Source: an optimization exercise on an open RTL-to-GDS flow (aim: a short achievable clock period and few clock cycles). Production flows keep margins and buffers that such runs may drop. Where RTL was checked, it was by simulation tests only, not by an equivalence proof against the original. Not every run is shown, and edits may drop behaviour that the tests do not exercise. No functional check of the RTL was part of runs 2 and 5. Power and IR drop assume default switching activity.

`config.mk`:
```
export PLATFORM = sky130hd
export DESIGN_NAME = mp3_core
export DESIGN_NICKNAME = mp3_core
export VERILOG_FILES = /design/flow/design.v
export SDC_FILE = /design/flow/constraint.sdc
export NUM_CORES = 4
export LEC_CHECK = 0
export CAP_MARGIN = 20
export CORE_MARGIN = 2
export CORE_UTILIZATION = 40
export SLEW_MARGIN = 20
```
`constraint.sdc`:
```
create_clock -name core_clock -period 12.0 [get_ports {clk}]
set_input_delay 2.4000 -clock core_clock [delete_from_list [all_inputs] [get_ports {clk}]]
set_output_delay 2.4000 -clock core_clock [all_outputs]
set_load 0.01 [all_outputs]
```
`design.v`:
```
package rv32i_types;
typedef enum bit [6:0] {
    op_lui   = 7'b0110111,  
    op_auipc = 7'b0010111,  
    op_jal   = 7'b1101111,  
    op_jalr  = 7'b1100111,  
    op_br    = 7'b1100011,  
    op_load  = 7'b0000011,  
    op_store = 7'b0100011,  
    op_imm   = 7'b0010011,  
    op_reg   = 7'b0110011,  
    op_csr   = 7'b1110011   
} rv32i_opcode;
typedef enum bit [2:0] {
    beq  = 3'b000,
    bne  = 3'b001,
    blt  = 3'b100,
    bge  = 3'b101,
    bltu = 3'b110,
    bgeu = 3'b111
} branch_funct3_t;
typedef enum bit [2:0] {
    lb  = 3'b000,
    lh  = 3'b001,
    lw  = 3'b010,
    lbu = 3'b100,
    lhu = 3'b101
} load_funct3_t;
typedef enum bit [2:0] {
    sb = 3'b000,
    sh = 3'b001,
    sw = 3'b010
} store_funct3_t;
typedef enum bit [2:0] {
    add  = 3'b000,  
    sll  = 3'b001,
    slt  = 3'b010,
    sltu = 3'b011,
    axor = 3'b100,
    sr   = 3'b101,  
    aor  = 3'b110,
    aand = 3'b111
} arith_funct3_t;
typedef enum bit [2:0] {
    alu_add = 3'b000,
    alu_sll = 3'b001,
    alu_sra = 3'b010,
    alu_sub = 3'b011,
    alu_xor = 3'b100,
    alu_srl = 3'b101,
    alu_or  = 3'b110,
    alu_and = 3'b111
} alu_ops;
typedef logic [31:0] rv32i_word;
typedef logic [4:0] rv32i_reg;
typedef logic [3:0] rv32i_mem_wmask;
 typedef struct packed {
	rv32i_opcode opcode;
	logic [1:0] pcadd_sel;
	logic [2:0] alumux_sel;
	logic alumux_sel_a;
	logic cmpmux_sel;
	logic pc_adder_arg;
	alu_ops aluop;
	branch_funct3_t cmpop;
} EX_struct;
typedef struct packed {
	rv32i_opcode opcode;
	logic [1:0] pcmux_if_sel;
	logic mem_read;
	logic mem_write;
	logic [3:0] mem_byte_enable;
	logic [2:0] mask_sel;
	logic load_predictor;
} MEM_struct;
typedef struct packed {
	rv32i_opcode opcode;
	logic [2:0] wbmux_sel;
	logic load_regfile;
} WB_struct;
endpackage : rv32i_types
module mux2 #(parameter width = 32)
(
	input sel,
	input [width-1:0] a, b,
	output logic [width-1:0] f
);
always_comb
begin
	if (sel == 0)
		f = a;
	else
		f = b;
end
endmodule : mux2
module mux4 #(parameter width = 32)
(
	input logic[1:0]sel,
	input [width-1:0] a, b, c, d,
	output logic [width-1:0] f
);
always_comb
begin
	if (sel == 2'b00)
		f = a;
	else if (sel == 2'b01)
		f = b;
	else if (sel == 2'b10)
		f = c;
	else 
		f = d;
end
endmodule : mux4
module mux8 #(parameter width = 32)
(
	input logic[2:0]sel,
	input [width-1:0] a, b, c, d, e, f, g, h,
	output logic [width-1:0] out
);
always_comb
begin
	case(sel)
		3'b000: out = a;
		3'b001: out = b;
		3'b010: out = c;
		3'b011: out = d;
		3'b100: out = e;
		3'b101: out = f;
		3'b110: out = g;
		3'b111: out = h;
	endcase
end
endmodule : mux8
module adder
(
	input logic [31:0] a, b,
	output logic [31:0] f
);
always_comb 
begin
	f = a + b;
end
endmodule
module register #(parameter width = 32)
(
    input clk,
    input rst,
    input load,
    input [width-1:0] in,
    output logic [width-1:0] out
);
logic [width-1:0] data;
always_ff @(posedge clk)
begin
    if (rst)
    begin
        data <= 1'b0;
    end
    else if (load)
    begin
        data <= in;
    end
end
always_comb
begin
    out = data;
end
endmodule : register
module pc_register #(parameter width = 32)
(
    input clk,
    input rst,
    input load,
    input [width-1:0] in,
    output logic [width-1:0] out
);
logic [width-1:0] data;
always_ff @(posedge clk)
begin
    if (rst)
    begin
        data <= 32'h00000060;
    end
    else if (load)
    begin
        data <= in;
    end
end
always_comb
begin
    out = data;
end
endmodule : pc_register
import rv32i_types::*;
module ir
(
    input clk,
    input rst,
    input load,
    input [31:0] in,
    output [2:0] funct3,
    output [6:0] funct7,
    output rv32i_types::rv32i_opcode opcode,
    output [31:0] i_imm,
    output [31:0] s_imm,
    output [31:0] b_imm,
    output [31:0] u_imm,
    output [31:0] j_imm,
    output [4:0] rs1,
    output [4:0] rs2,
    output [4:0] rd
);
logic [31:0] data;
assign funct3 = data[14:12];
assign funct7 = data[31:25];
assign opcode = rv32i_types::rv32i_opcode'(data[6:0]);
assign i_imm = {{21{data[31]}}, data[30:20]};
assign s_imm = {{21{data[31]}}, data[30:25], data[11:7]};
assign b_imm = {{20{data[31]}}, data[7], data[30:25], data[11:8], 1'b0};
assign u_imm = {data[31:12], 12'h000};
assign j_imm = {{12{data[31]}}, data[19:12], data[20], data[30:21], 1'b0};
assign rs1 = data[19:15];
assign rs2 = data[24:20];
assign rd = data[11:7];
always_ff @(posedge clk)
begin
    if (rst)
    begin
        data <= 32'h00000000;
    end
    else if (load == 1)
    begin
        data <= in;
    end
end
endmodule : ir
module regfile
(
    input clk,
    input load,
    input [31:0] in,
    input [4:0] src_a, src_b, dest,
    output logic [31:0] reg_a, reg_b
);
logic [31:0] data [32]  ;
always_ff @(posedge clk)
begin
    if (load && dest)
    begin
        data[dest] <= in;
    end
end
always_comb
begin
    reg_a = src_a ? data[src_a] : 0;
    reg_b = src_b ? data[src_b] : 0;
end
endmodule : regfile
import rv32i_types::*;
module control_memory
(
	input rv32i_types::rv32i_opcode opcode,
	input logic [2:0] funct3,
	input logic [6:0] funct7,
	output rv32i_types::EX_struct EX_struct_out,
	output rv32i_types::MEM_struct MEM_struct_out,
	output rv32i_types::WB_struct WB_struct_out
);
always_comb
begin
	EX_struct_out.opcode = opcode;
	EX_struct_out.pcadd_sel = 0;
	EX_struct_out.alumux_sel = 0;
	EX_struct_out.alumux_sel_a = 0;
	EX_struct_out.pc_adder_arg = 0;
	EX_struct_out.cmpmux_sel = 0;
	EX_struct_out.aluop = rv32i_types::alu_ops'(funct3);
	EX_struct_out.cmpop = rv32i_types::branch_funct3_t'(funct3);
	MEM_struct_out.opcode = opcode;
	MEM_struct_out.pcmux_if_sel = 0;
	MEM_struct_out.mem_read = 0;
	MEM_struct_out.mem_write = 0;
	MEM_struct_out.mem_byte_enable = 4'b1111;
	MEM_struct_out.mask_sel = 0;
	MEM_struct_out.load_predictor = 0;
	WB_struct_out.opcode = opcode;
	WB_struct_out.wbmux_sel = 0;
	WB_struct_out.load_regfile = 0;
	case (opcode)
		op_auipc: begin
			WB_struct_out.load_regfile=1;
			EX_struct_out.alumux_sel=1;
			EX_struct_out.aluop=alu_add;
			EX_struct_out.alumux_sel_a = 1;
		end
		op_lui: begin
			WB_struct_out.load_regfile=1;
			WB_struct_out.wbmux_sel=2;
		end
		op_store: begin
			case (funct3)
				sw: begin
					EX_struct_out.alumux_sel = 3;
					EX_struct_out.aluop = alu_add;
					MEM_struct_out.mem_write = 1;
					MEM_struct_out.mem_byte_enable = 4'b1111;
				end
				sh: begin
					EX_struct_out.alumux_sel = 3;
					EX_struct_out.aluop = alu_add;
					MEM_struct_out.mem_write = 1;
					MEM_struct_out.mem_byte_enable = 4'b0011;
				end
				sb: begin
					EX_struct_out.alumux_sel = 3;
					EX_struct_out.aluop = alu_add;
					MEM_struct_out.mem_write = 1;
					MEM_struct_out.mem_byte_enable = 4'b0001;
				end
				default :;
			endcase
		end
		op_load: begin
			case (funct3) 
				lw: begin
					EX_struct_out.aluop = alu_add;
					MEM_struct_out.mem_read = 1;
					MEM_struct_out.mask_sel = 0;
					WB_struct_out.wbmux_sel = 3;
					WB_struct_out.load_regfile = 1;
				end
				lh: begin
					EX_struct_out.aluop = alu_add;
					MEM_struct_out.mem_read = 1;
					MEM_struct_out.mask_sel = 1;
					WB_struct_out.wbmux_sel = 3;
					WB_struct_out.load_regfile = 1;
				end
				lhu: begin
					EX_struct_out.aluop = alu_add;
					MEM_struct_out.mem_read = 1;
					MEM_struct_out.mask_sel = 2;
					WB_struct_out.wbmux_sel = 3;
					WB_struct_out.load_regfile = 1;
				end
				lb: begin
					EX_struct_out.aluop = alu_add;
					MEM_struct_out.mem_read = 1;
					MEM_struct_out.mask_sel = 3;
					WB_struct_out.wbmux_sel = 3;
					WB_struct_out.load_regfile = 1;
				end
				lbu: begin
					EX_struct_out.aluop = alu_add;
					MEM_struct_out.mem_read = 1;
					MEM_struct_out.mask_sel = 4;
					WB_struct_out.wbmux_sel = 3;
					WB_struct_out.load_regfile = 1;
				end
				default :;
			endcase
		end
		op_br: begin
			MEM_struct_out.pcmux_if_sel = 1;
			MEM_struct_out.load_predictor = 1;
		end
		op_imm: begin
			case (funct3)
				slt: begin
					WB_struct_out.load_regfile = 1;
					EX_struct_out.cmpop = blt;
					WB_struct_out.wbmux_sel = 1;
					EX_struct_out.cmpmux_sel = 1;
				end
				sltu: begin
					WB_struct_out.load_regfile = 1;
					EX_struct_out.cmpop = bltu;
					WB_struct_out.wbmux_sel = 1;
					EX_struct_out.cmpmux_sel = 1;
				end
				sr: begin
					if (funct7 == 7'b0100000) begin
						WB_struct_out.load_regfile = 1;
						EX_struct_out.aluop = alu_sra;
					end
					else begin
						WB_struct_out.load_regfile = 1;
						EX_struct_out.aluop = rv32i_types::alu_ops'(funct3);
					end
				end
				default: begin
					WB_struct_out.load_regfile = 1;
					EX_struct_out.aluop = rv32i_types::alu_ops'(funct3);
				end
			endcase
		end
		op_reg: begin
			case (funct3)
				add: begin
					if (funct7 == 7'b0000000) begin
						WB_struct_out.load_regfile = 1;
						EX_struct_out.alumux_sel = 5;
						EX_struct_out.aluop = alu_add;
					end
					else begin
						WB_struct_out.load_regfile = 1;
						EX_struct_out.alumux_sel = 5;
						EX_struct_out.aluop = alu_sub;
					end
				end
				sll: begin
					WB_struct_out.load_regfile = 1;
					EX_struct_out.alumux_sel = 5;
					EX_struct_out.aluop = alu_sll;
				end
				axor: begin
					WB_struct_out.load_regfile = 1;
					EX_struct_out.alumux_sel = 5;
					EX_struct_out.aluop = alu_xor;
				end
				sr: begin
					if (funct7 == 7'b0000000) begin
						WB_struct_out.load_regfile = 1;
						EX_struct_out.alumux_sel = 5;
						EX_struct_out.aluop = alu_srl;
					end
					else begin
						WB_struct_out.load_regfile = 1;
						EX_struct_out.alumux_sel = 5;
						EX_struct_out.aluop = alu_sra;
					end
				end
				aor: begin
					WB_struct_out.load_regfile = 1;
					EX_struct_out.alumux_sel = 5;
					EX_struct_out.aluop = alu_or;
				end
				aand: begin
					WB_struct_out.load_regfile = 1;
					EX_struct_out.alumux_sel = 5;
					EX_struct_out.aluop = alu_and;
				end
				slt: begin
					WB_struct_out.load_regfile = 1;
					WB_struct_out.wbmux_sel = 1;
					EX_struct_out.cmpop = blt;
				end
				sltu: begin
					WB_struct_out.load_regfile = 1;
					WB_struct_out.wbmux_sel = 1;
					EX_struct_out.cmpop = bltu;
				end
				default: ;
			endcase
		end
		op_jal: begin
			EX_struct_out.pcadd_sel = 1;   
			WB_struct_out.wbmux_sel = 4;
			WB_struct_out.load_regfile = 1;
			MEM_struct_out.pcmux_if_sel = 2;
			MEM_struct_out.load_predictor = 1;
		end
		op_jalr: begin
			EX_struct_out.pcadd_sel = 2;   
			EX_struct_out.pc_adder_arg = 1;
			WB_struct_out.wbmux_sel = 4;
			WB_struct_out.load_regfile = 1;
			MEM_struct_out.pcmux_if_sel = 2;
			MEM_struct_out.load_predictor = 1;
		end
		default:;
	endcase
end 
endmodule : control_memory
import rv32i_types::*;
module alu
(
    input rv32i_types::alu_ops aluop,
    input [31:0] a, b,
    output logic [31:0] f
);
always_comb
begin
    case (aluop)
        alu_add:  f = a + b;
        alu_sll:  f = a << b[4:0];
        alu_sra:  f = $signed(a) >>> b[4:0];
        alu_sub:  f = a - b;
        alu_xor:  f = a ^ b;
        alu_srl:  f = a >> b[4:0];
        alu_or:   f = a | b;
        alu_and:  f = a & b;
    endcase
end
endmodule : alu
import rv32i_types::*;
module cmp
(
	input [31:0] a, b, 
	input rv32i_types::branch_funct3_t cmpop,
	output logic br_en
);
always_comb
begin
	br_en = 0;
	case(cmpop)
		beq: begin
			if (a==b)
				br_en = 1;
			else 
				br_en = 0;
		end
		bne: begin
			if (a!=b)
				br_en = 1;
			else 
				br_en = 0;
		end
		blt: begin
			if ($signed(a)<$signed(b))
				br_en = 1;
			else
				br_en = 0;
		end
		bge: begin
			if ($signed(a)>=$signed(b))
				br_en = 1;
			else 
				br_en = 0;
		end
		bltu: begin
			if (a<b)
				br_en = 1;
			else 
				br_en = 0;
		end
		bgeu: begin
			if (a>=b)
				br_en = 1;
			else 
				br_en = 0;
		end
	endcase	
end
endmodule : cmp
module forward
(
	input MEM_write,
	input WB_write,
	input EX_write,
	input [4:0] reg_MEM,
	input [4:0] reg_WB,
	input [4:0] reg_EX,
	input [4:0] curr_a,
	input [4:0] curr_b,
	output logic [1:0] sel_a,
	output logic [1:0] sel_b
);
always_comb
begin
	if((curr_a == reg_EX)&&(EX_write == 1)&&(curr_a!=0))
		sel_a = 1;
	else if((curr_a == reg_MEM)&&(MEM_write == 1)&&(curr_a!=0))
		sel_a = 2;
	else if((curr_a == reg_WB)&&(WB_write == 1)&&(curr_a!=0))
		sel_a = 3;
	else
		sel_a = 0;
	if((curr_b == reg_EX)&&(EX_write == 1)&&(curr_b!=0))
		sel_b = 1;
	else if((curr_b == reg_MEM)&&(MEM_write == 1)&&(curr_b!=0))
		sel_b = 2;
	else if((curr_b == reg_WB)&&(WB_write == 1)&&(curr_b!=0))
		sel_b = 3;
	else
		sel_b = 0;
end
endmodule : forward
module ex_forward_mod #(parameter width = 32)
(
	input logic[2:0]sel,
	input [width-1:0] a, b, c, d,
	output logic [width-1:0] f
);
always_comb
begin
	if (sel == 3'b00)
		f = a;
	else if (sel == 3'b01)
		f = b;
	else if (sel == 3'b10)
		f = c;
	else 
		f = d;
end
endmodule : ex_forward_mod
module mem_forward_mod #(parameter width = 32)
(
	input logic[2:0]sel,
	input [width-1:0] mem,old,
	output logic [width-1:0] out
);
always_comb
begin
	if (sel == 3)
		out = mem;
	else 
		out = old;
end
endmodule : mem_forward_mod
module mem_data_mask 
(
	input logic [31:0] in,
	input logic [2:0] sel,
	output logic [31:0] out
);
always_comb 
begin
	case (sel)
		3'b000: out = in;   
		3'b001: out = {{16{in[15]}}, in[15:0]};  
		3'b010: out = {16'd0, in[15:0]};  
		3'b011: out = {{24{in[7]}}, in[7:0]};  
		3'b100: out = {24'd0, in[7:0]};  
		default: out = in;
	endcase 
end
endmodule 
module new_pc_mod
(
    input [1:0] sel,
    input br,
	 input pc,
	 input cmp,
	 input BTB_found,
	 input predict_result,
	 output logic flush,
	 output logic[1:0] out
);
always_comb
begin
	flush = 0;
	out = 0;
	if (predict_result && BTB_found)
	begin
		out = 3;
	end
	if((!br)&&(((sel==1) && cmp)||(sel==2)))
	begin
		flush = 1;
		out = 2;
	end
	else if((sel==1) && (!pc) && (!cmp))
	begin
		flush = 1;
		out = 1;
	end
end
endmodule : new_pc_mod
import rv32i_types::*;
module datapath
(
	 input clk,
	 input rst,
    input logic resp_a,
    input logic [31:0] rdata_a,
    output read_a,
    output write_a,
    output [3:0] wmask_a,
    output [31:0] address_a,
    output [31:0] wdata_a,
    input logic resp_b,
    input logic [31:0] rdata_b,
    output read_b,
    output write_b,
    output [3:0] wmask_b,
    output [31:0] address_b,
    output [31:0] wdata_b
);
logic cmpmux_sel;
logic [1:0] pcadd_sel;
logic [2:0] alumux_sel,  wbmux_sel;
logic [31:0] pcmux_if_out;
logic [31:0] b_imm, j_imm, i_imm, u_imm, s_imm, b_imm_out, j_imm_out, i_imm_out, u_imm_out, s_imm_out,u_imm_mem;
logic [31:0] pcmux_ex_out, alumux_out, alumux_out_a, cmpmux_out;
logic [31:0] alu_out_mem,alu_out_wb, br_en_wb, br_en_mem, br_en_ex, u_imm_wb, mem_data_mask_wb,mem_data_mask_wb_pseudo; 
logic [31:0] instruction_raw;
logic [31:0] pc_reg_out_if, pcadder_out_if, pcadder_mux_out, pc_reg_out_id, pc_reg_out_ex,pc_reg_out_mem,pc_reg_out_wb,pc_new;
logic [31:0] mem_rdata_wb;
logic pc_reg_load;
logic [2:0] mask_sel;
rv32i_types::rv32i_opcode opcode;
logic [2:0] funct3;
logic [6:0] funct7;
rv32i_types::EX_struct EX_struct_ID,EX_struct_EX;
rv32i_types::MEM_struct MEM_struct_ID,MEM_struct_EX,MEM_struct_MEM;
rv32i_types::WB_struct WB_struct_ID,WB_struct_EX,WB_struct_MEM,WB_struct_WB;
logic load_regfile;
logic [31:0] reg_datain,alu_out,rs1_out, rs2_out, rs1_out_EX, rs2_out_EX, rs1_out_old, rs2_out_old, mem_forward,ex_forward,ex_forward_out;
logic [4:0] rs1, rs2, rd, rd_EX, rd_MEM, rd_WB;
logic alumux_sel_a;
logic [1:0] forward_sel_a;
logic [1:0] forward_sel_b;
rv32i_types::alu_ops aluop;
logic cmp_out;
rv32i_types::branch_funct3_t cmpop;
logic flush_IF_ID, flush_IF_ID_EX,flush_counter,flush_counter_EX,predictor_a_hit,predictor_b_hit;
logic br_counter_ld,br_ms_counter_ld,I_cache_hit_ld,D_cache_hit_ld,l2_cache_hit_ld,I_cache_miss_ld,D_cache_miss_ld,l2_cache_miss_ld,stall_counter_ld,predictor_a_ld,predictor_b_ld;
logic br_counter_sel, br_ms_counter_sel,I_cache_hit_sel,D_cache_hit_sel,l2_cache_hit_sel,I_cache_miss_sel,D_cache_miss_sel,l2_cache_miss_sel,stall_counter_sel,predictor_a_sel,predictor_b_sel;
logic [31:0] rdata;
logic [31:0] br_counter;
logic [31:0] br_ms_counter;
logic [31:0] I_cache_hit;
logic [31:0] D_cache_hit;
logic [31:0] l2_cache_hit;
logic [31:0] I_cache_miss;
logic [31:0] D_cache_miss;
logic [31:0] l2_cache_miss;
logic [31:0] stall_counter;
logic [31:0] predictor_a;
logic [31:0] predictor_b;
logic IF_ID_load;
logic ID_EX_load;
logic EX_MEM_load;
logic MEM_WB_load;
logic [9:0] PHT_idx;
logic [1:0] PHT_wdata_a, PHT_wdata_b, PHT_rdata,PHT_rdata_a,PHT_rdata_b,PHT_rdata_a_temp,PHT_rdata_b_temp,PHT_rdata_temp,tournament_sel_prev,tournament_sel,tournament_write;
logic BTB_load,BTB_found,BTB_found_ID,BTB_counter_ID;
logic [31:0] BTB_data;
logic [31:0] BTB_input;
logic [31:0] pc_input;
logic [1:0] ID_PC_sel;
logic flush;
logic [2:0] funct3_temp;
logic[6:0] funct7_temp;
logic[6:0] opcode_temp,opcode_out;
logic [31:0] i_imm_out_temp;
logic [31:0] s_imm_out_temp;
logic [31:0] b_imm_out_temp;
logic [31:0] u_imm_out_temp;
logic [31:0] j_imm_out_temp;
logic [4:0] rs1_temp;
logic [4:0] rs2_temp;
logic [4:0] rd_temp;
assign opcode = rv32i_types::rv32i_opcode' (opcode_out);
assign BTB_found = 1'b0;
assign BTB_data = 32'b0;
assign PHT_rdata = 2'b0;
assign instruction_raw = rdata_a;
assign address_a = pc_reg_out_if;
assign write_a = 1'b0;
assign wmask_a = 4'b0;
assign wdata_a = 32'b0;
assign read_a = 1;
assign pc_reg_load = (!(read_a||write_a)||resp_a)&&(!(read_b||write_b)||resp_b) &&(!((opcode == op_load)&& ((rd == instruction_raw[19:15])||(rd == instruction_raw[24:20]))));
assign IF_ID_load = (!(read_a||write_a)||resp_a)&&(!(read_b||write_b)||resp_b);
assign ID_EX_load = (!(read_a||write_a)||resp_a)&&(!(read_b||write_b)||resp_b);
assign EX_MEM_load = (!(read_a||write_a)||resp_a)&&(!(read_b||write_b)||resp_b);
assign MEM_WB_load = (!(read_a||write_a)||resp_a)&&(!(read_b||write_b)||resp_b);
assign flush_IF_ID = ((opcode == op_load)&& ((rd == instruction_raw[19:15])||(rd == instruction_raw[24:20]))) || flush;
assign read_b = MEM_struct_MEM.mem_read;
assign write_b = MEM_struct_MEM.mem_write;
assign wmask_b = MEM_struct_MEM.mem_byte_enable;
assign address_b = alu_out_mem;
assign pcadd_sel = EX_struct_ID.pcadd_sel;
assign alumux_sel = EX_struct_EX.alumux_sel;
assign alumux_sel_a = EX_struct_EX.alumux_sel_a;
assign aluop = EX_struct_EX.aluop;
assign cmpop = EX_struct_ID.cmpop;
assign cmpmux_sel = EX_struct_ID.cmpmux_sel;
assign load_regfile = WB_struct_WB.load_regfile;
assign mask_sel = MEM_struct_MEM.mask_sel;
assign wbmux_sel = WB_struct_WB.wbmux_sel; 
mux4 pcmux_if
(
	.sel(ID_PC_sel),
   .a(pcadder_out_if),
   .b(pc_reg_out_id+4),
	.c(pc_new),
	.d(BTB_data),
   .f(pc_input)
);
adder add_if
(
	.a(pc_reg_out_if),
	.b(32'd4),
	.f(pcadder_out_if)
);
pc_register pc_reg
(
	.clk(clk),
    .rst(rst),
   .load(pc_reg_load),
   .in(pc_input),
   .out(pc_reg_out_if)
);
register #(.width(1)) flush_ID_EX
(
    .clk,
    .rst(rst),
    .load(IF_ID_load),
    .in(flush_IF_ID),
    .out(flush_IF_ID_EX)
);
register #(.width(32)) pc_latch_IF_ID
(
    .clk,
    .rst(rst),
    .load(IF_ID_load),
    .in(pc_reg_out_if),
    .out(pc_reg_out_id)
);
ir ir
(
    .clk,
    .rst(rst),
    .load(IF_ID_load),
    .in(instruction_raw),
    .funct3(funct3_temp),
	 .funct7(funct7_temp),
    .opcode(opcode_temp),
    .i_imm(i_imm_out_temp),
	 .s_imm(s_imm_out_temp),
	 .b_imm(b_imm_out_temp),
	 .u_imm(u_imm_out_temp),
	 .j_imm(j_imm_out_temp),
	 .rs1(rs1_temp),
	 .rs2(rs2_temp),
	 .rd(rd_temp)
);
mux2 #(.width(5)) rs1_flush
(
	.sel(flush_IF_ID_EX),
	.a(rs1_temp),
	.b(5'b0),
	.f(rs1)
);
mux2 #(.width(5)) rs2_flush
(
	.sel(flush_IF_ID_EX),
	.a(rs2_temp),
	.b(5'b0),
	.f(rs2)
);
mux2 #(.width(5)) rd_flush
(
	.sel(flush_IF_ID_EX),
	.a(rd_temp),
	.b(5'b0),
	.f(rd)
);
mux2 s_imm_flush
(
	.sel(flush_IF_ID_EX),
	.a(s_imm_out_temp),
	.b(32'b0),
	.f(s_imm_out)
);
mux2 b_imm_flush
(
	.sel(flush_IF_ID_EX),
	.a(b_imm_out_temp),
	.b(32'b0),
	.f(b_imm_out)
);
mux2 u_imm_flush
(
	.sel(flush_IF_ID_EX),
	.a(u_imm_out_temp),
	.b(32'b0),
	.f(u_imm_out)
);
mux2 j_imm_flush
(
	.sel(flush_IF_ID_EX),
	.a(j_imm_out_temp),
	.b(32'b0),
	.f(j_imm_out)
);
mux2 i_imm_flush
(
	.sel(flush_IF_ID_EX),
	.a(i_imm_out_temp),
	.b(32'b0),
	.f(i_imm_out)
);
mux2 #(.width(3)) funct3_flush
(
	.sel(flush_IF_ID_EX),
	.a(funct3_temp),
	.b(3'b0),
	.f(funct3)
);
mux2 #(.width(7)) funct7_flush
(
	.sel(flush_IF_ID_EX),
	.a(funct7_temp),
	.b(7'b0),
	.f(funct7)
);
mux2 #(.width(7)) opcode_flush
(
	.sel(flush_IF_ID_EX),
	.a(opcode_temp),
	.b(7'b0110011),
	.f(opcode_out)
);
control_memory control_memory
(
	.opcode(opcode),
	.funct3(funct3),
	.funct7(funct7),
	.EX_struct_out(EX_struct_ID),
	.MEM_struct_out(MEM_struct_ID),
	.WB_struct_out(WB_struct_ID)
);
regfile regfile
(
	.clk(clk),
   .load(load_regfile),
   .in(reg_datain),
   .src_a(rs1),
	.src_b(rs2), 
	.dest(rd_WB),
   .reg_a(rs1_out), 
	.reg_b(rs2_out)
);
mux4 pcmux_ex
(
	.sel(pcadd_sel),
	.a(b_imm_out),
	.b(j_imm_out),
	.c(i_imm_out),
	.d(i_imm_out),
	.f(pcmux_ex_out)
);
mux2 pcadder_sel_mux
(
	.sel(EX_struct_ID.pc_adder_arg),
	.a(pc_reg_out_id+pcmux_ex_out),
	.b(rs1_out_old+pcmux_ex_out),
	.f(pc_new)
);
mux4 forward_mux_a
(
	.sel(forward_sel_a),
	.a(rs1_out),
	.b(ex_forward),
	.c(mem_forward),
	.d(reg_datain),
	.f(rs1_out_old)
);
mux4 forward_mux_b
(
	.sel(forward_sel_b),
	.a(rs2_out),
	.b(ex_forward),
	.c(mem_forward),
	.d(reg_datain),
	.f(rs2_out_old)
);
forward foward
(
	.MEM_write(WB_struct_MEM.load_regfile),
	.WB_write(WB_struct_WB.load_regfile),
	.EX_write(WB_struct_EX.load_regfile),
	.reg_MEM(rd_MEM),
	.reg_WB(rd_WB),
	.reg_EX(rd_EX),
	.sel_a(forward_sel_a),
	.sel_b(forward_sel_b),
	.curr_a(rs1),
	.curr_b(rs2)
);
mux2 cmpmux
(
	.sel(cmpmux_sel),
	.a(rs2_out_old),
	.b(i_imm_out),
	.f(cmpmux_out)
);
cmp cmp
(
	.a(rs1_out_old), 
	.b(cmpmux_out), 
	.cmpop(cmpop),
	.br_en(cmp_out)
);
new_pc_mod new_pc_mod
(
	.sel(MEM_struct_ID.pcmux_if_sel),
	.br(pc_new==pc_reg_out_if),
	.cmp(cmp_out),
	.pc((pc_reg_out_id+4)==pc_reg_out_if),
	.predict_result(PHT_rdata[1]),
	.BTB_found(BTB_found),
	.flush(flush),
	.out(ID_PC_sel)
);
register #(.width(32)) pc_latch_ID_EX
(
    .clk,
    .rst(rst),
    .load(ID_EX_load),
    .in(pc_reg_out_id),
    .out(pc_reg_out_ex)
);
register #(.width(21)) EX_struct_ID_EX
(
    .clk,
    .rst(rst),
    .load(ID_EX_load),
    .in(EX_struct_ID),
    .out(EX_struct_EX)
);
register #(.width(19)) MEM_struct_ID_EX
(
    .clk,
    .rst(rst),
    .load(ID_EX_load),
    .in(MEM_struct_ID),
    .out(MEM_struct_EX)
);
register #(.width(11)) WB_struct_ID_EX
(
    .clk,
    .rst(rst),
    .load(ID_EX_load),
    .in(WB_struct_ID),
    .out(WB_struct_EX)
);
register #(.width(32)) rs1_ID_EX
(
    .clk,
    .rst(rst),
    .load(ID_EX_load),
    .in(rs1_out_old),
    .out(rs1_out_EX)
);
register #(.width(32)) rs2_ID_EX
(
    .clk,
    .rst(rst),
    .load(ID_EX_load),
    .in(rs2_out_old),
    .out(rs2_out_EX)
);
register #(.width(5)) rd_ID_EX
(
    .clk,
    .rst(rst),
    .load(ID_EX_load),
    .in(rd),
    .out(rd_EX)
);
register #(.width(32)) br_en_ID_EX
(
    .clk,
    .rst(rst),
    .load(ID_EX_load),
    .in({31'b0,cmp_out}),
    .out(br_en_ex)
);
register #(.width(32)) b_imm_out_ID_EX
(
    .clk,
    .rst(rst),
    .load(ID_EX_load),
    .in(b_imm_out),
    .out(b_imm)
);
register #(.width(32)) j_imm_out_ID_EX
(
    .clk,
    .rst(rst),
    .load(ID_EX_load),
    .in(j_imm_out),
    .out(j_imm)
);
register #(.width(32)) i_imm_out_ID_EX
(
    .clk,
    .rst(rst),
    .load(ID_EX_load),
    .in(i_imm_out),
    .out(i_imm)
);
register #(.width(32)) u_imm_out_ID_EX
(
    .clk,
    .rst(rst),
    .load(ID_EX_load),
    .in(u_imm_out),
    .out(u_imm)
);
register #(.width(32)) s_imm_out_ID_EX
(
    .clk,
    .rst(rst),
    .load(ID_EX_load),
    .in(s_imm_out),
    .out(s_imm)
);
mux8 alumux
(
	.sel(alumux_sel),
	.a(i_imm),
	.b(u_imm),
	.c(b_imm),
	.d(s_imm),
	.e(j_imm),
	.f(rs2_out_EX),
	.g(32'd0),
	.h(32'd0),
	.out(alumux_out)
);
mux2 alumux_a
(
	.sel(alumux_sel_a),
	.a(rs1_out_EX),
	.b(pc_reg_out_ex),
	.f(alumux_out_a)
);
ex_forward_mod ex_forward_mod
(
	.sel(WB_struct_EX.wbmux_sel),
	.a(alu_out),
	.b(br_en_ex),
	.c(u_imm),
	.d(pc_reg_out_ex+4),
	.f(ex_forward)
);
alu alu
(
	.aluop(aluop),
   .a(alumux_out_a), 
	.b(alumux_out),
   .f(alu_out)
);
register #(.width(32)) pc_latch_EX_MEM
(
    .clk,
    .rst(rst),
    .load(EX_MEM_load),
    .in(pc_reg_out_ex),
    .out(pc_reg_out_mem)
);
register #(.width(19)) MEM_struct_EX_MEM
(
    .clk,
    .rst(rst),
    .load(EX_MEM_load),
    .in(MEM_struct_EX),
    .out(MEM_struct_MEM)
);
register #(.width(11)) WB_struct_EX_MEM
(
    .clk,
    .rst(rst),
    .load(EX_MEM_load),
    .in(WB_struct_EX),
    .out(WB_struct_MEM)
);
register #(.width(32)) alu_out_EX_MEM
(
    .clk,
    .rst(rst),
    .load(EX_MEM_load),
    .in(alu_out),
    .out(alu_out_mem)
);
register #(.width(32)) mem_data_out_EX_MEM
(
    .clk,
    .rst(rst),
    .load(EX_MEM_load),
    .in(rs2_out_EX),
    .out(wdata_b)
);
register #(.width(32)) br_en_EX_MEM
(
    .clk,
    .rst(rst),
    .load(EX_MEM_load),
    .in(br_en_ex),
    .out(br_en_mem)
);
register #(.width(5)) rd_EX_MEM
(
    .clk,
    .rst(rst),
    .load(EX_MEM_load),
    .in(rd_EX),
    .out(rd_MEM)
);
register #(.width(32)) u_imm_out_EX_MEM
(
    .clk,
    .rst(rst),
    .load(EX_MEM_load),
    .in(u_imm),
    .out(u_imm_mem)
);
register #(.width(32)) EX_MEM_forwarding
(
    .clk,
    .rst(rst),
    .load(EX_MEM_load),
    .in(ex_forward),
    .out(ex_forward_out)
);
mem_forward_mod mem_forward_mod
(
	.sel(WB_struct_MEM.wbmux_sel),
	.old(ex_forward_out),
	.mem(mem_data_mask_wb_pseudo),
	.out(mem_forward)
);
assign rdata = rdata_b;
mem_data_mask mem_data_mask_pse
(
	.in(rdata_b),
	.sel(mask_sel),
	.out(mem_data_mask_wb_pseudo)
);
mem_data_mask mem_data_mask
(
	.in(rdata),
	.sel(mask_sel),
	.out(mem_data_mask_wb)
);
register #(.width(32)) pc_latch_MEM_WB
(
    .clk,
    .rst(rst),
    .load(MEM_WB_load),
    .in(pc_reg_out_mem),
    .out(pc_reg_out_wb)
);
register #(.width(11)) WB_struct_MEM_WB
(
    .clk,
    .rst(rst),
    .load(MEM_WB_load),
    .in(WB_struct_MEM),
    .out(WB_struct_WB)
);
register #(.width(32)) alu_out_MEM_WB
(
    .clk,
    .rst(rst),
    .load(MEM_WB_load),
    .in(alu_out_mem),
    .out(alu_out_wb)
);
register #(.width(32)) mem_data_out_MEM_WB
(
    .clk,
    .rst(rst),
    .load(MEM_WB_load),
    .in(mem_data_mask_wb),
    .out(mem_rdata_wb)
);
register #(.width(32)) br_en_MEM_WB
(
    .clk,
    .rst(rst),
    .load(MEM_WB_load),
    .in(br_en_mem),
    .out(br_en_wb)
);
register #(.width(5)) rd_MEM_WB
(
    .clk,
    .rst(rst),
    .load(MEM_WB_load),
    .in(rd_MEM),
    .out(rd_WB)
);
register #(.width(32)) u_imm_out_MEM_WB
(
    .clk,
    .rst(rst),
    .load(MEM_WB_load),
    .in(u_imm_mem),
    .out(u_imm_wb)
);
mux8 wbmux
(
	.sel(wbmux_sel),
	.a(alu_out_wb),
	.b(br_en_wb),
	.c(u_imm_wb),
	.d(mem_rdata_wb),
	.e(pc_reg_out_wb+4),
	.f(32'd0),
	.g(32'd0),
	.h(32'd0),
	.out(reg_datain)
);
endmodule
module mp3_core
(
    input  logic        clk,
    input  logic        rst,
    output logic [31:0] imem_addr,
    input  logic        imem_resp,
    input  logic [31:0] imem_rdata,
    output logic        dmem_read,
    output logic        dmem_write,
    output logic [3:0]  dmem_wmask,
    output logic [31:0] dmem_addr,
    output logic [31:0] dmem_wdata,
    input  logic        dmem_resp,
    input  logic [31:0] dmem_rdata
);
logic        read_a, write_a;
logic [3:0]  wmask_a;
logic [31:0] wdata_a;
datapath datapath
(
    .clk(clk),
    .rst(rst),
    .resp_a(imem_resp),
    .rdata_a(imem_rdata),
    .read_a(read_a),
    .write_a(write_a),
    .wmask_a(wmask_a),
    .address_a(imem_addr),
    .wdata_a(wdata_a),
    .resp_b(dmem_resp),
    .rdata_b(dmem_rdata),
    .read_b(dmem_read),
    .write_b(dmem_write),
    .wmask_b(dmem_wmask),
    .address_b(dmem_addr),
    .wdata_b(dmem_wdata)
);
endmodule
```
`run.sh`:
```
#!/bin/bash
# synth_recipe.tcl (not shown) runs the flow's synth.tcl, then flattens the netlist and writes it again
# the make line also repeats each setting of config.mk as NAME=value (left out here)
make -C /OpenROAD-flow-scripts/flow DESIGN_CONFIG=/design/flow/config.mk WORK_HOME=/design/flow/orfs CLKGATE_MAP_FILE= SYNTH_SCRIPT=/design/flow/synth_recipe.tcl finish
```
==> results.cfg, run 1 <==
[clocking]
h-tree-depth = 4
cts_resized = 0
numCtsBuffers = 174
postCtsSetupBuffers = 0
path_clk_slew_ns = 0.06
max-clock-path-buffers = 3
clk_latency_ns = 0.87
postCtsHoldBufs = 0
tritoncts = built
cts.sinks = 1554
clock-root-buffer = clkbuf_16

[detailed_routing]
drt_iter0_drc = 11990
wl_um = 427200
wl_per_cell_um = 34.81
drcViolationCount = 0
ant_nets = 0
first_pass_iters = 6
vias = 82040
vias_per_cell = 6.684

[cells_and_area]
seq_cells = 1554
area_delta_synth_final_pct = 13.69
layoutNonFillerInstCount = 12270
final_util_pct = 45.68
regArea_sq_um = 41390
final_cell_area_sq_um = 100300
buffers = 570
fill_cells = 20760
multi_input_cells = 6799
multiInputGateArea_sq_um = 43910
final_nets = 9488
final_common_cell = nand2_1
clockNetworkAreaShare_pct = 5.726
largest_reg_flops = 1024
multi_input_area_share_pct = 43.79
drive_gt1_share_pct = 9.530
inverters = 157
diodes = 12
buffer_area_share_pct = 5.007
largest_register = datapath.regfile.data
area_dominant_class = multi-input gates
clockBufferCount = 229
sh_seq_area_pct = 41.28

[flow_run]
drv_cap = 0

[min_path]
hold_path_class = register to register
min_from = datapath.alu_out_EX_MEM.data[18]
min_path_cells = 2
hold_end = datapath.alu_out_MEM_WB.data[18]

[grt]
grt-ovfl-total = 0
grt.total_usage_pct = 36.66
grt_pass1_vias = 75330
antenna_found_initial = 32
grt_pass1_wl_um = 589200
grt_max_degree = 167

[power]
p_sw_share_pct = 31.27
intPower_mw = 9.810
power_mw = 14.27
pwr-share-comb_pct = 20.0
pwr-share-clk_pct = 38.5
p_clk_mw = 5.50
pg_comb_mw = 2.85
p_seq_share_pct = 41.5
p_leak_nw = 34.76
p_per_area_nw_per_um2 = 142.4
ir_drop_mv = 0.1543
switchingPower_mw = 4.464
power-top-group = sequential cells
p_seq_mw = 5.93

[sta]
fmax_mhz = 87.73
finalClockSkew_ns = 0.06837
period_minus_slack_ns = 11.40
grt_setup_unrepaired = false
fin_hold_ws_ns = 0.4242
tightest_slew_ns = 1.240
relSlewSlack_pct = 16.54
setup_slack_ns = 0.6008
period_share_pct = 94.99
maxSlewViolCount = 0
finalSetupTns_ns = 0
hold_violations = 0

[worst_setup_path]
worst_ep_required_time_ns = 12.73
crit_end = datapath.pc_reg.data[19]
path_max_fanout = 18
path_buf_inv = 4
r2r_end = datapath.pc_reg.data[19]
slowest_stage = or4_1
path_class = register to register
arrival_ns = 12.13
critPathLaunchType = register
cp-end-kind = register
crit_family = compound AO/OA/AOI/OAI gates
worst-path-stages = 39
max_stage_delay_ns = 0.58
rr_startpoint = datapath.EX_struct_ID_EX.data[10]
worstSetupStartpoint = datapath.EX_struct_ID_EX.data[10]
r2r_slack_ns = 0.60
r2r_cells = 39

[floorplan]
core_area_sq_um = 219500
dieArea_sq_um = 224300
die_w_um = 473.6
io_pins = 170
nWellTaps = 2871
rows = 172
die_y_um = 473.6

[outcome]
status = finished clean

[placed_design]
gp_congestion = 1.037
placed_area_sq_um = 94350
pre_cts_ws_ns = 0.7293
dp.cells = 11950
numPortBuffers = 169
dp_hpwl_um = 285900

[synth]
synth_common_cells = nand2_1 (1,296), edfxtp_1 (1,024), nor2_1 (837), a21oi_1 (806), mux2i_1 (749)
synth_top_cell_area_share_pct = 34.86
ys_ff_latch = 1554
yosysMostFrequentCell = nand2_1
synth_area_leaders = edfxtp_1 (35%), dfxtp_1 (12%), mux2i_1 (8.5%), nand2_1 (5.5%), a21oi_1 (4.6%)
yosys_warnings = 24
ys_seq_area_share_pct = 46.89
synth.avg_cell_area_sq_um = 9.487
ys.flop_type = edfxtp_1
synth_top_area_cell = edfxtp_1
ys_types = 115
synth_edf_count = 1024
netlist_area_sq_um = 88200
synthCells = 9297
async_reset_ff_share_pct = 0
Testbench counts for the RTL of run 1, summed over its fixed seeds: cycles 83,340.
run 1: worst register-to-register path: cells and delay by family, from the launching register on:
family                   cells  cell delay, ns
AO/OA/AOI/OAI               18            4.20
buffers and inverters        4            0.86
AND/OR/NAND/NOR             11            4.09
flip-flops                   1            0.48
adder cells (fa/ha/maj)      2            0.87
multiplexers                 2            0.54
XOR/XNOR                     2            0.29
run 1: kinds of logic (layout without fill, tap and decap cells):
kind of cell | Yosys count | count (layout) | synth area share (%)
buffers and inverters | 975 | 1038 | 4.260
other | 1 | 44 | 0.004252
DFF | 1554 | 1554 | 46.89
xor gates and xnor gates | 247 | 247 | 2.515
muxes | 803 | 803 | 9.435
and+or+nand+nor | 2868 | 2868 | 14.06
AOI/OAI and AO/OA | 2684 | 2684 | 20.48
adders and majority gates | 165 | 165 | 2.355
run 1: routing by layer:
metal,up-vias,routed length [um],global-route usage [%]
li1,34640,-,-
met1,40570,169000,49.08
met2,5590,180400,53.64
met3,1209,49590,9.341
met4,28,28030,20.84
met5,-,212,0
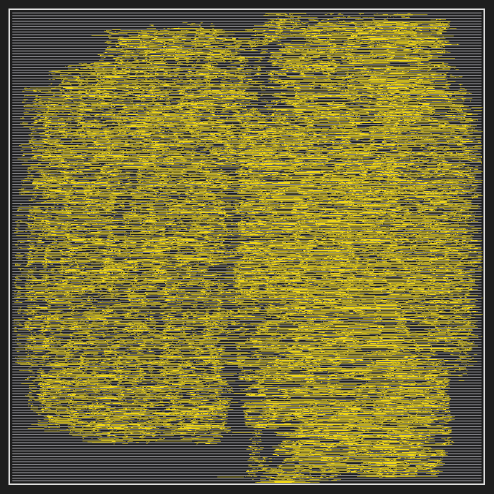
**Above:** run 1 (M1 wires).
Scale: 1 px per um. Supply wires on this layer in gray.
8,994 nets have wire on it. The wires run mostly horizontal.

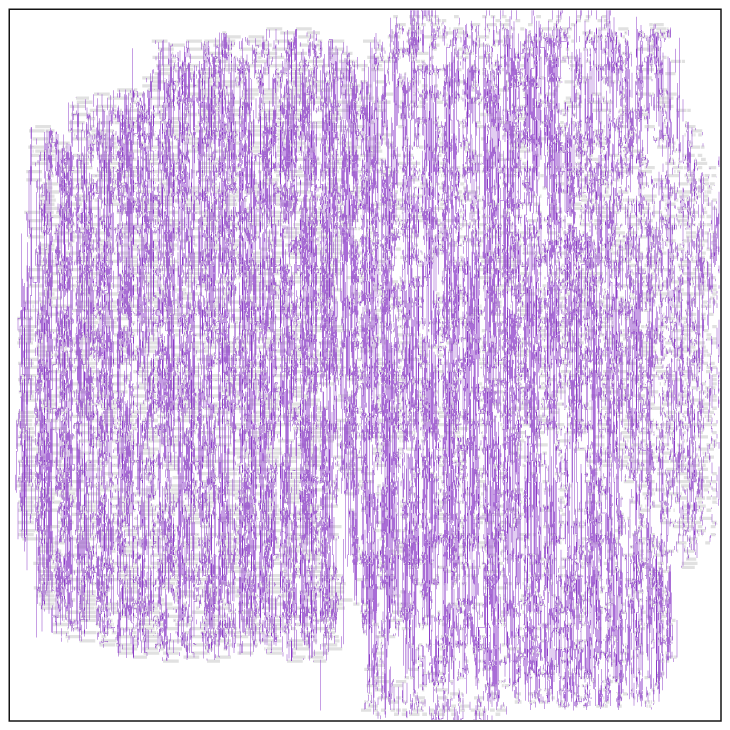
**Above:** run 1 (the metal 2 layer).
Scale: 1.5 px per um. Cells faint in the background.
The layer carries 180 mm of wire. 7,710 nets have wire on it. The wires run mostly vertical. The layer holds 42% of the routed length. The longest straight run is 195 um.

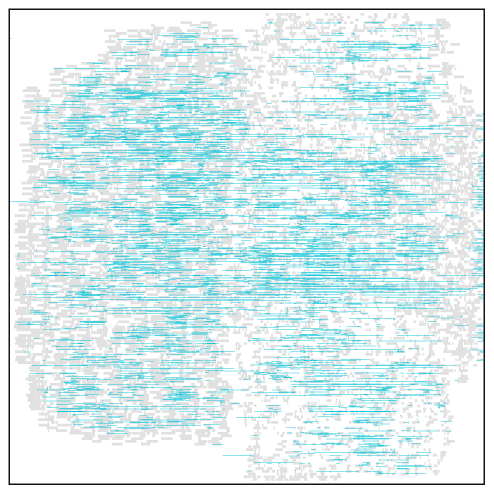
**Above:** run 1 (metal 3).
Scale: 1 px per um. Cells faint in the background.
The layer carries 49.6 mm of wire. The wires run mostly horizontal. 1,275 nets have wire on it. The longest straight run is 217 um. The layer holds 12% of the routed length.

**Run 1: metal 4**

Scale: 1.5 px per um. Supply wires on this layer in gray. Cells faint in the background.
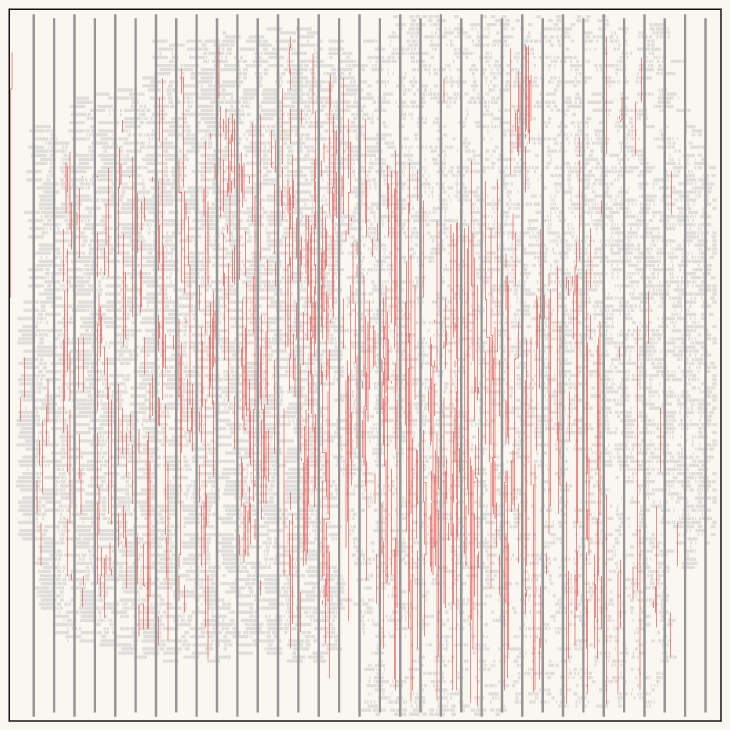

## Run 2: files that changed since run 1, shown whole
removed: run.sh
==> design.v <==
module mp3_core
(
    input  logic        clk,
    input  logic        rst,
    output logic [31:0] imem_addr,
    input  logic        imem_resp,
    input  logic [31:0] imem_rdata,
    output logic        dmem_read,
    output logic        dmem_write,
    output logic [3:0]  dmem_wmask,
    output logic [31:0] dmem_addr,
    output logic [31:0] dmem_wdata,
    input  logic        dmem_resp,
    input  logic [31:0] dmem_rdata
);
logic [29:0] pc_f;
logic [31:0] bt_v;
logic [5:0]  bt_tag [32];
logic [29:0] bt_tgt [32];
logic [1:0]  bt_ctr [32];
logic        d_valid, d_miss;
logic [31:0] d_ir;
logic [29:0] d_pc, d_pnpc;
logic        d_hit;
logic [1:0]  d_ctr;
logic        e_valid;
logic [29:0] e_pc1, e_target, e_pnpc;
logic [10:0] e_pcl;
logic [31:0] e_a, e_b, e_sd, e_pass;
logic        e_mt, e_mnt;
logic        e_fam, e_fawa, e_fawl, e_far;
logic        e_fbm, e_fbwa, e_fbwl, e_fbr;
logic        e_fsm, e_fswa, e_fswl, e_fsr;
logic        e_sub;
logic        e_r_add, e_r_sll, e_r_srl, e_r_sra, e_r_xor, e_r_or, e_r_and, e_r_slt, e_r_sltu, e_r_pass;
logic        e_c_eq, e_c_ne, e_c_lt, e_c_ge, e_c_ltu, e_c_geu;
logic        e_br, e_jal, e_jalr, e_smis;
logic        e_we, e_ld, e_rdq, e_st;
logic [4:0]  e_rd;
logic        e_lw, e_lh, e_lhs, e_lbs;
logic [3:0]  e_mask;
logic        e_hit;
logic [1:0]  e_ctr;
logic        m_valid;
logic [29:0] m_tgt, m_pnpc, rp_pc;
logic [10:0] m_pcl;
logic [31:0] m_res, m_sd;
logic        m_we, m_ld, m_rdq, m_wrq;
logic [4:0]  m_rd;
logic        m_lw, m_lh, m_lhs, m_lbs;
logic [3:0]  m_mask;
logic        m_ctrl, m_jal, m_jalr, m_taken, m_mis;
logic        m_hit;
logic [1:0]  m_ctr;
logic        replay_q;
logic        w_we, w_isld;
logic [4:0]  w_rd;
logic [31:0] w_alu, w_ld;
logic [31:0] rf [32];
assign imem_addr = {pc_f, 2'b00};
wire [4:0]  f_idx = pc_f[4:0];
wire        f_hit = bt_v[f_idx] && (bt_tag[f_idx] == pc_f[10:5]);
wire [1:0]  f_ctr = bt_ctr[f_idx];
wire [29:0] f_pc1 = pc_f + 30'd1;
wire [29:0] f_npc = (f_hit && f_ctr[1]) ? bt_tgt[f_idx] : f_pc1;
wire [6:0] d_op  = d_ir[6:0];
wire [4:0] d_rd  = d_ir[11:7];
wire [2:0] d_f3  = d_ir[14:12];
wire [4:0] d_rs1 = d_ir[19:15];
wire [4:0] d_rs2 = d_ir[24:20];
wire       d_b30 = d_ir[30];
wire d_is_lui   = (d_op == 7'b0110111);
wire d_is_auipc = (d_op == 7'b0010111);
wire d_is_jal   = (d_op == 7'b1101111);
wire d_is_jalr  = (d_op == 7'b1100111);
wire d_is_br    = (d_op == 7'b1100011);
wire d_is_ld    = (d_op == 7'b0000011);
wire d_is_st    = (d_op == 7'b0100011);
wire d_is_opi   = (d_op == 7'b0010011);
wire d_is_op    = (d_op == 7'b0110011);
wire d_ld_ok = d_is_ld && (d_f3 == 3'd0 || d_f3 == 3'd1 || d_f3 == 3'd2 || d_f3 == 3'd4 || d_f3 == 3'd5);
wire d_st_ok = d_is_st && (d_f3 == 3'd0 || d_f3 == 3'd1 || d_f3 == 3'd2);
wire d_use1 = d_is_jalr || d_is_br || d_is_ld || d_is_st || d_is_opi || d_is_op;
wire d_use2 = d_is_br || d_is_st || d_is_op;
wire d_wr   = d_is_lui || d_is_auipc || d_is_jal || d_is_jalr || d_ld_ok || d_is_opi || d_is_op;
wire d_we   = d_wr && (d_rd != 5'd0);
wire [31:0] d_i_imm = {{20{d_ir[31]}}, d_ir[31:20]};
wire [31:0] d_s_imm = {{20{d_ir[31]}}, d_ir[31:25], d_ir[11:7]};
wire [31:0] d_b_imm = {{19{d_ir[31]}}, d_ir[31], d_ir[7], d_ir[30:25], d_ir[11:8], 1'b0};
wire [31:0] d_u_imm = {d_ir[31:12], 12'h000};
wire [31:0] d_j_imm = {{11{d_ir[31]}}, d_ir[31], d_ir[19:12], d_ir[20], d_ir[30:21], 1'b0};
wire [31:0] d_t_imm = d_is_jal ? d_j_imm : (d_is_br ? d_b_imm : d_u_imm);
wire [31:0] d_tsum  = {d_pc, 2'b00} + d_t_imm;
wire [29:0] d_pc1   = d_pc + 30'd1;
wire        d_mt    = (d_tsum[31:2] == d_pnpc);
wire        d_mnt   = (d_pc1 == d_pnpc);
wire [31:0] w_wdata = w_isld ? w_ld : w_alu;
wire [31:0] d_rf1 = (d_rs1 == 5'd0) ? 32'd0 : ((w_we && w_rd == d_rs1) ? w_wdata : rf[d_rs1]);
wire [31:0] d_rf2 = (d_rs2 == 5'd0) ? 32'd0 : ((w_we && w_rd == d_rs2) ? w_wdata : rf[d_rs2]);
wire d_a_e = e_we && (e_rd == d_rs1);
wire d_b_e = e_we && (e_rd == d_rs2);
wire d_a_m = m_we && (m_rd == d_rs1);
wire d_b_m = m_we && (m_rd == d_rs2);
wire d_use_imm = d_is_opi || d_is_ld || d_is_st || d_is_jalr;
wire [31:0] d_b_imm_val = d_is_st ? d_s_imm : d_i_imm;
wire d_haz = e_ld && ((d_use1 && d_a_e) || (d_use2 && d_b_e));
wire d_alu_op  = d_is_op || d_is_opi;
wire d_f_add   = d_alu_op && d_f3 == 3'd0;
wire d_f_sub   = d_is_op && d_f3 == 3'd0 && d_b30;
wire d_f_slt   = d_alu_op && d_f3 == 3'd2;
wire d_f_sltu  = d_alu_op && d_f3 == 3'd3;
wire d_r_pass  = d_is_lui || d_is_auipc || d_is_jal || d_is_jalr;
wire [31:0] opA = ({32{e_fam}}  & m_res) | ({32{e_fawa}} & w_alu) | ({32{e_fawl}} & w_ld) |
                  ({32{e_far}} & e_a);
wire [31:0] opB = ({32{e_fbm}}  & m_res) | ({32{e_fbwa}} & w_alu) | ({32{e_fbwl}} & w_ld) |
                  ({32{e_fbr}} & e_b);
wire [31:0] sdv = ({32{e_fsm}}  & m_res) | ({32{e_fswa}} & w_alu) | ({32{e_fswl}} & w_ld) |
                  ({32{e_fsr}} & e_sd);
wire [31:0] opBx = opB ^ {32{e_sub}};
wire [33:0] addw = {opA, 1'b1} + {opBx, e_sub};
wire [31:0] sum  = addw[32:1];
wire        cout = addw[33];
wire        lt_u = !cout;
wire        lt_s = (opA[31] ^ opB[31]) ? opA[31] : sum[31];
wire        eq   = (opA == opB);
wire [31:0] sh_l  = opA << opB[4:0];
wire [31:0] sh_r  = opA >> opB[4:0];
wire [31:0] sh_ra = $signed(opA) >>> opB[4:0];
wire [31:0] e_res = ({32{e_r_add}}  & sum) |
                    ({32{e_r_sll}}  & sh_l) |
                    ({32{e_r_srl}}  & sh_r) |
                    ({32{e_r_sra}}  & sh_ra) |
                    ({32{e_r_xor}}  & (opA ^ opB)) |
                    ({32{e_r_or}}   & (opA | opB)) |
                    ({32{e_r_and}}  & (opA & opB)) |
                    {31'd0, (e_r_slt & lt_s) | (e_r_sltu & lt_u)} |
                    ({32{e_r_pass}} & e_pass);
wire cond = (e_c_eq & eq) | (e_c_ne & !eq) | (e_c_lt & lt_s) | (e_c_ge & !lt_s) |
            (e_c_ltu & lt_u) | (e_c_geu & !lt_u);
wire take_t = e_jal | (e_br & cond);
wire e_mis  = e_smis | (e_br & (cond ? !e_mt : !e_mnt));
wire [29:0] t_e = take_t ? e_target : e_pc1;
wire hold   = (m_rdq | m_wrq) & !dmem_resp;
wire m_act  = m_valid & !replay_q;
wire r_mis  = m_act & (m_mis | (m_jalr & (m_tgt != m_pnpc)));
wire r_m    = replay_q | r_mis;
wire [29:0] t_m = replay_q ? rp_pc : m_tgt;
wire r_d    = d_miss & !r_m;
wire stall_d = d_valid & d_haz;             
wire d_go   = d_valid & !d_haz & !r_m;
wire e_go   = e_valid & !r_m;
always_ff @(posedge clk) begin
    if (rst)
        pc_f <= 30'h18;
    else if (r_m)
        pc_f <= t_m;
    else if (r_d)
        pc_f <= d_pc;
    else if (!stall_d)
        pc_f <= f_npc;
end
always_ff @(posedge clk) begin
    if (rst || r_m || r_d) begin
        d_valid <= 1'b0;
        d_miss  <= 1'b0;
    end else if (!stall_d) begin
        d_valid <= imem_resp;
        d_miss  <= !imem_resp;
    end
    if (!stall_d) begin
        d_ir   <= imem_rdata;
        d_pc   <= pc_f;
        d_pnpc <= f_npc;
        d_hit  <= f_hit;
        d_ctr  <= f_ctr;
    end
end
always_ff @(posedge clk) begin
    if (rst) begin
        e_valid <= 1'b0;
        e_we <= 1'b0; e_ld <= 1'b0; e_rdq <= 1'b0; e_st <= 1'b0;
        e_br <= 1'b0; e_jal <= 1'b0; e_jalr <= 1'b0; e_smis <= 1'b0;
    end else begin
        e_valid <= d_go;
        e_we    <= d_go & d_we;
        e_ld    <= d_go & d_ld_ok & d_we;
        e_rdq   <= d_go & d_ld_ok;
        e_st    <= d_go & d_st_ok;
        e_br    <= d_go & d_is_br;
        e_jal   <= d_go & d_is_jal;
        e_jalr  <= d_go & d_is_jalr;
        e_smis  <= d_go & !d_is_br & !d_is_jalr & (d_is_jal ? !d_mt : !d_mnt);
    end
    e_pc1    <= d_pc1;
    e_pcl    <= d_pc[10:0];
    e_target <= d_tsum[31:2];
    e_pnpc   <= d_pnpc;
    e_mt     <= d_mt;
    e_mnt    <= d_mnt;
    e_a      <= d_rf1;
    e_b      <= d_use_imm ? d_b_imm_val : d_rf2;
    e_sd     <= d_rf2;
    e_pass   <= d_is_lui ? d_u_imm : (d_is_auipc ? d_tsum : {d_pc1, 2'b00});
    e_fam    <= d_use1 & d_a_e;
    e_fawa   <= d_use1 & !d_a_e & d_a_m & !m_ld;
    e_fawl   <= d_use1 & !d_a_e & d_a_m & m_ld;
    e_far    <= !(d_use1 & (d_a_e | d_a_m));
    e_fbm    <= !d_use_imm & d_b_e;
    e_fbwa   <= !d_use_imm & !d_b_e & d_b_m & !m_ld;
    e_fbwl   <= !d_use_imm & !d_b_e & d_b_m & m_ld;
    e_fbr    <= !(!d_use_imm & (d_b_e | d_b_m));
    e_fsm    <= d_b_e;
    e_fswa   <= !d_b_e & d_b_m & !m_ld;
    e_fswl   <= !d_b_e & d_b_m & m_ld;
    e_fsr    <= !(d_b_e | d_b_m);
    e_sub    <= d_f_sub | d_f_slt | d_f_sltu | d_is_br;
    e_r_add  <= d_f_add || d_is_ld || d_is_st;
    e_r_sll  <= d_alu_op && d_f3 == 3'd1;
    e_r_srl  <= d_alu_op && d_f3 == 3'd5 && !d_b30;
    e_r_sra  <= d_alu_op && d_f3 == 3'd5 && d_b30;
    e_r_xor  <= d_alu_op && d_f3 == 3'd4;
    e_r_or   <= d_alu_op && d_f3 == 3'd6;
    e_r_and  <= d_alu_op && d_f3 == 3'd7;
    e_r_slt  <= d_f_slt;
    e_r_sltu <= d_f_sltu;
    e_r_pass <= d_r_pass;
    e_c_eq   <= d_f3 == 3'd0;
    e_c_ne   <= d_f3 == 3'd1;
    e_c_lt   <= d_f3 == 3'd4;
    e_c_ge   <= d_f3 == 3'd5;
    e_c_ltu  <= d_f3 == 3'd6;
    e_c_geu  <= d_f3 == 3'd7;
    e_rd     <= d_rd;
    e_lw     <= d_f3 == 3'd2;
    e_lh     <= d_f3[0];
    e_lhs    <= d_f3 == 3'd1;
    e_lbs    <= d_f3 == 3'd0;
    e_mask   <= (d_f3 == 3'd0) ? 4'b0001 : ((d_f3 == 3'd1) ? 4'b0011 : 4'b1111);
    e_hit    <= d_hit;
    e_ctr    <= d_ctr;
end
always_ff @(posedge clk) begin
    if (rst) begin
        m_valid <= 1'b0;
        m_we <= 1'b0; m_ld <= 1'b0; m_rdq <= 1'b0; m_wrq <= 1'b0;
        m_ctrl <= 1'b0; m_jal <= 1'b0; m_jalr <= 1'b0;
    end else begin
        if (!hold) begin
            m_valid <= e_go;
            m_we    <= e_go & e_we;
            m_ld    <= e_go & e_ld;
            m_rdq   <= e_go & e_rdq;
            m_wrq   <= e_go & e_st;
        end
        m_ctrl  <= e_go & (e_br | e_jal | e_jalr);
        m_jal   <= e_go & e_jal;
        m_jalr  <= e_go & e_jalr;
        m_mis   <= e_go & e_mis;
    end
    if (!hold) begin
        m_res   <= e_res;
        m_sd    <= sdv;
        m_rd    <= e_rd;
        m_lw    <= e_lw;
        m_lh    <= e_lh;
        m_lhs   <= e_lhs;
        m_lbs   <= e_lbs;
        m_mask  <= e_mask;
    end
    m_tgt   <= e_jalr ? sum[31:2] : t_e;
    m_pcl   <= e_pcl;
    m_pnpc  <= e_pnpc;
    m_taken <= take_t | e_jalr;
    m_hit   <= e_hit;
    m_ctr   <= e_ctr;
    if (!replay_q)
        rp_pc <= m_tgt;              
    replay_q <= !rst & hold;
end
assign dmem_read  = m_rdq;
assign dmem_write = m_wrq;
assign dmem_wmask = m_mask;
assign dmem_addr  = m_res;
assign dmem_wdata = m_sd;
wire [31:0] ld_ext;
assign ld_ext[7:0]   = dmem_rdata[7:0];
assign ld_ext[15:8]  = (m_lw | m_lh) ? dmem_rdata[15:8] : {8{m_lbs & dmem_rdata[7]}};
assign ld_ext[31:16] = m_lw ? dmem_rdata[31:16] :
                       {16{(m_lhs & dmem_rdata[15]) | (m_lbs & dmem_rdata[7])}};
always_ff @(posedge clk) begin
    w_we  <= !rst & m_we & !hold;
    w_rd  <= m_rd;
    w_isld <= m_ld;
    w_alu <= m_res;
    w_ld  <= ld_ext;
end
always_ff @(posedge clk) begin
    if (w_we)
        rf[w_rd] <= w_wdata;
end
wire [4:0] u_idx = m_pcl[4:0];
always_ff @(posedge clk) begin
    if (rst) begin
        bt_v <= 32'd0;
    end else if (m_act) begin
        if (m_ctrl) begin
            if (m_taken) begin
                bt_v[u_idx]   <= 1'b1;
                bt_tag[u_idx] <= m_pcl[10:5];
                bt_tgt[u_idx] <= m_tgt;
                bt_ctr[u_idx] <= (m_jal | m_jalr) ? 2'b11 :
                                 (m_hit ? ((m_ctr == 2'b11) ? 2'b11 : m_ctr + 2'b01) : 2'b10);
            end else if (m_hit) begin
                bt_ctr[u_idx] <= (m_ctr == 2'b00) ? 2'b00 : m_ctr - 2'b01;
            end
        end else if (m_hit && m_ctr[1]) begin
            bt_v[u_idx] <= 1'b0;
        end
    end
end
endmodule
==> flow/run.sh <==
#!/bin/bash
set -euo pipefail
cd "$(dirname "$0")/.."
bash standard.sh SETUP_SLACK_MARGIN=9.0 finish > standard_flow.log 2>&1
==> standard.sh <==
#!/bin/bash
# synth_recipe.tcl (not shown) runs the flow's synth.tcl, then flattens the netlist and writes it again
# the make line also repeats each setting of config.mk as NAME=value (left out here)
make -C /OpenROAD-flow-scripts/flow DESIGN_CONFIG=/design/flow/config.mk WORK_HOME=/design/flow/orfs CLKGATE_MAP_FILE= SYNTH_SCRIPT=/design/flow/synth_recipe.tcl "${@:-finish}"
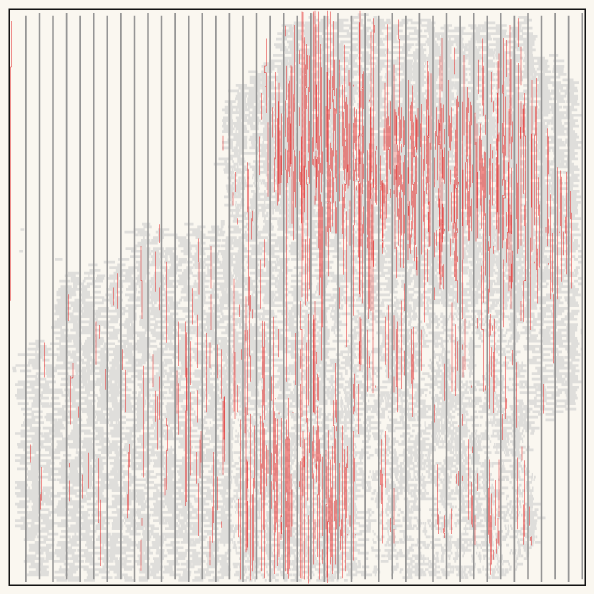
**Above:** run 2 (metal 4).
Scale: 1 px per um. Supply wires on this layer in gray. Cells faint in the background.
The wires run mostly vertical. The layer holds 7.0% of the routed length.

==> run 2 against run 1 <==
Net effect: first-iteration DRC count increased by 6.4%; the layout now fails its checks (max-capacitance violations, max-slew violations); area after synthesis rose by 48%; critical path depth decreased by 21; flip-flop and latch count up 1396; via count grew 7.7%; setup slack improved by 7.0 ns.
==> results.cfg, run 2 <==
[sta]
maxSlewViolCount = 5
setup_slack_ns = 7.569
tightest_slew_ns = 1.550
finalSetupTns_ns = 0
relSlewSlack_pct = -4.422
hold_violations = 0

[worst_setup_path]
path_class = register to register
path_max_fanout = 6
worst_ep_required_time_ns = 12.52
path_buf_inv = 5
cp-end-kind = register
crit_end = m_res[25]
rr_startpoint = e_fbwl
arrival_ns = 4.96
r2r_end = m_res[25]

[power]
pwr-share-comb_pct = 14.4
pwr-share-clk_pct = 39.9
p_leak_nw = 62.39
ir_drop_mv = 0.1164
pg_comb_mw = 3.52
p_sw_share_pct = 25.95
p_seq_mw = 11.2
p_per_area_nw_per_um2 = 140.0
switchingPower_mw = 6.371
p_seq_share_pct = 45.7

[detailed_routing]
first_pass_iters = 6
vias = 88400
drcViolationCount = 0
drt_iter0_drc = 12750
wl_per_cell_um = 38.69
vias_per_cell = 6.407
ant_nets = 0

[grt]
grt-ovfl-total = 0
grt_pass1_wl_um = 706600
grt_max_degree = 70
grt_pass1_vias = 84930
antenna_found_initial = 31

[floorplan]
die_y_um = 574.5
rows = 209
die_w_um = 574.5

[synth]
synth_top_cell_area_share_pct = 55.62
synthMuxAreaShare_pct = 21.30
netlist_area_sq_um = 130200
synth_common_cells = edfxtp_1 (2,411), mux4_2 (1,030), dfxtp_1 (539), nand2_1 (444), clkbuf_1 (371)
synth_compound_area_share_pct = 5.248
synth_top_family_by_area = multiplexers
async_reset_ff_share_pct = 0
synth_xor_area_share_pct = 1.932
synth_top_area_cell = edfxtp_1
synth_edf_count = 2411
yosysMostFrequentCell = edfxtp_1
ys_ff_latch = 2950
ys_seq_area_share_pct = 63.91

[min_path]
min_from = e_pnpc[3]
min_path_cells = 0
hold_path_class = register to register
hold_end = m_pnpc[3]

[placed_design]
dp_hpwl_um = 266400
dp.cells = 11940
placed_area_sq_um = 138200

[clocking]
clk_latency_ns = 0.95
postCtsHoldBufs = 0
numCtsBuffers = 316
tritoncts = built
path_clk_slew_ns = 0.07
h-tree-depth = 5
clock-root-buffer = clkbuf_16

[flow_run]
drv_cap = 1

[cells_and_area]
largest_register = rf
multiInputGateArea_sq_um = 52070
final_cell_area_sq_um = 175400
drive_gt1_share_pct = 44.24
final_util_pct = 54.13
final_nets = 9390
final_common_cell = edfxtp_1
largest_reg_flops = 1024

[outcome]
status = failed layout checks
so_faults = max-capacitance violations, max-slew violations
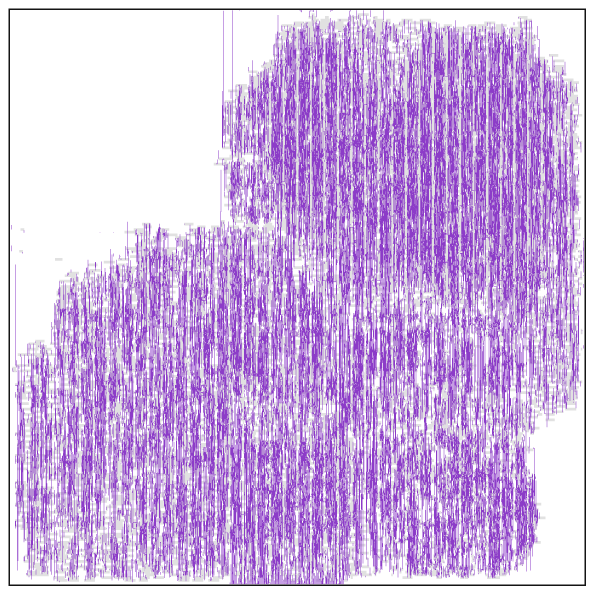
**Above:** run 2 (the metal 2 layer).
Scale: 1 px per um. Cells faint in the background.
The layer holds 46% of the routed length. 8,616 nets have wire on it.

==> run 2: cell count changes after synthesis, moves of 158 or more <==
cell	delta
nor2_1	-469
mux4_2	+1011
nand2_1	-852
o22ai_1	-159
a211oi_1	-166
o21ai_0	-158
edfxtp_1	+1387
a21oi_1	-589
a22oi_1	+162
clkbuf_1	-262
mux2i_1	-412
a221oi_1	-159
==> run 2: area by class of cell <==
cell class,instances,area share (%)
antenna,29,0.04138
clock buffer,404,4.903
clock inverter,169,0.9117
inverter,157,0.3931
multi-input combinational,4140,29.69
sequential,2950,47.53
tap,4325,3.086
timing repair buffer,1612,13.41
timing repair inverter,10,0.02854
==> run 2: layer usage <==
metal / track usage (%) / part of all wire, % / up-vias
li1: - / - / 34320
met1: 39.55 / 35 / 46110
met2: 48.38 / 46 / 6406
met3: 7.638 / 12 / 1540
met4: 17.03 / 7.0 / 22
met5: 0 / 0.027 / -
==> run 2: repair_timing <==
action                                   CTS  global route
hold endpoints to repair                   0             0
resized for setup                       2187           544
gates cloned                             274            49
endpoints found under the setup margin  2047          1966
pin swaps                                302           272
setup buffers                            666           268
**Run 2: M1 wires**

Scale: 1 px per um. Supply wires on this layer in gray.
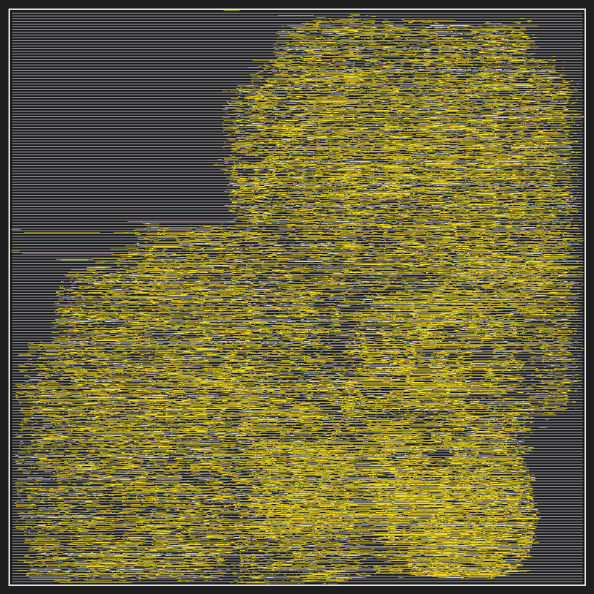

==> run 3, diff against run 2 <==
--- a/design.v
+++ b/design.v
@@ -29,7 +29,7 @@
 logic [31:0] e_a, e_b, e_sd, e_pass;
 logic        e_mt, e_mnt;
-logic        e_fam, e_fawa, e_fawl, e_far;
-logic        e_fbm, e_fbwa, e_fbwl, e_fbr;
-logic        e_fsm, e_fswa, e_fswl, e_fsr;
+logic        e_fam, e_fawa, e_fawl;
+logic        e_fbm, e_fbwa, e_fbwl;
+logic        e_fsm, e_fswa, e_fswl;
 logic        e_sub;
 logic        e_r_add, e_r_sll, e_r_srl, e_r_sra, e_r_xor, e_r_or, e_r_and, e_r_slt, e_r_sltu, e_r_pass;
@@ -43,5 +43,5 @@
 logic [1:0]  e_ctr;
 logic        m_valid;
-logic [29:0] m_tgt, m_pnpc, rp_pc;
+logic [29:0] m_pc1, m_pnpc;
 logic [10:0] m_pcl;
 logic [31:0] m_res, m_sd;
@@ -50,5 +50,5 @@
 logic        m_lw, m_lh, m_lhs, m_lbs;
 logic [3:0]  m_mask;
-logic        m_ctrl, m_jal, m_jalr, m_taken, m_mis;
+logic        m_ctrl, m_jal, m_jalr, m_taken;
 logic        m_hit;
 logic [1:0]  m_ctr;
@@ -112,9 +112,9 @@
 wire d_r_pass  = d_is_lui || d_is_auipc || d_is_jal || d_is_jalr;
 wire [31:0] opA = ({32{e_fam}}  & m_res) | ({32{e_fawa}} & w_alu) | ({32{e_fawl}} & w_ld) |
-                  ({32{e_far}} & e_a);
+                  ({32{!(e_fam | e_fawa | e_fawl)}} & e_a);
 wire [31:0] opB = ({32{e_fbm}}  & m_res) | ({32{e_fbwa}} & w_alu) | ({32{e_fbwl}} & w_ld) |
-                  ({32{e_fbr}} & e_b);
+                  ({32{!(e_fbm | e_fbwa | e_fbwl)}} & e_b);
 wire [31:0] sdv = ({32{e_fsm}}  & m_res) | ({32{e_fswa}} & w_alu) | ({32{e_fswl}} & w_ld) |
-                  ({32{e_fsr}} & e_sd);
+                  ({32{!(e_fsm | e_fswa | e_fswl)}} & e_sd);
 wire [31:0] opBx = opB ^ {32{e_sub}};
 wire [33:0] addw = {opA, 1'b1} + {opBx, e_sub};
@@ -142,11 +142,11 @@
 wire [29:0] t_e = take_t ? e_target : e_pc1;
 wire hold   = (m_rdq | m_wrq) & !dmem_resp;
-wire m_act  = m_valid & !replay_q;
-wire r_mis  = m_act & (m_mis | (m_jalr & (m_tgt != m_pnpc)));
-wire r_m    = replay_q | r_mis;
-wire [29:0] t_m = replay_q ? rp_pc : m_tgt;
-wire r_d    = d_miss & !r_m;
-wire stall_d = d_valid & d_haz;             
-wire d_go   = d_valid & !d_haz & !r_m;
+wire r_jalr = m_valid & m_jalr & (m_sd[31:2] != m_pnpc);
+wire r_m    = replay_q | r_jalr;
+wire [29:0] t_m = replay_q ? m_pc1 : m_sd[31:2];
+wire r_e    = e_valid & !r_m & e_mis;
+wire r_d    = d_miss & !r_m & !r_e;
+wire stall_d = d_valid & d_haz & !r_m & !r_e;
+wire d_go   = d_valid & !stall_d & !r_m & !r_e;
 wire e_go   = e_valid & !r_m;
 always_ff @(posedge clk) begin
@@ -155,4 +155,6 @@
     else if (r_m)
         pc_f <= t_m;
+    else if (r_e)
+        pc_f <= t_e;
     else if (r_d)
         pc_f <= d_pc;
@@ -161,5 +163,5 @@
 end
 always_ff @(posedge clk) begin
-    if (rst || r_m || r_d) begin
+    if (rst || r_m || r_e || r_d) begin
         d_valid <= 1'b0;
         d_miss  <= 1'b0;
@@ -205,13 +207,10 @@
     e_fawa   <= d_use1 & !d_a_e & d_a_m & !m_ld;
     e_fawl   <= d_use1 & !d_a_e & d_a_m & m_ld;
-    e_far    <= !(d_use1 & (d_a_e | d_a_m));
     e_fbm    <= !d_use_imm & d_b_e;
     e_fbwa   <= !d_use_imm & !d_b_e & d_b_m & !m_ld;
     e_fbwl   <= !d_use_imm & !d_b_e & d_b_m & m_ld;
-    e_fbr    <= !(!d_use_imm & (d_b_e | d_b_m));
     e_fsm    <= d_b_e;
     e_fswa   <= !d_b_e & d_b_m & !m_ld;
     e_fswl   <= !d_b_e & d_b_m & m_ld;
-    e_fsr    <= !(d_b_e | d_b_m);
     e_sub    <= d_f_sub | d_f_slt | d_f_sltu | d_is_br;
     e_r_add  <= d_f_add || d_is_ld || d_is_st;
@@ -245,20 +244,20 @@
         m_we <= 1'b0; m_ld <= 1'b0; m_rdq <= 1'b0; m_wrq <= 1'b0;
         m_ctrl <= 1'b0; m_jal <= 1'b0; m_jalr <= 1'b0;
-    end else begin
-        if (!hold) begin
-            m_valid <= e_go;
-            m_we    <= e_go & e_we;
-            m_ld    <= e_go & e_ld;
-            m_rdq   <= e_go & e_rdq;
-            m_wrq   <= e_go & e_st;
-        end
+    end else if (!hold) begin
+        m_valid <= e_go;
+        m_we    <= e_go & e_we;
+        m_ld    <= e_go & e_ld;
+        m_rdq   <= e_go & e_rdq;
+        m_wrq   <= e_go & e_st;
         m_ctrl  <= e_go & (e_br | e_jal | e_jalr);
         m_jal   <= e_go & e_jal;
         m_jalr  <= e_go & e_jalr;
-        m_mis   <= e_go & e_mis;
     end
     if (!hold) begin
+        m_pc1   <= e_pc1;
+        m_pcl   <= e_pcl;
+        m_pnpc  <= e_pnpc;
         m_res   <= e_res;
-        m_sd    <= sdv;
+        m_sd    <= e_jalr ? sum : ((e_br | e_jal) ? {e_target, 2'b00} : sdv);
         m_rd    <= e_rd;
         m_lw    <= e_lw;
@@ -267,13 +266,8 @@
         m_lbs   <= e_lbs;
         m_mask  <= e_mask;
+        m_taken <= take_t | e_jalr;
+        m_hit   <= e_hit;
+        m_ctr   <= e_ctr;
     end
-    m_tgt   <= e_jalr ? sum[31:2] : t_e;
-    m_pcl   <= e_pcl;
-    m_pnpc  <= e_pnpc;
-    m_taken <= take_t | e_jalr;
-    m_hit   <= e_hit;
-    m_ctr   <= e_ctr;
-    if (!replay_q)
-        rp_pc <= m_tgt;              
     replay_q <= !rst & hold;
 end
@@ -303,10 +297,10 @@
     if (rst) begin
         bt_v <= 32'd0;
-    end else if (m_act) begin
+    end else if (m_valid) begin
         if (m_ctrl) begin
             if (m_taken) begin
                 bt_v[u_idx]   <= 1'b1;
                 bt_tag[u_idx] <= m_pcl[10:5];
-                bt_tgt[u_idx] <= m_tgt;
+                bt_tgt[u_idx] <= m_sd[31:2];
                 bt_ctr[u_idx] <= (m_jal | m_jalr) ? 2'b11 :
                                  (m_hit ? ((m_ctr == 2'b11) ? 2'b11 : m_ctr + 2'b01) : 2'b10);
==> run.sh (new file) <==
#!/bin/bash
# synth_recipe.tcl (not shown) runs the flow's synth.tcl, then flattens the netlist and writes it again
# the make line also repeats each setting of config.mk as NAME=value (left out here)
make -C /OpenROAD-flow-scripts/flow DESIGN_CONFIG=/design/flow/config.mk WORK_HOME=/design/flow/orfs CLKGATE_MAP_FILE= SYNTH_SCRIPT=/design/flow/synth_recipe.tcl finish
removed: flow/run.sh
removed: standard.sh
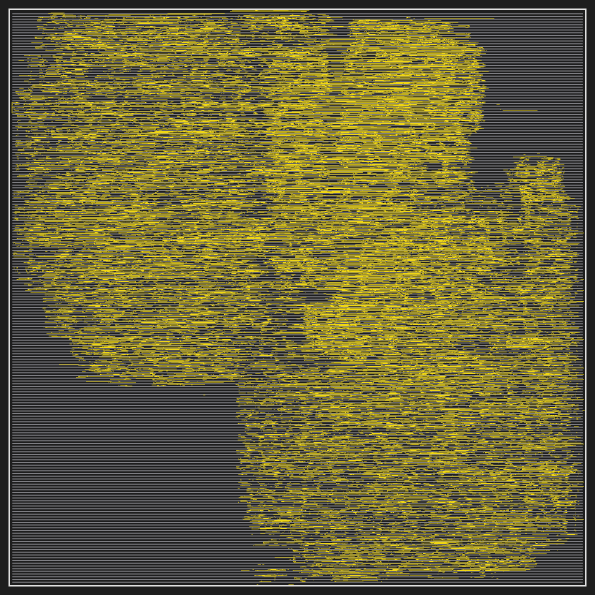
**Above:** run 3 (M1 wires).
Scale: 1 px per um. Supply wires on this layer in gray.
The wires run mostly horizontal. The layer holds 40% of the routed length. The longest straight run is 142 um.

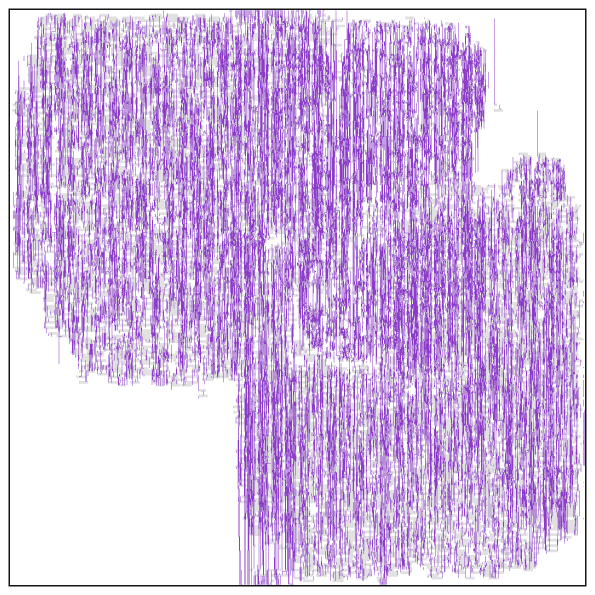
**Above:** run 3 (the metal 2 layer).
Scale: 1 px per um. Cells faint in the background.
7,285 nets have wire on it. The layer carries 212 mm of wire. The longest straight run is 214 um. The layer holds 48% of the routed length. The wires run mostly vertical.

==> run 3 against run 2 <==
Net effect: now clean on timing, DRC and antenna; clock-buffer cell count is 8 higher; synthesized cell count is 2.1% higher; sequential power barely moved; maximum frequency down 46%; critical path type unchanged; largest cell class unchanged; largest power group unchanged.
==> results.cfg, run 3 <==
[outcome]
status = finished clean

[placed_design]
dp_hpwl_um = 282000
numPortBuffers = 166
gp_congestion = 0.9731
dp.cells = 12080

[detailed_routing]
wl_met2_um = 212400
wl_met3_um = 38400
vias = 79430
ant_nets = 0
wl_per_cell_um = 35.21
routed.top_layer = met5
vias_per_cell = 6.261
wl_met1_um = 177400
drt_iter0_drc = 11410
first_pass_iters = 11

[sta]
period_minus_slack_ns = 8.240
fin_hold_ws_ns = 0.3679
finalClockSkew_ns = 0.09954
setup_slack_ns = 3.760
fmax_mhz = 121.4
period_share_pct = 68.67
relSlewSlack_pct = 16.40
hold_violations = 0
finalSetupTns_ns = 0
maxSlewViolCount = 0
grt_setup_unrepaired = false

[cells_and_area]
fill_cells = 27780
layoutNonFillerInstCount = 12690
diodes = 15
regArea_sq_um = 83290
multi_input_cells = 4279
final_cell_area_sq_um = 148200
area_dominant_class = sequential cells
largest_register = rf
area_delta_synth_final_pct = 13.67
clockNetworkAreaShare_pct = 7.011
largest_reg_flops = 1024
buffers = 386
multiInputGateArea_sq_um = 44970
buffer_area_share_pct = 2.338
final_util_pct = 45.71
seq_cells = 2916
drive_gt1_share_pct = 22.23
inverters = 174
clockBufferCount = 412

[grt]
grt_pass1_wl_um = 615000
grt_max_degree = 124
use_met2_pct = 42.72
grt.busiest_layer = met2
grt-ovfl-total = 0
grt.total_usage_pct = 26.41
grt_pass1_vias = 77460
grt_use_met3_pct = 4.808

[clocking]
tritoncts = built
cts_resized = 0
h-tree-depth = 5
clk_latency_ns = 0.94
max-clock-path-buffers = 4
numCtsBuffers = 320
postCtsSetupBuffers = 0
cts.sinks = 2916
postCtsHoldBufs = 0

[synth]
yosys_warnings = 1
synth_top_area_cell = edfxtp_1
synth_xor_area_share_pct = 1.855
async_reset_ff_share_pct = 0
ys_types = 95
synth-simple-area-share_pct = 5.011
synthMuxAreaShare_pct = 19.43
synthCells = 7903
synth_fa_ha_area_share_pct = 1.301
synth.avg_cell_area_sq_um = 16.50
synth_compound_area_share_pct = 6.400
yosysMostFrequentCell = edfxtp_1
ys_ff_latch = 2916
synth_top_cell_area_share_pct = 57.22
synth_common_cells = edfxtp_1 (2,485), mux4_2 (973), nand2_1 (516), dfxtp_1 (431), nor2_1 (383)
ys.flop_type = edfxtp_1
ys_seq_area_share_pct = 63.84

[power]
p_sw_share_pct = 24.92
pwr-share-clk_pct = 41.5
p_clk_mw = 9.82
pg_comb_mw = 2.54
p_seq_share_pct = 47.8
power-top-group = sequential cells
p_seq_mw = 11.3
p_per_area_nw_per_um2 = 159.6
pwr-share-comb_pct = 10.7

[worst_setup_path]
critPathLaunchType = register
worst_ep_required_time_ns = 12.74
path_class = register to register
rr_startpoint = e_fbm
arrival_ns = 8.98
cp-end-kind = register
path_max_fanout = 51
r2r_slack_ns = 3.76

[min_path]
hold_end = e_ctr[0]
min_path_cells = 0
min_from = d_ctr[0]

[flow_run]
drv_cap = 0

[floorplan]
die_w_um = 575.0
nWellTaps = 4325
dieArea_sq_um = 330600
die_y_um = 575.0
core_area_sq_um = 324300
Testbench counts for the RTL of run 3, summed over its fixed seeds: cycles 78,026.
## run 3: critical path, stage by stage (launching register included)
cell and delay (ns):
dfxtp_1 0.30, buf_4 0.27, nor3_4 0.64, buf_4 0.37, nand2_1 0.10, nand2_1 0.12, buf_4 0.45, inv_1 0.08
buf_4 0.30, xnor2_1 0.19, ha_1 0.40, a21oi_1 0.13, nor2b_1 0.19, a2111o_1 0.45, a21oi_1 0.32, a2111oi_2 0.15
o41a_1 0.47, a311oi_1 0.44, mux2_2 0.48, and2_1 0.19, buf_4 0.26, nand2_4 0.55, buf_4 0.65, mux2_2 0.40
## run 3: cells by family after synthesis
| logic type | after synthesis |
|---|---|
| AO/OA/AOI/OAI | 1184 |
| XOR/XNOR | 268 |
| adder cells (fa/ha/maj) | 135 |
| buffers and inverters | 710 |
| flip-flops | 2916 |
| multiplexers | 1273 |
| other | 2 |
| AND/OR/NAND/NOR | 1415 |
## run 3: worst max-delay path by stage
stage	startpoint	endpoint	slack, ns	cells past startpoint
after global placement	e_fbm	register	3.94	23
after floorplan	m_res[0]	register	4.46	21
after global routing	e_fbm	register	3.51	23
after CTS	e_fbm	register	3.87	23
after detailed placement	e_fbm	register	3.90	23
final	e_fbm	register	3.76	23
**Run 3: IR drop over the die**

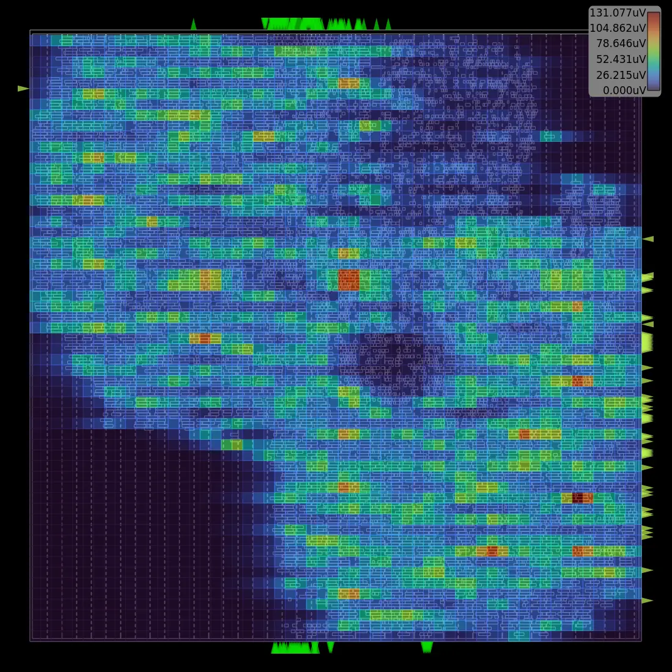

--- run 4 (changed files replaced; the others as in run 3) ---
removed: run.sh
==> design.v <==
module mp3_core
(
    input  logic        clk,
    input  logic        rst,
    output logic [31:0] imem_addr,
    input  logic        imem_resp,
    input  logic [31:0] imem_rdata,
    output logic        dmem_read,
    output logic        dmem_write,
    output logic [3:0]  dmem_wmask,
    output logic [31:0] dmem_addr,
    output logic [31:0] dmem_wdata,
    input  logic        dmem_resp,
    input  logic [31:0] dmem_rdata
);
logic [29:0] pc_f;
logic [31:0] f_oh;           
localparam int IB = 5;            
localparam int NB = 1 << IB;
logic [NB-1:0] bt_v;
logic [10-IB:0] bt_tag [NB];
logic [29:0]   bt_tgt [NB];
logic [1:0]    bt_ctr [NB];
logic        d_valid, d_miss;
logic [31:0] d_ir;
logic [29:0] d_pc, d_pnpc;
logic        d_hit;
logic [1:0]  d_ctr;
logic        e_valid;
logic [29:0] e_pc1, e_target, e_pnpc;
logic [10:0] e_pcl;
logic [31:0] e_a, e_b, e_sd, e_pass;
logic        e_mt, e_mnt;
logic        e_fam, e_fawa, e_fawl, e_far;
logic        e_fbm, e_fbwa, e_fbwl, e_fbr;
logic        e_fsm, e_fswa, e_fswl, e_fsr;
logic        e_sub;
logic        e_r_add, e_r_sll, e_r_srl, e_r_sra, e_r_xor, e_r_or, e_r_and, e_r_slt, e_r_sltu, e_r_pass;
logic        e_c_eq, e_c_ne, e_c_lt, e_c_ge, e_c_ltu, e_c_geu;
logic        e_br, e_jal, e_jalr, e_smis;
logic        e_we, e_ld, e_rdq, e_st;
logic [4:0]  e_rd;
logic        e_lw, e_lh, e_lhs, e_lbs;
logic [3:0]  e_mask;
logic        e_hit;
logic [1:0]  e_ctr;
logic        m_valid;
logic [29:0] m_tt, m_pc1, m_pnpc, rp_pc;
logic [10:0] m_pcl;
logic [31:0] m_res, m_addr, m_sd;      
logic        m_we, m_ld, m_rdq, m_wrq;
logic [4:0]  m_rd;
logic        m_lw, m_lh, m_lhs, m_lbs;
logic [3:0]  m_mask;
logic        m_ctrl, m_jal, m_jalr, m_taken, m_mis;
logic        m_hit;
logic [1:0]  m_ctr;
logic        replay_q;
logic        w_we, w_isld;
logic [4:0]  w_rd;
logic [31:0] w_alu, w_ld;
logic [31:0] rf [32];
assign imem_addr = {pc_f, 2'b00};
logic          f_v;
logic [10-IB:0] f_tag;
logic [29:0]   f_tgt;
logic [1:0]    f_ctr;
always_comb begin
    f_v = 1'b0; f_tag = '0; f_tgt = '0; f_ctr = '0;
    for (int i = 0; i < NB; i++) begin
        f_v   = f_v   | (f_oh[i] & bt_v[i]);
        f_tag = f_tag | ({(11-IB){f_oh[i]}} & bt_tag[i]);
        f_tgt = f_tgt | ({30{f_oh[i]}} & bt_tgt[i]);
        f_ctr = f_ctr | ({2{f_oh[i]}} & bt_ctr[i]);
    end
end
wire        f_hit = f_v && (f_tag == pc_f[10:IB]);
wire [29:0] f_pc1 = pc_f + 30'd1;
wire [29:0] f_npc = (f_hit && f_ctr[1]) ? f_tgt : f_pc1;
wire [6:0] d_op  = d_ir[6:0];
wire [4:0] d_rd  = d_ir[11:7];
wire [2:0] d_f3  = d_ir[14:12];
wire [4:0] d_rs1 = d_ir[19:15];
wire [4:0] d_rs2 = d_ir[24:20];
wire       d_b30 = d_ir[30];
wire d_is_lui   = (d_op == 7'b0110111);
wire d_is_auipc = (d_op == 7'b0010111);
wire d_is_jal   = (d_op == 7'b1101111);
wire d_is_jalr  = (d_op == 7'b1100111);
wire d_is_br    = (d_op == 7'b1100011);
wire d_is_ld    = (d_op == 7'b0000011);
wire d_is_st    = (d_op == 7'b0100011);
wire d_is_opi   = (d_op == 7'b0010011);
wire d_is_op    = (d_op == 7'b0110011);
wire d_ld_ok = d_is_ld && (d_f3 == 3'd0 || d_f3 == 3'd1 || d_f3 == 3'd2 || d_f3 == 3'd4 || d_f3 == 3'd5);
wire d_st_ok = d_is_st && (d_f3 == 3'd0 || d_f3 == 3'd1 || d_f3 == 3'd2);
wire d_use1 = d_is_jalr || d_is_br || d_is_ld || d_is_st || d_is_opi || d_is_op;
wire d_use2 = d_is_br || d_is_st || d_is_op;
wire d_wr   = d_is_lui || d_is_auipc || d_is_jal || d_is_jalr || d_ld_ok || d_is_opi || d_is_op;
wire d_we   = d_wr && (d_rd != 5'd0);
wire [31:0] d_i_imm = {{20{d_ir[31]}}, d_ir[31:20]};
wire [31:0] d_s_imm = {{20{d_ir[31]}}, d_ir[31:25], d_ir[11:7]};
wire [31:0] d_b_imm = {{19{d_ir[31]}}, d_ir[31], d_ir[7], d_ir[30:25], d_ir[11:8], 1'b0};
wire [31:0] d_u_imm = {d_ir[31:12], 12'h000};
wire [31:0] d_j_imm = {{11{d_ir[31]}}, d_ir[31], d_ir[19:12], d_ir[20], d_ir[30:21], 1'b0};
wire [31:0] d_t_imm = d_is_jal ? d_j_imm : (d_is_br ? d_b_imm : d_u_imm);
wire [31:0] d_tsum  = {d_pc, 2'b00} + d_t_imm;
wire [29:0] d_pc1   = d_pc + 30'd1;
wire [29:0] mt_x = d_pc;
wire [29:0] mt_y = d_t_imm[31:2];    
wire [29:0] mt_c = mt_x ^ mt_y ^ d_pnpc;
wire [29:0] mt_o = (mt_x & mt_y) | (mt_c & (mt_x | mt_y));
wire        d_mt  = !mt_c[0] && (mt_o[28:0] == mt_c[29:1]);
wire [29:0] mn_c = d_pc ^ d_pnpc ^ 30'd1;
wire [29:0] mn_o = (d_pc & 30'd1) | (mn_c & (d_pc | 30'd1));
wire        d_mnt = !mn_c[0] && (mn_o[28:0] == mn_c[29:1]);
wire [31:0] w_wdata = w_isld ? w_ld : w_alu;
wire [31:0] d_rf1 = (d_rs1 == 5'd0) ? 32'd0 : ((w_we && w_rd == d_rs1) ? w_wdata : rf[d_rs1]);
wire [31:0] d_rf2 = (d_rs2 == 5'd0) ? 32'd0 : ((w_we && w_rd == d_rs2) ? w_wdata : rf[d_rs2]);
wire d_a_e = e_we && (e_rd == d_rs1);
wire d_b_e = e_we && (e_rd == d_rs2);
wire d_a_m = m_we && (m_rd == d_rs1);
wire d_b_m = m_we && (m_rd == d_rs2);
wire d_use_imm = d_is_opi || d_is_ld || d_is_st || d_is_jalr;
wire [31:0] d_b_imm_val = d_is_st ? d_s_imm : d_i_imm;
wire d_haz = e_ld && ((d_use1 && d_a_e) || (d_use2 && d_b_e));
wire d_alu_op  = d_is_op || d_is_opi;
wire d_f_add   = d_alu_op && d_f3 == 3'd0;
wire d_f_sub   = d_is_op && d_f3 == 3'd0 && d_b30;
wire d_f_slt   = d_alu_op && d_f3 == 3'd2;
wire d_f_sltu  = d_alu_op && d_f3 == 3'd3;
wire d_r_pass  = d_is_lui || d_is_auipc || d_is_jal || d_is_jalr;
wire [31:0] opA = ({32{e_fam}}  & m_res) | ({32{e_fawa}} & w_alu) | ({32{e_fawl}} & w_ld) |
                  ({32{e_far}} & e_a);
wire [31:0] opB = ({32{e_fbm}}  & m_res) | ({32{e_fbwa}} & w_alu) | ({32{e_fbwl}} & w_ld) |
                  ({32{e_fbr}} & e_b);
wire [31:0] sdv = ({32{e_fsm}}  & m_res) | ({32{e_fswa}} & w_alu) | ({32{e_fswl}} & w_ld) |
                  ({32{e_fsr}} & e_sd);
wire [31:0] opBx = opB ^ {32{e_sub}};
wire [33:0] addw = {opA, 1'b1} + {opBx, e_sub};
wire [31:0] sum  = addw[32:1];
wire        cout = addw[33];
wire        lt_u = !cout;
wire        lt_s = (opA[31] ^ opB[31]) ? opA[31] : sum[31];
wire        eq   = (opA == opB);
wire [31:0] sh_l  = opA << opB[4:0];
wire [31:0] sh_r  = opA >> opB[4:0];
wire [31:0] sh_ra = $signed(opA) >>> opB[4:0];
wire [31:0] e_res = ({32{e_r_add}}  & sum) |
                    ({32{e_r_sll}}  & sh_l) |
                    ({32{e_r_srl}}  & sh_r) |
                    ({32{e_r_sra}}  & sh_ra) |
                    ({32{e_r_xor}}  & (opA ^ opB)) |
                    ({32{e_r_or}}   & (opA | opB)) |
                    ({32{e_r_and}}  & (opA & opB)) |
                    {31'd0, (e_r_slt & lt_s) | (e_r_sltu & lt_u)} |
                    ({32{e_r_pass}} & e_pass);
wire cond = (e_c_eq & eq) | (e_c_ne & !eq) | (e_c_lt & lt_s) | (e_c_ge & !lt_s) |
            (e_c_ltu & lt_u) | (e_c_geu & !lt_u);
wire take_t = e_jal | (e_br & cond);
wire e_mis  = e_smis | (e_br & (cond ? !e_mt : !e_mnt));
wire hold   = (m_rdq | m_wrq) & !dmem_resp;
wire m_act  = m_valid & !replay_q;
wire r_mis  = m_act & (m_mis | (m_jalr & (m_tt != m_pnpc)));
wire r_m    = replay_q | r_mis;
wire [29:0] t_m = replay_q ? rp_pc : (m_taken ? m_tt : m_pc1);
wire r_d    = d_miss & !r_m;
wire stall_d = d_valid & d_haz;             
wire d_go   = d_valid & !d_haz & !r_m;
wire e_go   = e_valid & !r_m;
logic [29:0] pc_alt;
always_comb begin
    if (r_m)
        pc_alt = t_m;
    else if (r_d)
        pc_alt = d_pc;
    else if (!stall_d)
        pc_alt = f_pc1;
    else
        pc_alt = pc_f;
end
wire f_take = !r_m & !r_d & !stall_d & f_hit & f_ctr[1];
always_ff @(posedge clk) begin
    if (rst) begin
        pc_f <= 30'h18;
        f_oh <= 32'd1 << 5'h18;
    end else begin
        pc_f <= f_take ? f_tgt : pc_alt;
        f_oh <= f_take ? (32'd1 << f_tgt[IB-1:0]) : (32'd1 << pc_alt[IB-1:0]);
    end
end
always_ff @(posedge clk) begin
    if (rst || r_m || r_d) begin
        d_valid <= 1'b0;
        d_miss  <= 1'b0;
    end else if (!stall_d) begin
        d_valid <= imem_resp;
        d_miss  <= !imem_resp;
    end
    if (!stall_d) begin
        d_ir   <= imem_rdata;
        d_pc   <= pc_f;
        d_pnpc <= f_npc;
        d_hit  <= f_hit;
        d_ctr  <= f_ctr;
    end
end
always_ff @(posedge clk) begin
    if (rst) begin
        e_valid <= 1'b0;
        e_we <= 1'b0; e_ld <= 1'b0; e_rdq <= 1'b0; e_st <= 1'b0;
        e_br <= 1'b0; e_jal <= 1'b0; e_jalr <= 1'b0; e_smis <= 1'b0;
    end else begin
        e_valid <= d_go;
        e_we    <= d_go & d_we;
        e_ld    <= d_go & d_ld_ok & d_we;
        e_rdq   <= d_go & d_ld_ok;
        e_st    <= d_go & d_st_ok;
        e_br    <= d_go & d_is_br;
        e_jal   <= d_go & d_is_jal;
        e_jalr  <= d_go & d_is_jalr;
        e_smis  <= d_go & !d_is_br & !d_is_jalr & (d_is_jal ? !d_mt : !d_mnt);
    end
    e_pc1    <= d_pc1;
    e_pcl    <= d_pc[10:0];
    e_target <= d_tsum[31:2];
    e_pnpc   <= d_pnpc;
    e_mt     <= d_mt;
    e_mnt    <= d_mnt;
    e_a      <= d_rf1;
    e_b      <= d_use_imm ? d_b_imm_val : d_rf2;
    e_sd     <= d_rf2;
    e_pass   <= d_is_lui ? d_u_imm : (d_is_auipc ? d_tsum : {d_pc1, 2'b00});
    e_fam    <= d_use1 & d_a_e;
    e_fawa   <= d_use1 & !d_a_e & d_a_m & !m_ld;
    e_fawl   <= d_use1 & !d_a_e & d_a_m & m_ld;
    e_far    <= !(d_use1 & (d_a_e | d_a_m));
    e_fbm    <= !d_use_imm & d_b_e;
    e_fbwa   <= !d_use_imm & !d_b_e & d_b_m & !m_ld;
    e_fbwl   <= !d_use_imm & !d_b_e & d_b_m & m_ld;
    e_fbr    <= !(!d_use_imm & (d_b_e | d_b_m));
    e_fsm    <= d_b_e;
    e_fswa   <= !d_b_e & d_b_m & !m_ld;
    e_fswl   <= !d_b_e & d_b_m & m_ld;
    e_fsr    <= !(d_b_e | d_b_m);
    e_sub    <= d_f_sub | d_f_slt | d_f_sltu | d_is_br;
    e_r_add  <= d_f_add || d_is_ld || d_is_st;
    e_r_sll  <= d_alu_op && d_f3 == 3'd1;
    e_r_srl  <= d_alu_op && d_f3 == 3'd5 && !d_b30;
    e_r_sra  <= d_alu_op && d_f3 == 3'd5 && d_b30;
    e_r_xor  <= d_alu_op && d_f3 == 3'd4;
    e_r_or   <= d_alu_op && d_f3 == 3'd6;
    e_r_and  <= d_alu_op && d_f3 == 3'd7;
    e_r_slt  <= d_f_slt;
    e_r_sltu <= d_f_sltu;
    e_r_pass <= d_r_pass;
    e_c_eq   <= d_f3 == 3'd0;
    e_c_ne   <= d_f3 == 3'd1;
    e_c_lt   <= d_f3 == 3'd4;
    e_c_ge   <= d_f3 == 3'd5;
    e_c_ltu  <= d_f3 == 3'd6;
    e_c_geu  <= d_f3 == 3'd7;
    e_rd     <= d_rd;
    e_lw     <= d_f3 == 3'd2;
    e_lh     <= d_f3[0];
    e_lhs    <= d_f3 == 3'd1;
    e_lbs    <= d_f3 == 3'd0;
    e_mask   <= (d_f3 == 3'd0) ? 4'b0001 : ((d_f3 == 3'd1) ? 4'b0011 : 4'b1111);
    e_hit    <= d_hit;
    e_ctr    <= d_ctr;
end
always_ff @(posedge clk) begin
    if (rst) begin
        m_valid <= 1'b0;
        m_we <= 1'b0; m_ld <= 1'b0; m_rdq <= 1'b0; m_wrq <= 1'b0;
        m_ctrl <= 1'b0; m_jal <= 1'b0; m_jalr <= 1'b0;
    end else begin
        if (!hold) begin
            m_valid <= e_go;
            m_we    <= e_go & e_we;
            m_ld    <= e_go & e_ld;
            m_rdq   <= e_go & e_rdq;
            m_wrq   <= e_go & e_st;
        end
        m_ctrl  <= e_go & (e_br | e_jal | e_jalr);
        m_jal   <= e_go & e_jal;
        m_jalr  <= e_go & e_jalr;
        m_mis   <= e_go & e_mis;
    end
    if (!hold) begin
        m_addr  <= e_res;
        m_sd    <= sdv;
        m_rd    <= e_rd;
        m_lw    <= e_lw;
        m_lh    <= e_lh;
        m_lhs   <= e_lhs;
        m_lbs   <= e_lbs;
        m_mask  <= e_mask;
    end
    m_res   <= e_res;
    m_tt    <= e_jalr ? sum[31:2] : e_target;
    m_pc1   <= e_pc1;
    m_pcl   <= e_pcl;
    m_pnpc  <= e_pnpc;
    m_taken <= take_t | e_jalr;
    m_hit   <= e_hit;
    m_ctr   <= e_ctr;
    if (!replay_q)
        rp_pc <= m_pc1;
    replay_q <= !rst & hold;
end
assign dmem_read  = m_rdq;
assign dmem_write = m_wrq;
assign dmem_wmask = m_mask;
assign dmem_addr  = m_addr;
assign dmem_wdata = m_sd;
wire [31:0] ld_ext;
assign ld_ext[7:0]   = dmem_rdata[7:0];
assign ld_ext[15:8]  = (m_lw | m_lh) ? dmem_rdata[15:8] : {8{m_lbs & dmem_rdata[7]}};
assign ld_ext[31:16] = m_lw ? dmem_rdata[31:16] :
                       {16{(m_lhs & dmem_rdata[15]) | (m_lbs & dmem_rdata[7])}};
always_ff @(posedge clk) begin
    w_we  <= !rst & m_we & !hold;
    w_rd  <= m_rd;
    w_isld <= m_ld;
    w_alu <= m_res;
    w_ld  <= ld_ext;
end
always_ff @(posedge clk) begin
    if (w_we)
        rf[w_rd] <= w_wdata;
end
wire [IB-1:0] u_idx = m_pcl[IB-1:0];
always_ff @(posedge clk) begin
    if (rst)
        bt_v <= '0;
    else if (m_act && m_ctrl && m_taken)
        bt_v[u_idx] <= 1'b1;
    else if (m_act && !m_ctrl && m_hit && m_ctr[1])
        bt_v[u_idx] <= 1'b0;
end
always_ff @(posedge clk) begin
    if (m_act && m_ctrl) begin
        if (m_taken) begin
            bt_tag[u_idx] <= m_pcl[10:IB];
            bt_tgt[u_idx] <= m_tt;
            bt_ctr[u_idx] <= (m_jal | m_jalr) ? 2'b11 :
                             (m_hit ? ((m_ctr == 2'b11) ? 2'b11 : m_ctr + 2'b01) : 2'b10);
        end else if (m_hit) begin
            bt_ctr[u_idx] <= (m_ctr == 2'b00) ? 2'b00 : m_ctr - 2'b01;
        end
    end
end
endmodule
==> flow/run.sh <==
#!/bin/bash
set -euo pipefail
cd "$(dirname "$0")/.."
bash standard.sh SETUP_SLACK_MARGIN=9.0 finish > standard_flow.log 2>&1
==> standard.sh <==
#!/bin/bash
# synth_recipe.tcl (not shown) runs the flow's synth.tcl, then flattens the netlist and writes it again
# the make line also repeats each setting of config.mk as NAME=value (left out here)
make -C /OpenROAD-flow-scripts/flow DESIGN_CONFIG=/design/flow/config.mk WORK_HOME=/design/flow/orfs CLKGATE_MAP_FILE= SYNTH_SCRIPT=/design/flow/synth_recipe.tcl "${@:-finish}"
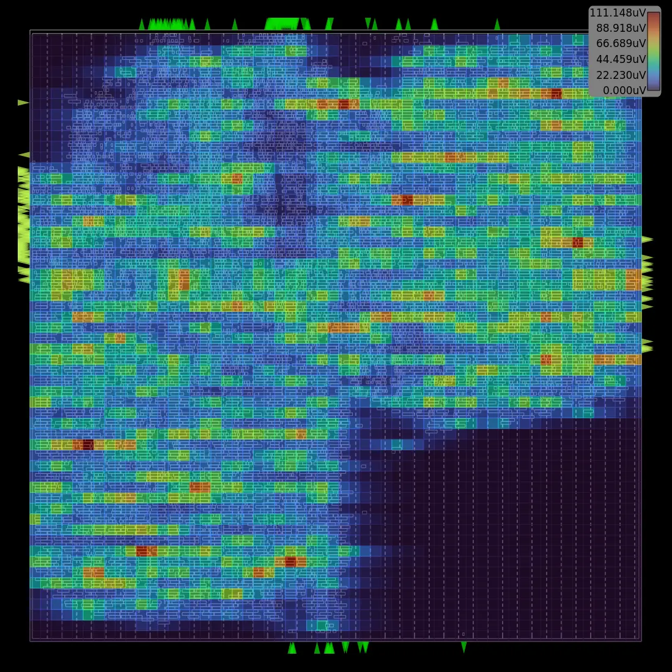
**Above:** run 4 (IR drop over the die).
switching pwr: 6.216 mW
total power: 24.66 mW
Pint: 18.44 mW
pwr/cell area: 152.5 nW/um^2

==> run 4 against run 3 <==
Net effect: flip-flop and latch count grew 123; largest power group unchanged; non-clock buffer count grew 641; maximum frequency grew 100%; clock skew shrank 0.041 ns; critical path depth shrank 22; still clean; cell count grew 10%; sequential share of layout area shrank 3.3 points; sequential power is essentially flat; worst hold slack lost 0.047 ns; global-route usage grew 4.3 points; final area grew 9.1%; first-iteration DRC count grew 26%.
==> results.cfg, run 4 <==
[synth]
ys.flop_type = edfxtp_1
synth.avg_cell_area_sq_um = 15.28
ys_types = 88
async_reset_ff_share_pct = 0
yosys_warnings = 1
synth_edf_count = 2441
netlist_area_sq_um = 130200
synth_common_cells = edfxtp_1 (2,441), a22oi_1 (673), dfxtp_1 (598), mux4_2 (560), nand2_1 (483)
synthCells = 8520
synth_top_area_cell = edfxtp_1
ys_ff_latch = 3039
synth_top_cell_area_share_pct = 56.29
ys_seq_area_share_pct = 65.48

[worst_setup_path]
r2r_slack_ns = 7.94
worst-path-stages = 1
arrival_ns = 1.69
critPathLaunchType = register
r2r_cells = 17
path_class = register to primary output
cp_cell_sequence = buf_2
slowest_stage = edfxtp_1
crit_family = flip-flops
cp-end-kind = primary output
max_stage_delay_ns = 0.57
crit_end = dmem_addr[9]
path_buf_inv = 1
rr_startpoint = d_ir[4]
path_max_fanout = 1
worst_ep_required_time_ns = 9.60
worstSetupStartpoint = m_addr[9]

[cells_and_area]
area_delta_synth_final_pct = 24.20
multi_input_cells = 4742
final_common_cell = edfxtp_1
layoutNonFillerInstCount = 13960
clockNetworkAreaShare_pct = 6.476
drive_gt1_share_pct = 31.31
buffer_area_share_pct = 7.268
buffers = 1027
seq_cells = 3039
diodes = 17
multiInputGateArea_sq_um = 47560
area_dominant_class = sequential cells
final_nets = 9637
regArea_sq_um = 85570
final_cell_area_sq_um = 161700
clockBufferCount = 444
largest_register = rf
inverters = 213
largest_reg_flops = 1024

[floorplan]
dieArea_sq_um = 330100
nWellTaps = 4325
die_y_um = 574.6
core_area_sq_um = 324000
io_pins = 170
rows = 209

[sta]
maxSlewViolCount = 0
period_minus_slack_ns = 4.095
fmax_mhz = 244.2
period_share_pct = 34.12
finalSetupTns_ns = 0
fin_hold_ws_ns = 0.3205

[detailed_routing]
drcViolationCount = 0
wl_met2_um = 236500
wl_um = 527000
routed.top_layer = met5
vias_per_cell = 6.483
drt_iter0_drc = 14320
wl_met3_um = 61890
ant_nets = 0

[grt]
grt.busiest_layer = met2
grt_pass1_vias = 87340
grt_pass1_wl_um = 708900
grt_max_degree = 67
grt-ovfl-total = 0
antenna_found_initial = 28
use_met1_pct = 39.36
grt_use_met3_pct = 6.981
grt.total_usage_pct = 30.74
use_met2_pct = 47.58

[clocking]
numCtsBuffers = 324
tritoncts = built
h-tree-depth = 5
path_clk_slew_ns = 0.06
cts.sinks = 3039
max-clock-path-buffers = 4
clk_latency_ns = 0.95

[placed_design]
gp_congestion = 0.9791
dp.cells = 12720
placed_area_sq_um = 138400
dp_hpwl_um = 291600
pre_cts_ws_ns = 6.295
numPortBuffers = 166

[flow_run]
drv_cap = 0

[min_path]
min_from = e_pnpc[18]
hold_end = m_pnpc[18]
min_path_cells = 0
hold_path_class = register to register

[power]
p_leak_nw = 55.68
ir_drop_mv = 0.1140

[outcome]
status = finished clean
Testbench counts for the RTL of run 4, summed over its fixed seeds: cycles 81,070.
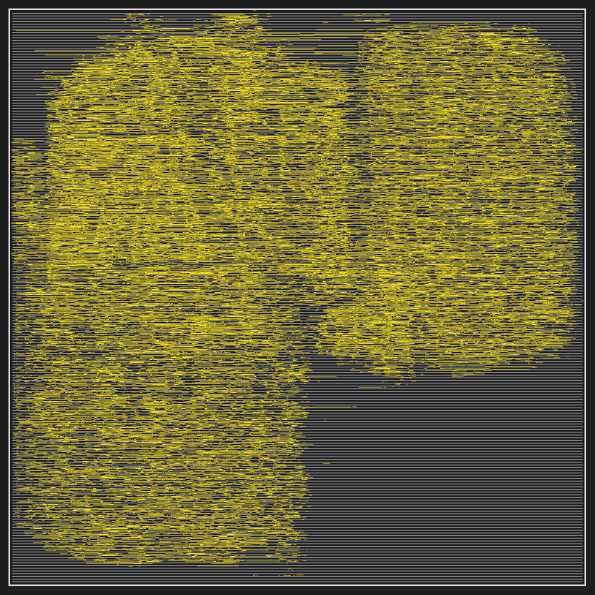
**Above:** run 4 (M1 wires).
Scale: 1 px per um. Supply wires on this layer in gray.
The wires run mostly horizontal. 9,166 nets have wire on it.

-- run 4: changes by cell type after synthesis, sizes merged, moves of 60 or more --
cell and delta:
mux2 +87, a222oi -109, a22oi +620, a211oi -78
a221oi +83, mux4 -422, a22o +72, o21ai -97
nand4 +102, mux2i +60, dfxtp +167
-- run 4: report_power, final --
group	leakage (nW)	switching, mW	internal, mW
clock	5.14	4.28	5.75
combinational	23.2	1.77	1.23
sequential	27.4	0.169	11.5
total	55.7	6.22	18.4
-- run 4: repair_timing --
action | 4_1_cts | 5_1_grt
endpoints found under the setup margin | 1808 | 805
cloned | 61 | 10
hold buffers | 0 | 0
buffers inserted | 403 | 150
pin swaps | 268 | 187
gates resized for setup | 1566 | 359
-- run 4: cells by family after synthesis --
logic type               synth area share (%)
adder cells (fa/ha/maj)                 2.306
multiplexers                            13.17
buffers and inverters                   2.213
flip-flops                              65.48
other                                0.005767
XOR/XNOR                                1.850
AND/OR/NAND/NOR                         5.543
AO/OA/AOI/OAI                           9.432
-- run 4: stage by stage --
stage	total power [mW]	util [%]
5_1_grt	25.19	49.91
4_1_cts	24.39	48.93
3_3_place_gp	13.93	42.71
3_5_place_dp	13.94	42.71
2_1_floorplan	13.06	-
6_report	24.66	49.92
**Run 4: metal 3**

Scale: 1 px per um. Cells faint in the background.
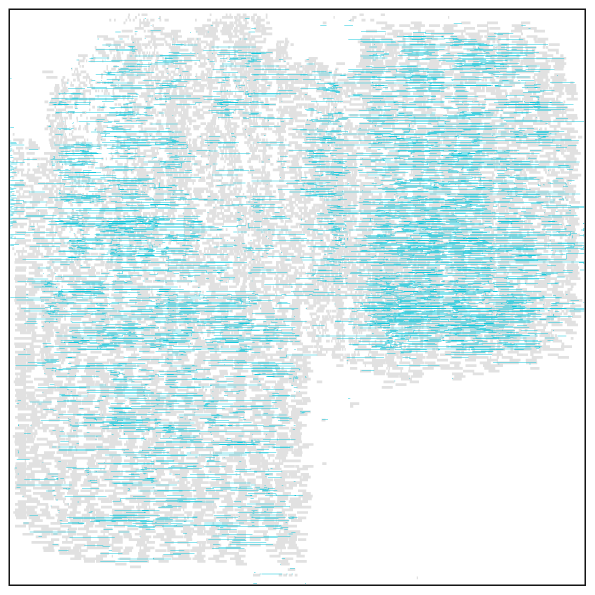

==> run 5, diff against run 4 <==
--- a/design.v
+++ b/design.v
@@ -168,4 +168,6 @@
 wire stall_d = d_valid & d_haz;             
 wire d_go   = d_valid & !d_haz & !r_m;
+wire d_sjmp = d_is_jal | (d_is_br & d_ir[31]);
+wire r_dj   = d_go & d_sjmp & !d_mt;
 wire e_go   = e_valid & !r_m;
 logic [29:0] pc_alt;
@@ -175,4 +177,6 @@
     else if (r_d)
         pc_alt = d_pc;
+    else if (r_dj)
+        pc_alt = d_tsum[31:2];
     else if (!stall_d)
         pc_alt = f_pc1;
@@ -180,5 +184,5 @@
         pc_alt = pc_f;
 end
-wire f_take = !r_m & !r_d & !stall_d & f_hit & f_ctr[1];
+wire f_take = !r_m & !r_d & !r_dj & !stall_d & f_hit & f_ctr[1];
 always_ff @(posedge clk) begin
     if (rst) begin
@@ -191,5 +195,5 @@
 end
 always_ff @(posedge clk) begin
-    if (rst || r_m || r_d) begin
+    if (rst || r_m || r_d || r_dj) begin
         d_valid <= 1'b0;
         d_miss  <= 1'b0;
@@ -220,12 +224,12 @@
         e_jal   <= d_go & d_is_jal;
         e_jalr  <= d_go & d_is_jalr;
-        e_smis  <= d_go & !d_is_br & !d_is_jalr & (d_is_jal ? !d_mt : !d_mnt);
+        e_smis  <= d_go & !d_is_br & !d_is_jalr & (d_is_jal ? (!d_mt & !r_dj) : !d_mnt);
     end
     e_pc1    <= d_pc1;
     e_pcl    <= d_pc[10:0];
     e_target <= d_tsum[31:2];
-    e_pnpc   <= d_pnpc;
-    e_mt     <= d_mt;
-    e_mnt    <= d_mnt;
+    e_pnpc   <= r_dj ? d_tsum[31:2] : d_pnpc;
+    e_mt     <= d_mt | r_dj;
+    e_mnt    <= d_mnt & !r_dj;
     e_a      <= d_rf1;
     e_b      <= d_use_imm ? d_b_imm_val : d_rf2;
==> flow/run.sh (replaced) <==
#!/bin/bash
set -euo pipefail
cd "$(dirname "$0")/.."
bash standard.sh SETUP_SLACK_MARGIN=9.0 PRE_DETAIL_ROUTE_TCL="$PWD/flow/pre_drt.tcl" finish > standard_flow.log 2>&1
==> flow/pre_drt.tcl (new file) <==
# Run before detailed routing (ORFS PRE_DETAIL_ROUTE_TCL hook): repair max slew and
# max capacitance with global-route parasitics, then legalize and re-route the
# changed nets incrementally.
if { [info exists ::env(DONT_USE_CELLS)] && $::env(DONT_USE_CELLS) ne "" } {
  set_dont_use $::env(DONT_USE_CELLS)
}
set_placement_padding -global \
  -left $::env(CELL_PAD_IN_SITES_DETAIL_PLACEMENT) \
  -right $::env(CELL_PAD_IN_SITES_DETAIL_PLACEMENT)
estimate_parasitics -global_routing
repair_design -slew_margin 30 -cap_margin 30 -verbose
global_route -start_incremental
detailed_placement
global_route -end_incremental
check_placement -verbose
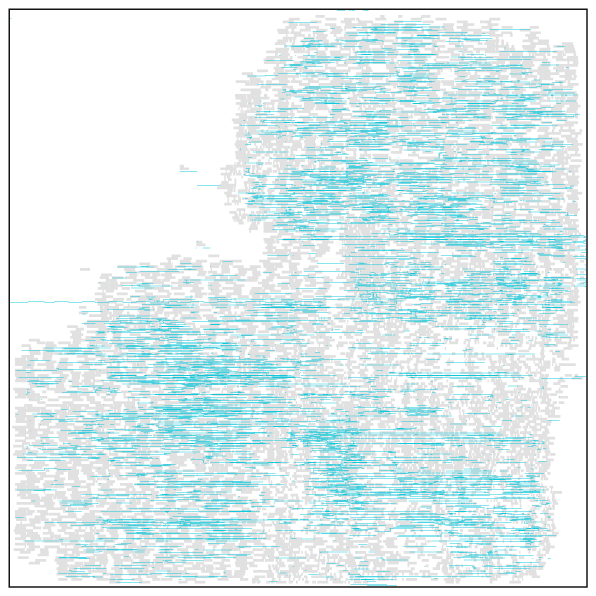
**Above:** run 5 (metal 3).
Scale: 1 px per um. Cells faint in the background.
1,357 nets have wire on it. The layer holds 12% of the routed length. The layer carries 61.8 mm of wire.

==> run 5 against run 4 <==
Net effect: first-iteration DRC count is 3.3% higher; core utilization down 0.25 points; maximum frequency fell by 18%; area after synthesis up 0.59%; cell count rose by 1.2%; clock power barely moved; sequential power about the same; final area rose by 0.31%; still clean; critical path type is now register to register; die area up 0.59%.
==> results.cfg, run 5 <==
[floorplan]
dieArea_sq_um = 332100
core_area_sq_um = 326600

[synth]
synth.avg_cell_area_sq_um = 15.12
ys_ff_latch = 3039
synth_compound_area_share_pct = 9.835
synthCells = 8666
ys.flop_type = edfxtp_1
synth_fa_ha_area_share_pct = 2.292
synth_area_leaders = edfxtp_1 (56%), mux4_2 (9.7%), dfxtp_1 (9.1%), a22oi_1 (4.0%), mux2i_1 (2.0%)
yosys_warnings = 1
synth-simple-area-share_pct = 5.797
synth_xor_area_share_pct = 1.811
ys_seq_area_share_pct = 65.09
ys_types = 104
synth_common_cells = edfxtp_1 (2,441), a22oi_1 (702), dfxtp_1 (598), mux4_2 (566), nand2_1 (490)

[power]
pwr-share-clk_pct = 39.5
p_leak_nw = 56.03
switchingPower_mw = 6.487
pwr-share-comb_pct = 13.8
power_mw = 25.23
p_sw_share_pct = 25.71
intPower_mw = 18.75
p_seq_share_pct = 46.7
ir_drop_mv = 0.1151
p_per_area_nw_per_um2 = 155.5
pg_comb_mw = 3.47

[cells_and_area]
final_nets = 9790
largest_reg_flops = 1024
area_delta_synth_final_pct = 23.85
layoutNonFillerInstCount = 14120
final_common_cell = edfxtp_1
final_cell_area_sq_um = 162200
multiInputGateArea_sq_um = 48220
final_util_pct = 49.68
fill_cells = 27050

[outcome]
status = finished clean

[detailed_routing]
wl_per_cell_um = 36.85
wl_met1_um = 193300
wl_met3_um = 61830
first_pass_iters = 7
vias_per_cell = 6.479
routed.top_layer = met5
ant_nets = 0
drt_iter0_drc = 14790
vias = 91490
wl_um = 520400

[min_path]
hold_path_class = register to register

[worst_setup_path]
max_stage_delay_ns = 0.53
slowest_stage = fa_1
cp-end-kind = register
critPathLaunchType = register
arrival_ns = 5.79
path_class = register to register
cp_cell_sequence = nand3b_4 -> or3_4 -> nand2_4 -> and2_4 -> a21o_1 -> inv_2 -> fa_1 -> xor2_2 -> nand2_1 -> or4_4 -> nor4_4 -> buf_6 -> buf_4 -> nor2_4 -> a211oi_4 -> a211oi_4 -> o31ai_4 -> nand2_1 -> nor3_2
worst_ep_required_time_ns = 12.82
path_max_fanout = 8
crit_family = simple AND/OR/NAND/NOR gates

[grt]
grt_pass1_wl_um = 701900
grt.total_usage_pct = 30.18
antenna_found_initial = 22
grt_pass1_vias = 87160
grt-ovfl-total = 0

[clocking]
path_clk_slew_ns = 0.06
cts.sinks = 3039
postCtsHoldBufs = 0
postCtsSetupBuffers = 418
tritoncts = built
clock-root-buffer = clkbuf_16
max-clock-path-buffers = 4
clk_latency_ns = 0.97
h-tree-depth = 5

[sta]
fmax_mhz = 201.2
period_minus_slack_ns = 4.969
fin_hold_ws_ns = 0.3163
hold_violations = 0
finalSetupTns_ns = 0
period_share_pct = 41.41
finalClockSkew_ns = 0.1195
tightest_slew_ns = 1.038
maxSlewViolCount = 0

[placed_design]
dp.cells = 12880
placed_area_sq_um = 139100
numPortBuffers = 166
dp_hpwl_um = 300700
gp_congestion = 0.9492
pre_cts_ws_ns = 5.819

[flow_run]
drv_cap = 0
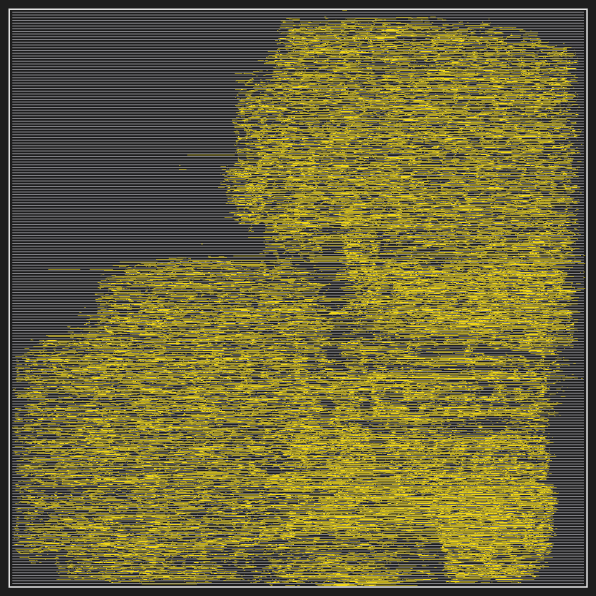
**Above:** run 5 (M1 wires).
Scale: 1 px per um. Supply wires on this layer in gray.
The layer carries 193 mm of wire. 9,335 nets have wire on it. The longest straight run is 206 um. The layer holds 37% of the routed length.

==> run 5: kinds of logic after synthesis <==
family,Yosys count
AO/OA/AOI/OAI,1805
XOR/XNOR,270
adder cells (fa/ha/maj),222
buffers and inverters,776
flip-flops,3039
multiplexers,958
other,2
AND/OR/NAND/NOR,1594
==> run 5: worst paths after layout <==
path | startpoint | to | slack (ns) | cells past startpoint
max | d_ir[3] | f_oh[19] | 7.03 | 19
min | e_pcl[0] | m_pcl[0] | 0.32 | 0
max reg2reg | d_ir[3] | f_oh[19] | 7.03 | 19
min reg2reg | e_pcl[0] | m_pcl[0] | 0.32 | 0
==> run 5: layout make-up <==
| cell class | instances | share of cell area, % |
|---|---|---|
| Sequential cell | 3039 | 52.70 |
| Multi-Input combinational cell | 4858 | 29.72 |
| Timing Repair Buffer | 1052 | 7.184 |
| Clock buffer | 450 | 5.604 |
| Tap cell | 4346 | 3.352 |
| Clock inverter | 142 | 0.8275 |
| Inverter | 217 | 0.5460 |
| Timing Repair inverter | 7 | 0.04858 |
| Antenna cell | 11 | 0.01697 |
==> run 5: layer usage <==
metal,GRT usage (%),up-vias
met5,0,-
met4,14.23,10
met3,6.199,1357
met2,46.59,6544
met1,40.90,47360
li1,-,36220

==> notes/layouts.md <==
Pictures saved along the way, in no particular order.

IR drop over the die.
image #1
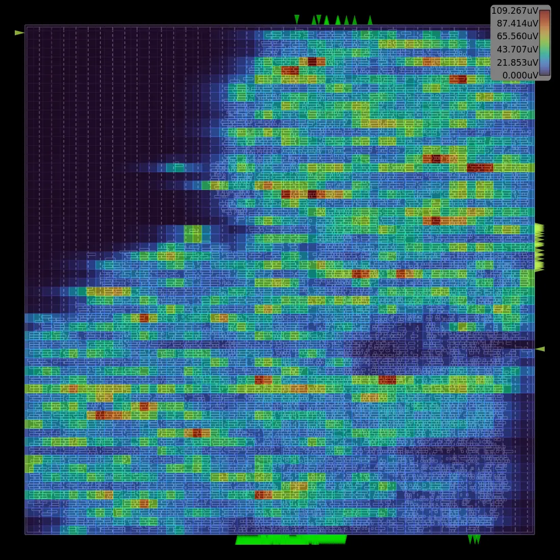
image #2
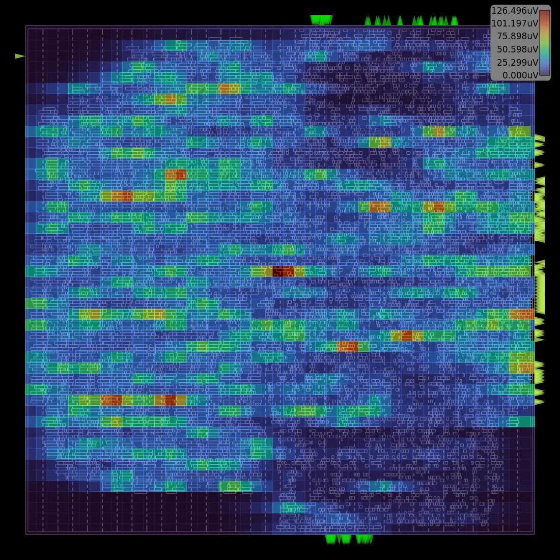
Image #2 comes from run 1.
Image #1 comes from run 5.


==> notes/layouts.md <==
Pictures saved along the way, in no particular order.

Metal 4.
Scale: 1 px per um. Supply wires on this layer in gray. Cells faint in the background.
(a)
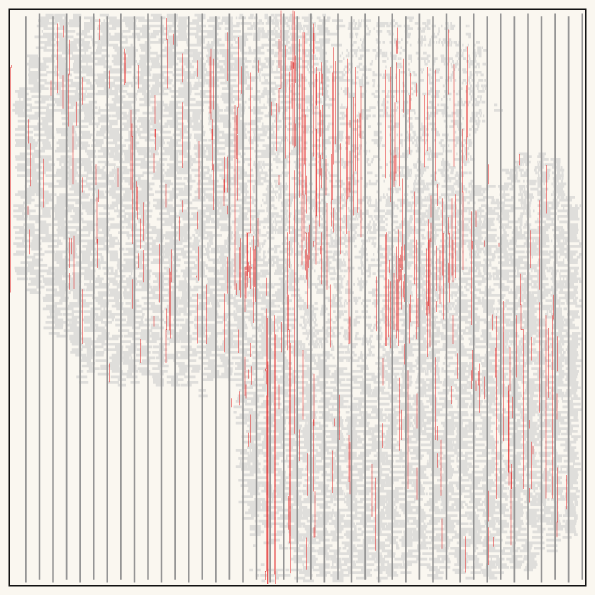
(b)
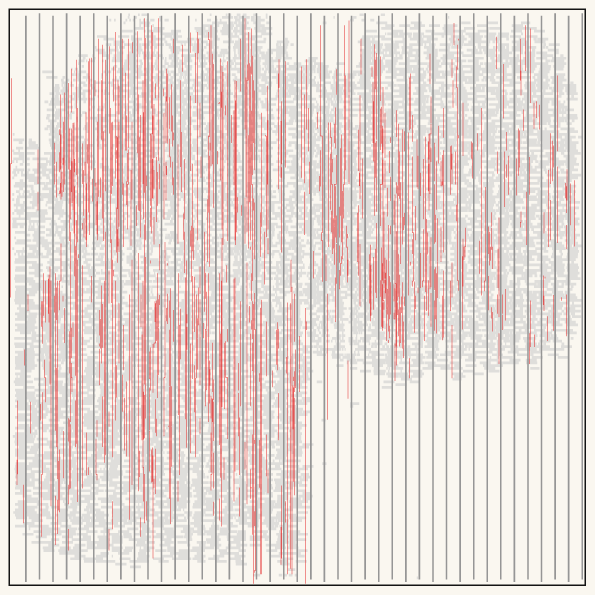
(c)
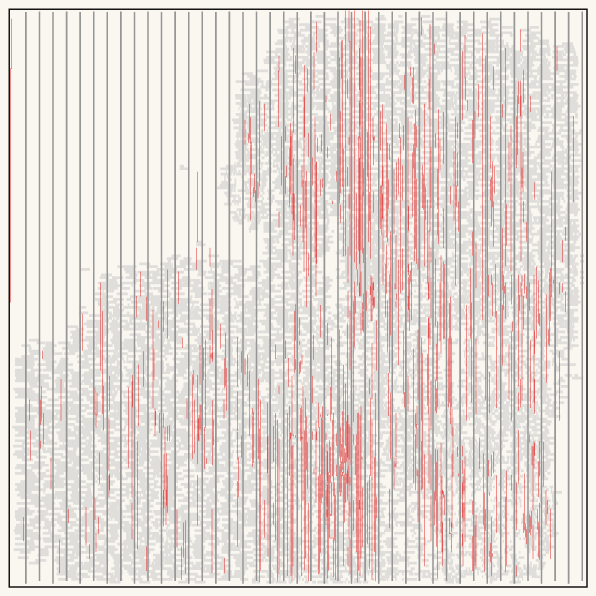
| picture | from |
|---|---|
| (a) | run 3 |
| (c) | run 5 |
| (b) | run 4 |

Key to (c):
431 nets have wire on it. The wires run mostly vertical. The layer carries 31.2 mm of wire.

[afterwards: timing with drivers on the ports]
In the flow no input, the clock included, has a driving cell. The finished layouts below were timed again as built, in two steps.
Step 1 assumes that a clkbuf_16 drives the clock port and a buf_2 every other input.
Step 2 times the ports against the registers' clock, not the clock port: input delays grow and output delays shrink by t, the midpoint of the rising clock arrivals with the driver on.
Slacks: ideal / step 1 / step 2; pairs: ideal / step 1.
run	t (ns)	setup WS [ns]	slew at the worst register clock pin (ns)	worst data-port slew with drivers (ns)	pins driven straight from the clock port
run 1	0.927	0.601 / 0.601 / 0.601	0.07 / 0.07	0.08	1
run 2	1.002	7.569 / 7.569 / 7.164	0.07 / 0.07	0.34	1
run 3	0.988	3.760 / 3.760 / 3.760	0.07 / 0.07	0.29	1
run 4	1.032	7.905 / 7.797 / 7.936	0.07 / 0.07	0.26	1
run 5	1.002	7.031 / 7.031 / 7.031	0.08 / 0.08	0.13	1
For run 2, which loses most, drivers alone change the setup slack by 0.000 ns; drivers and shift together by -0.405 ns.
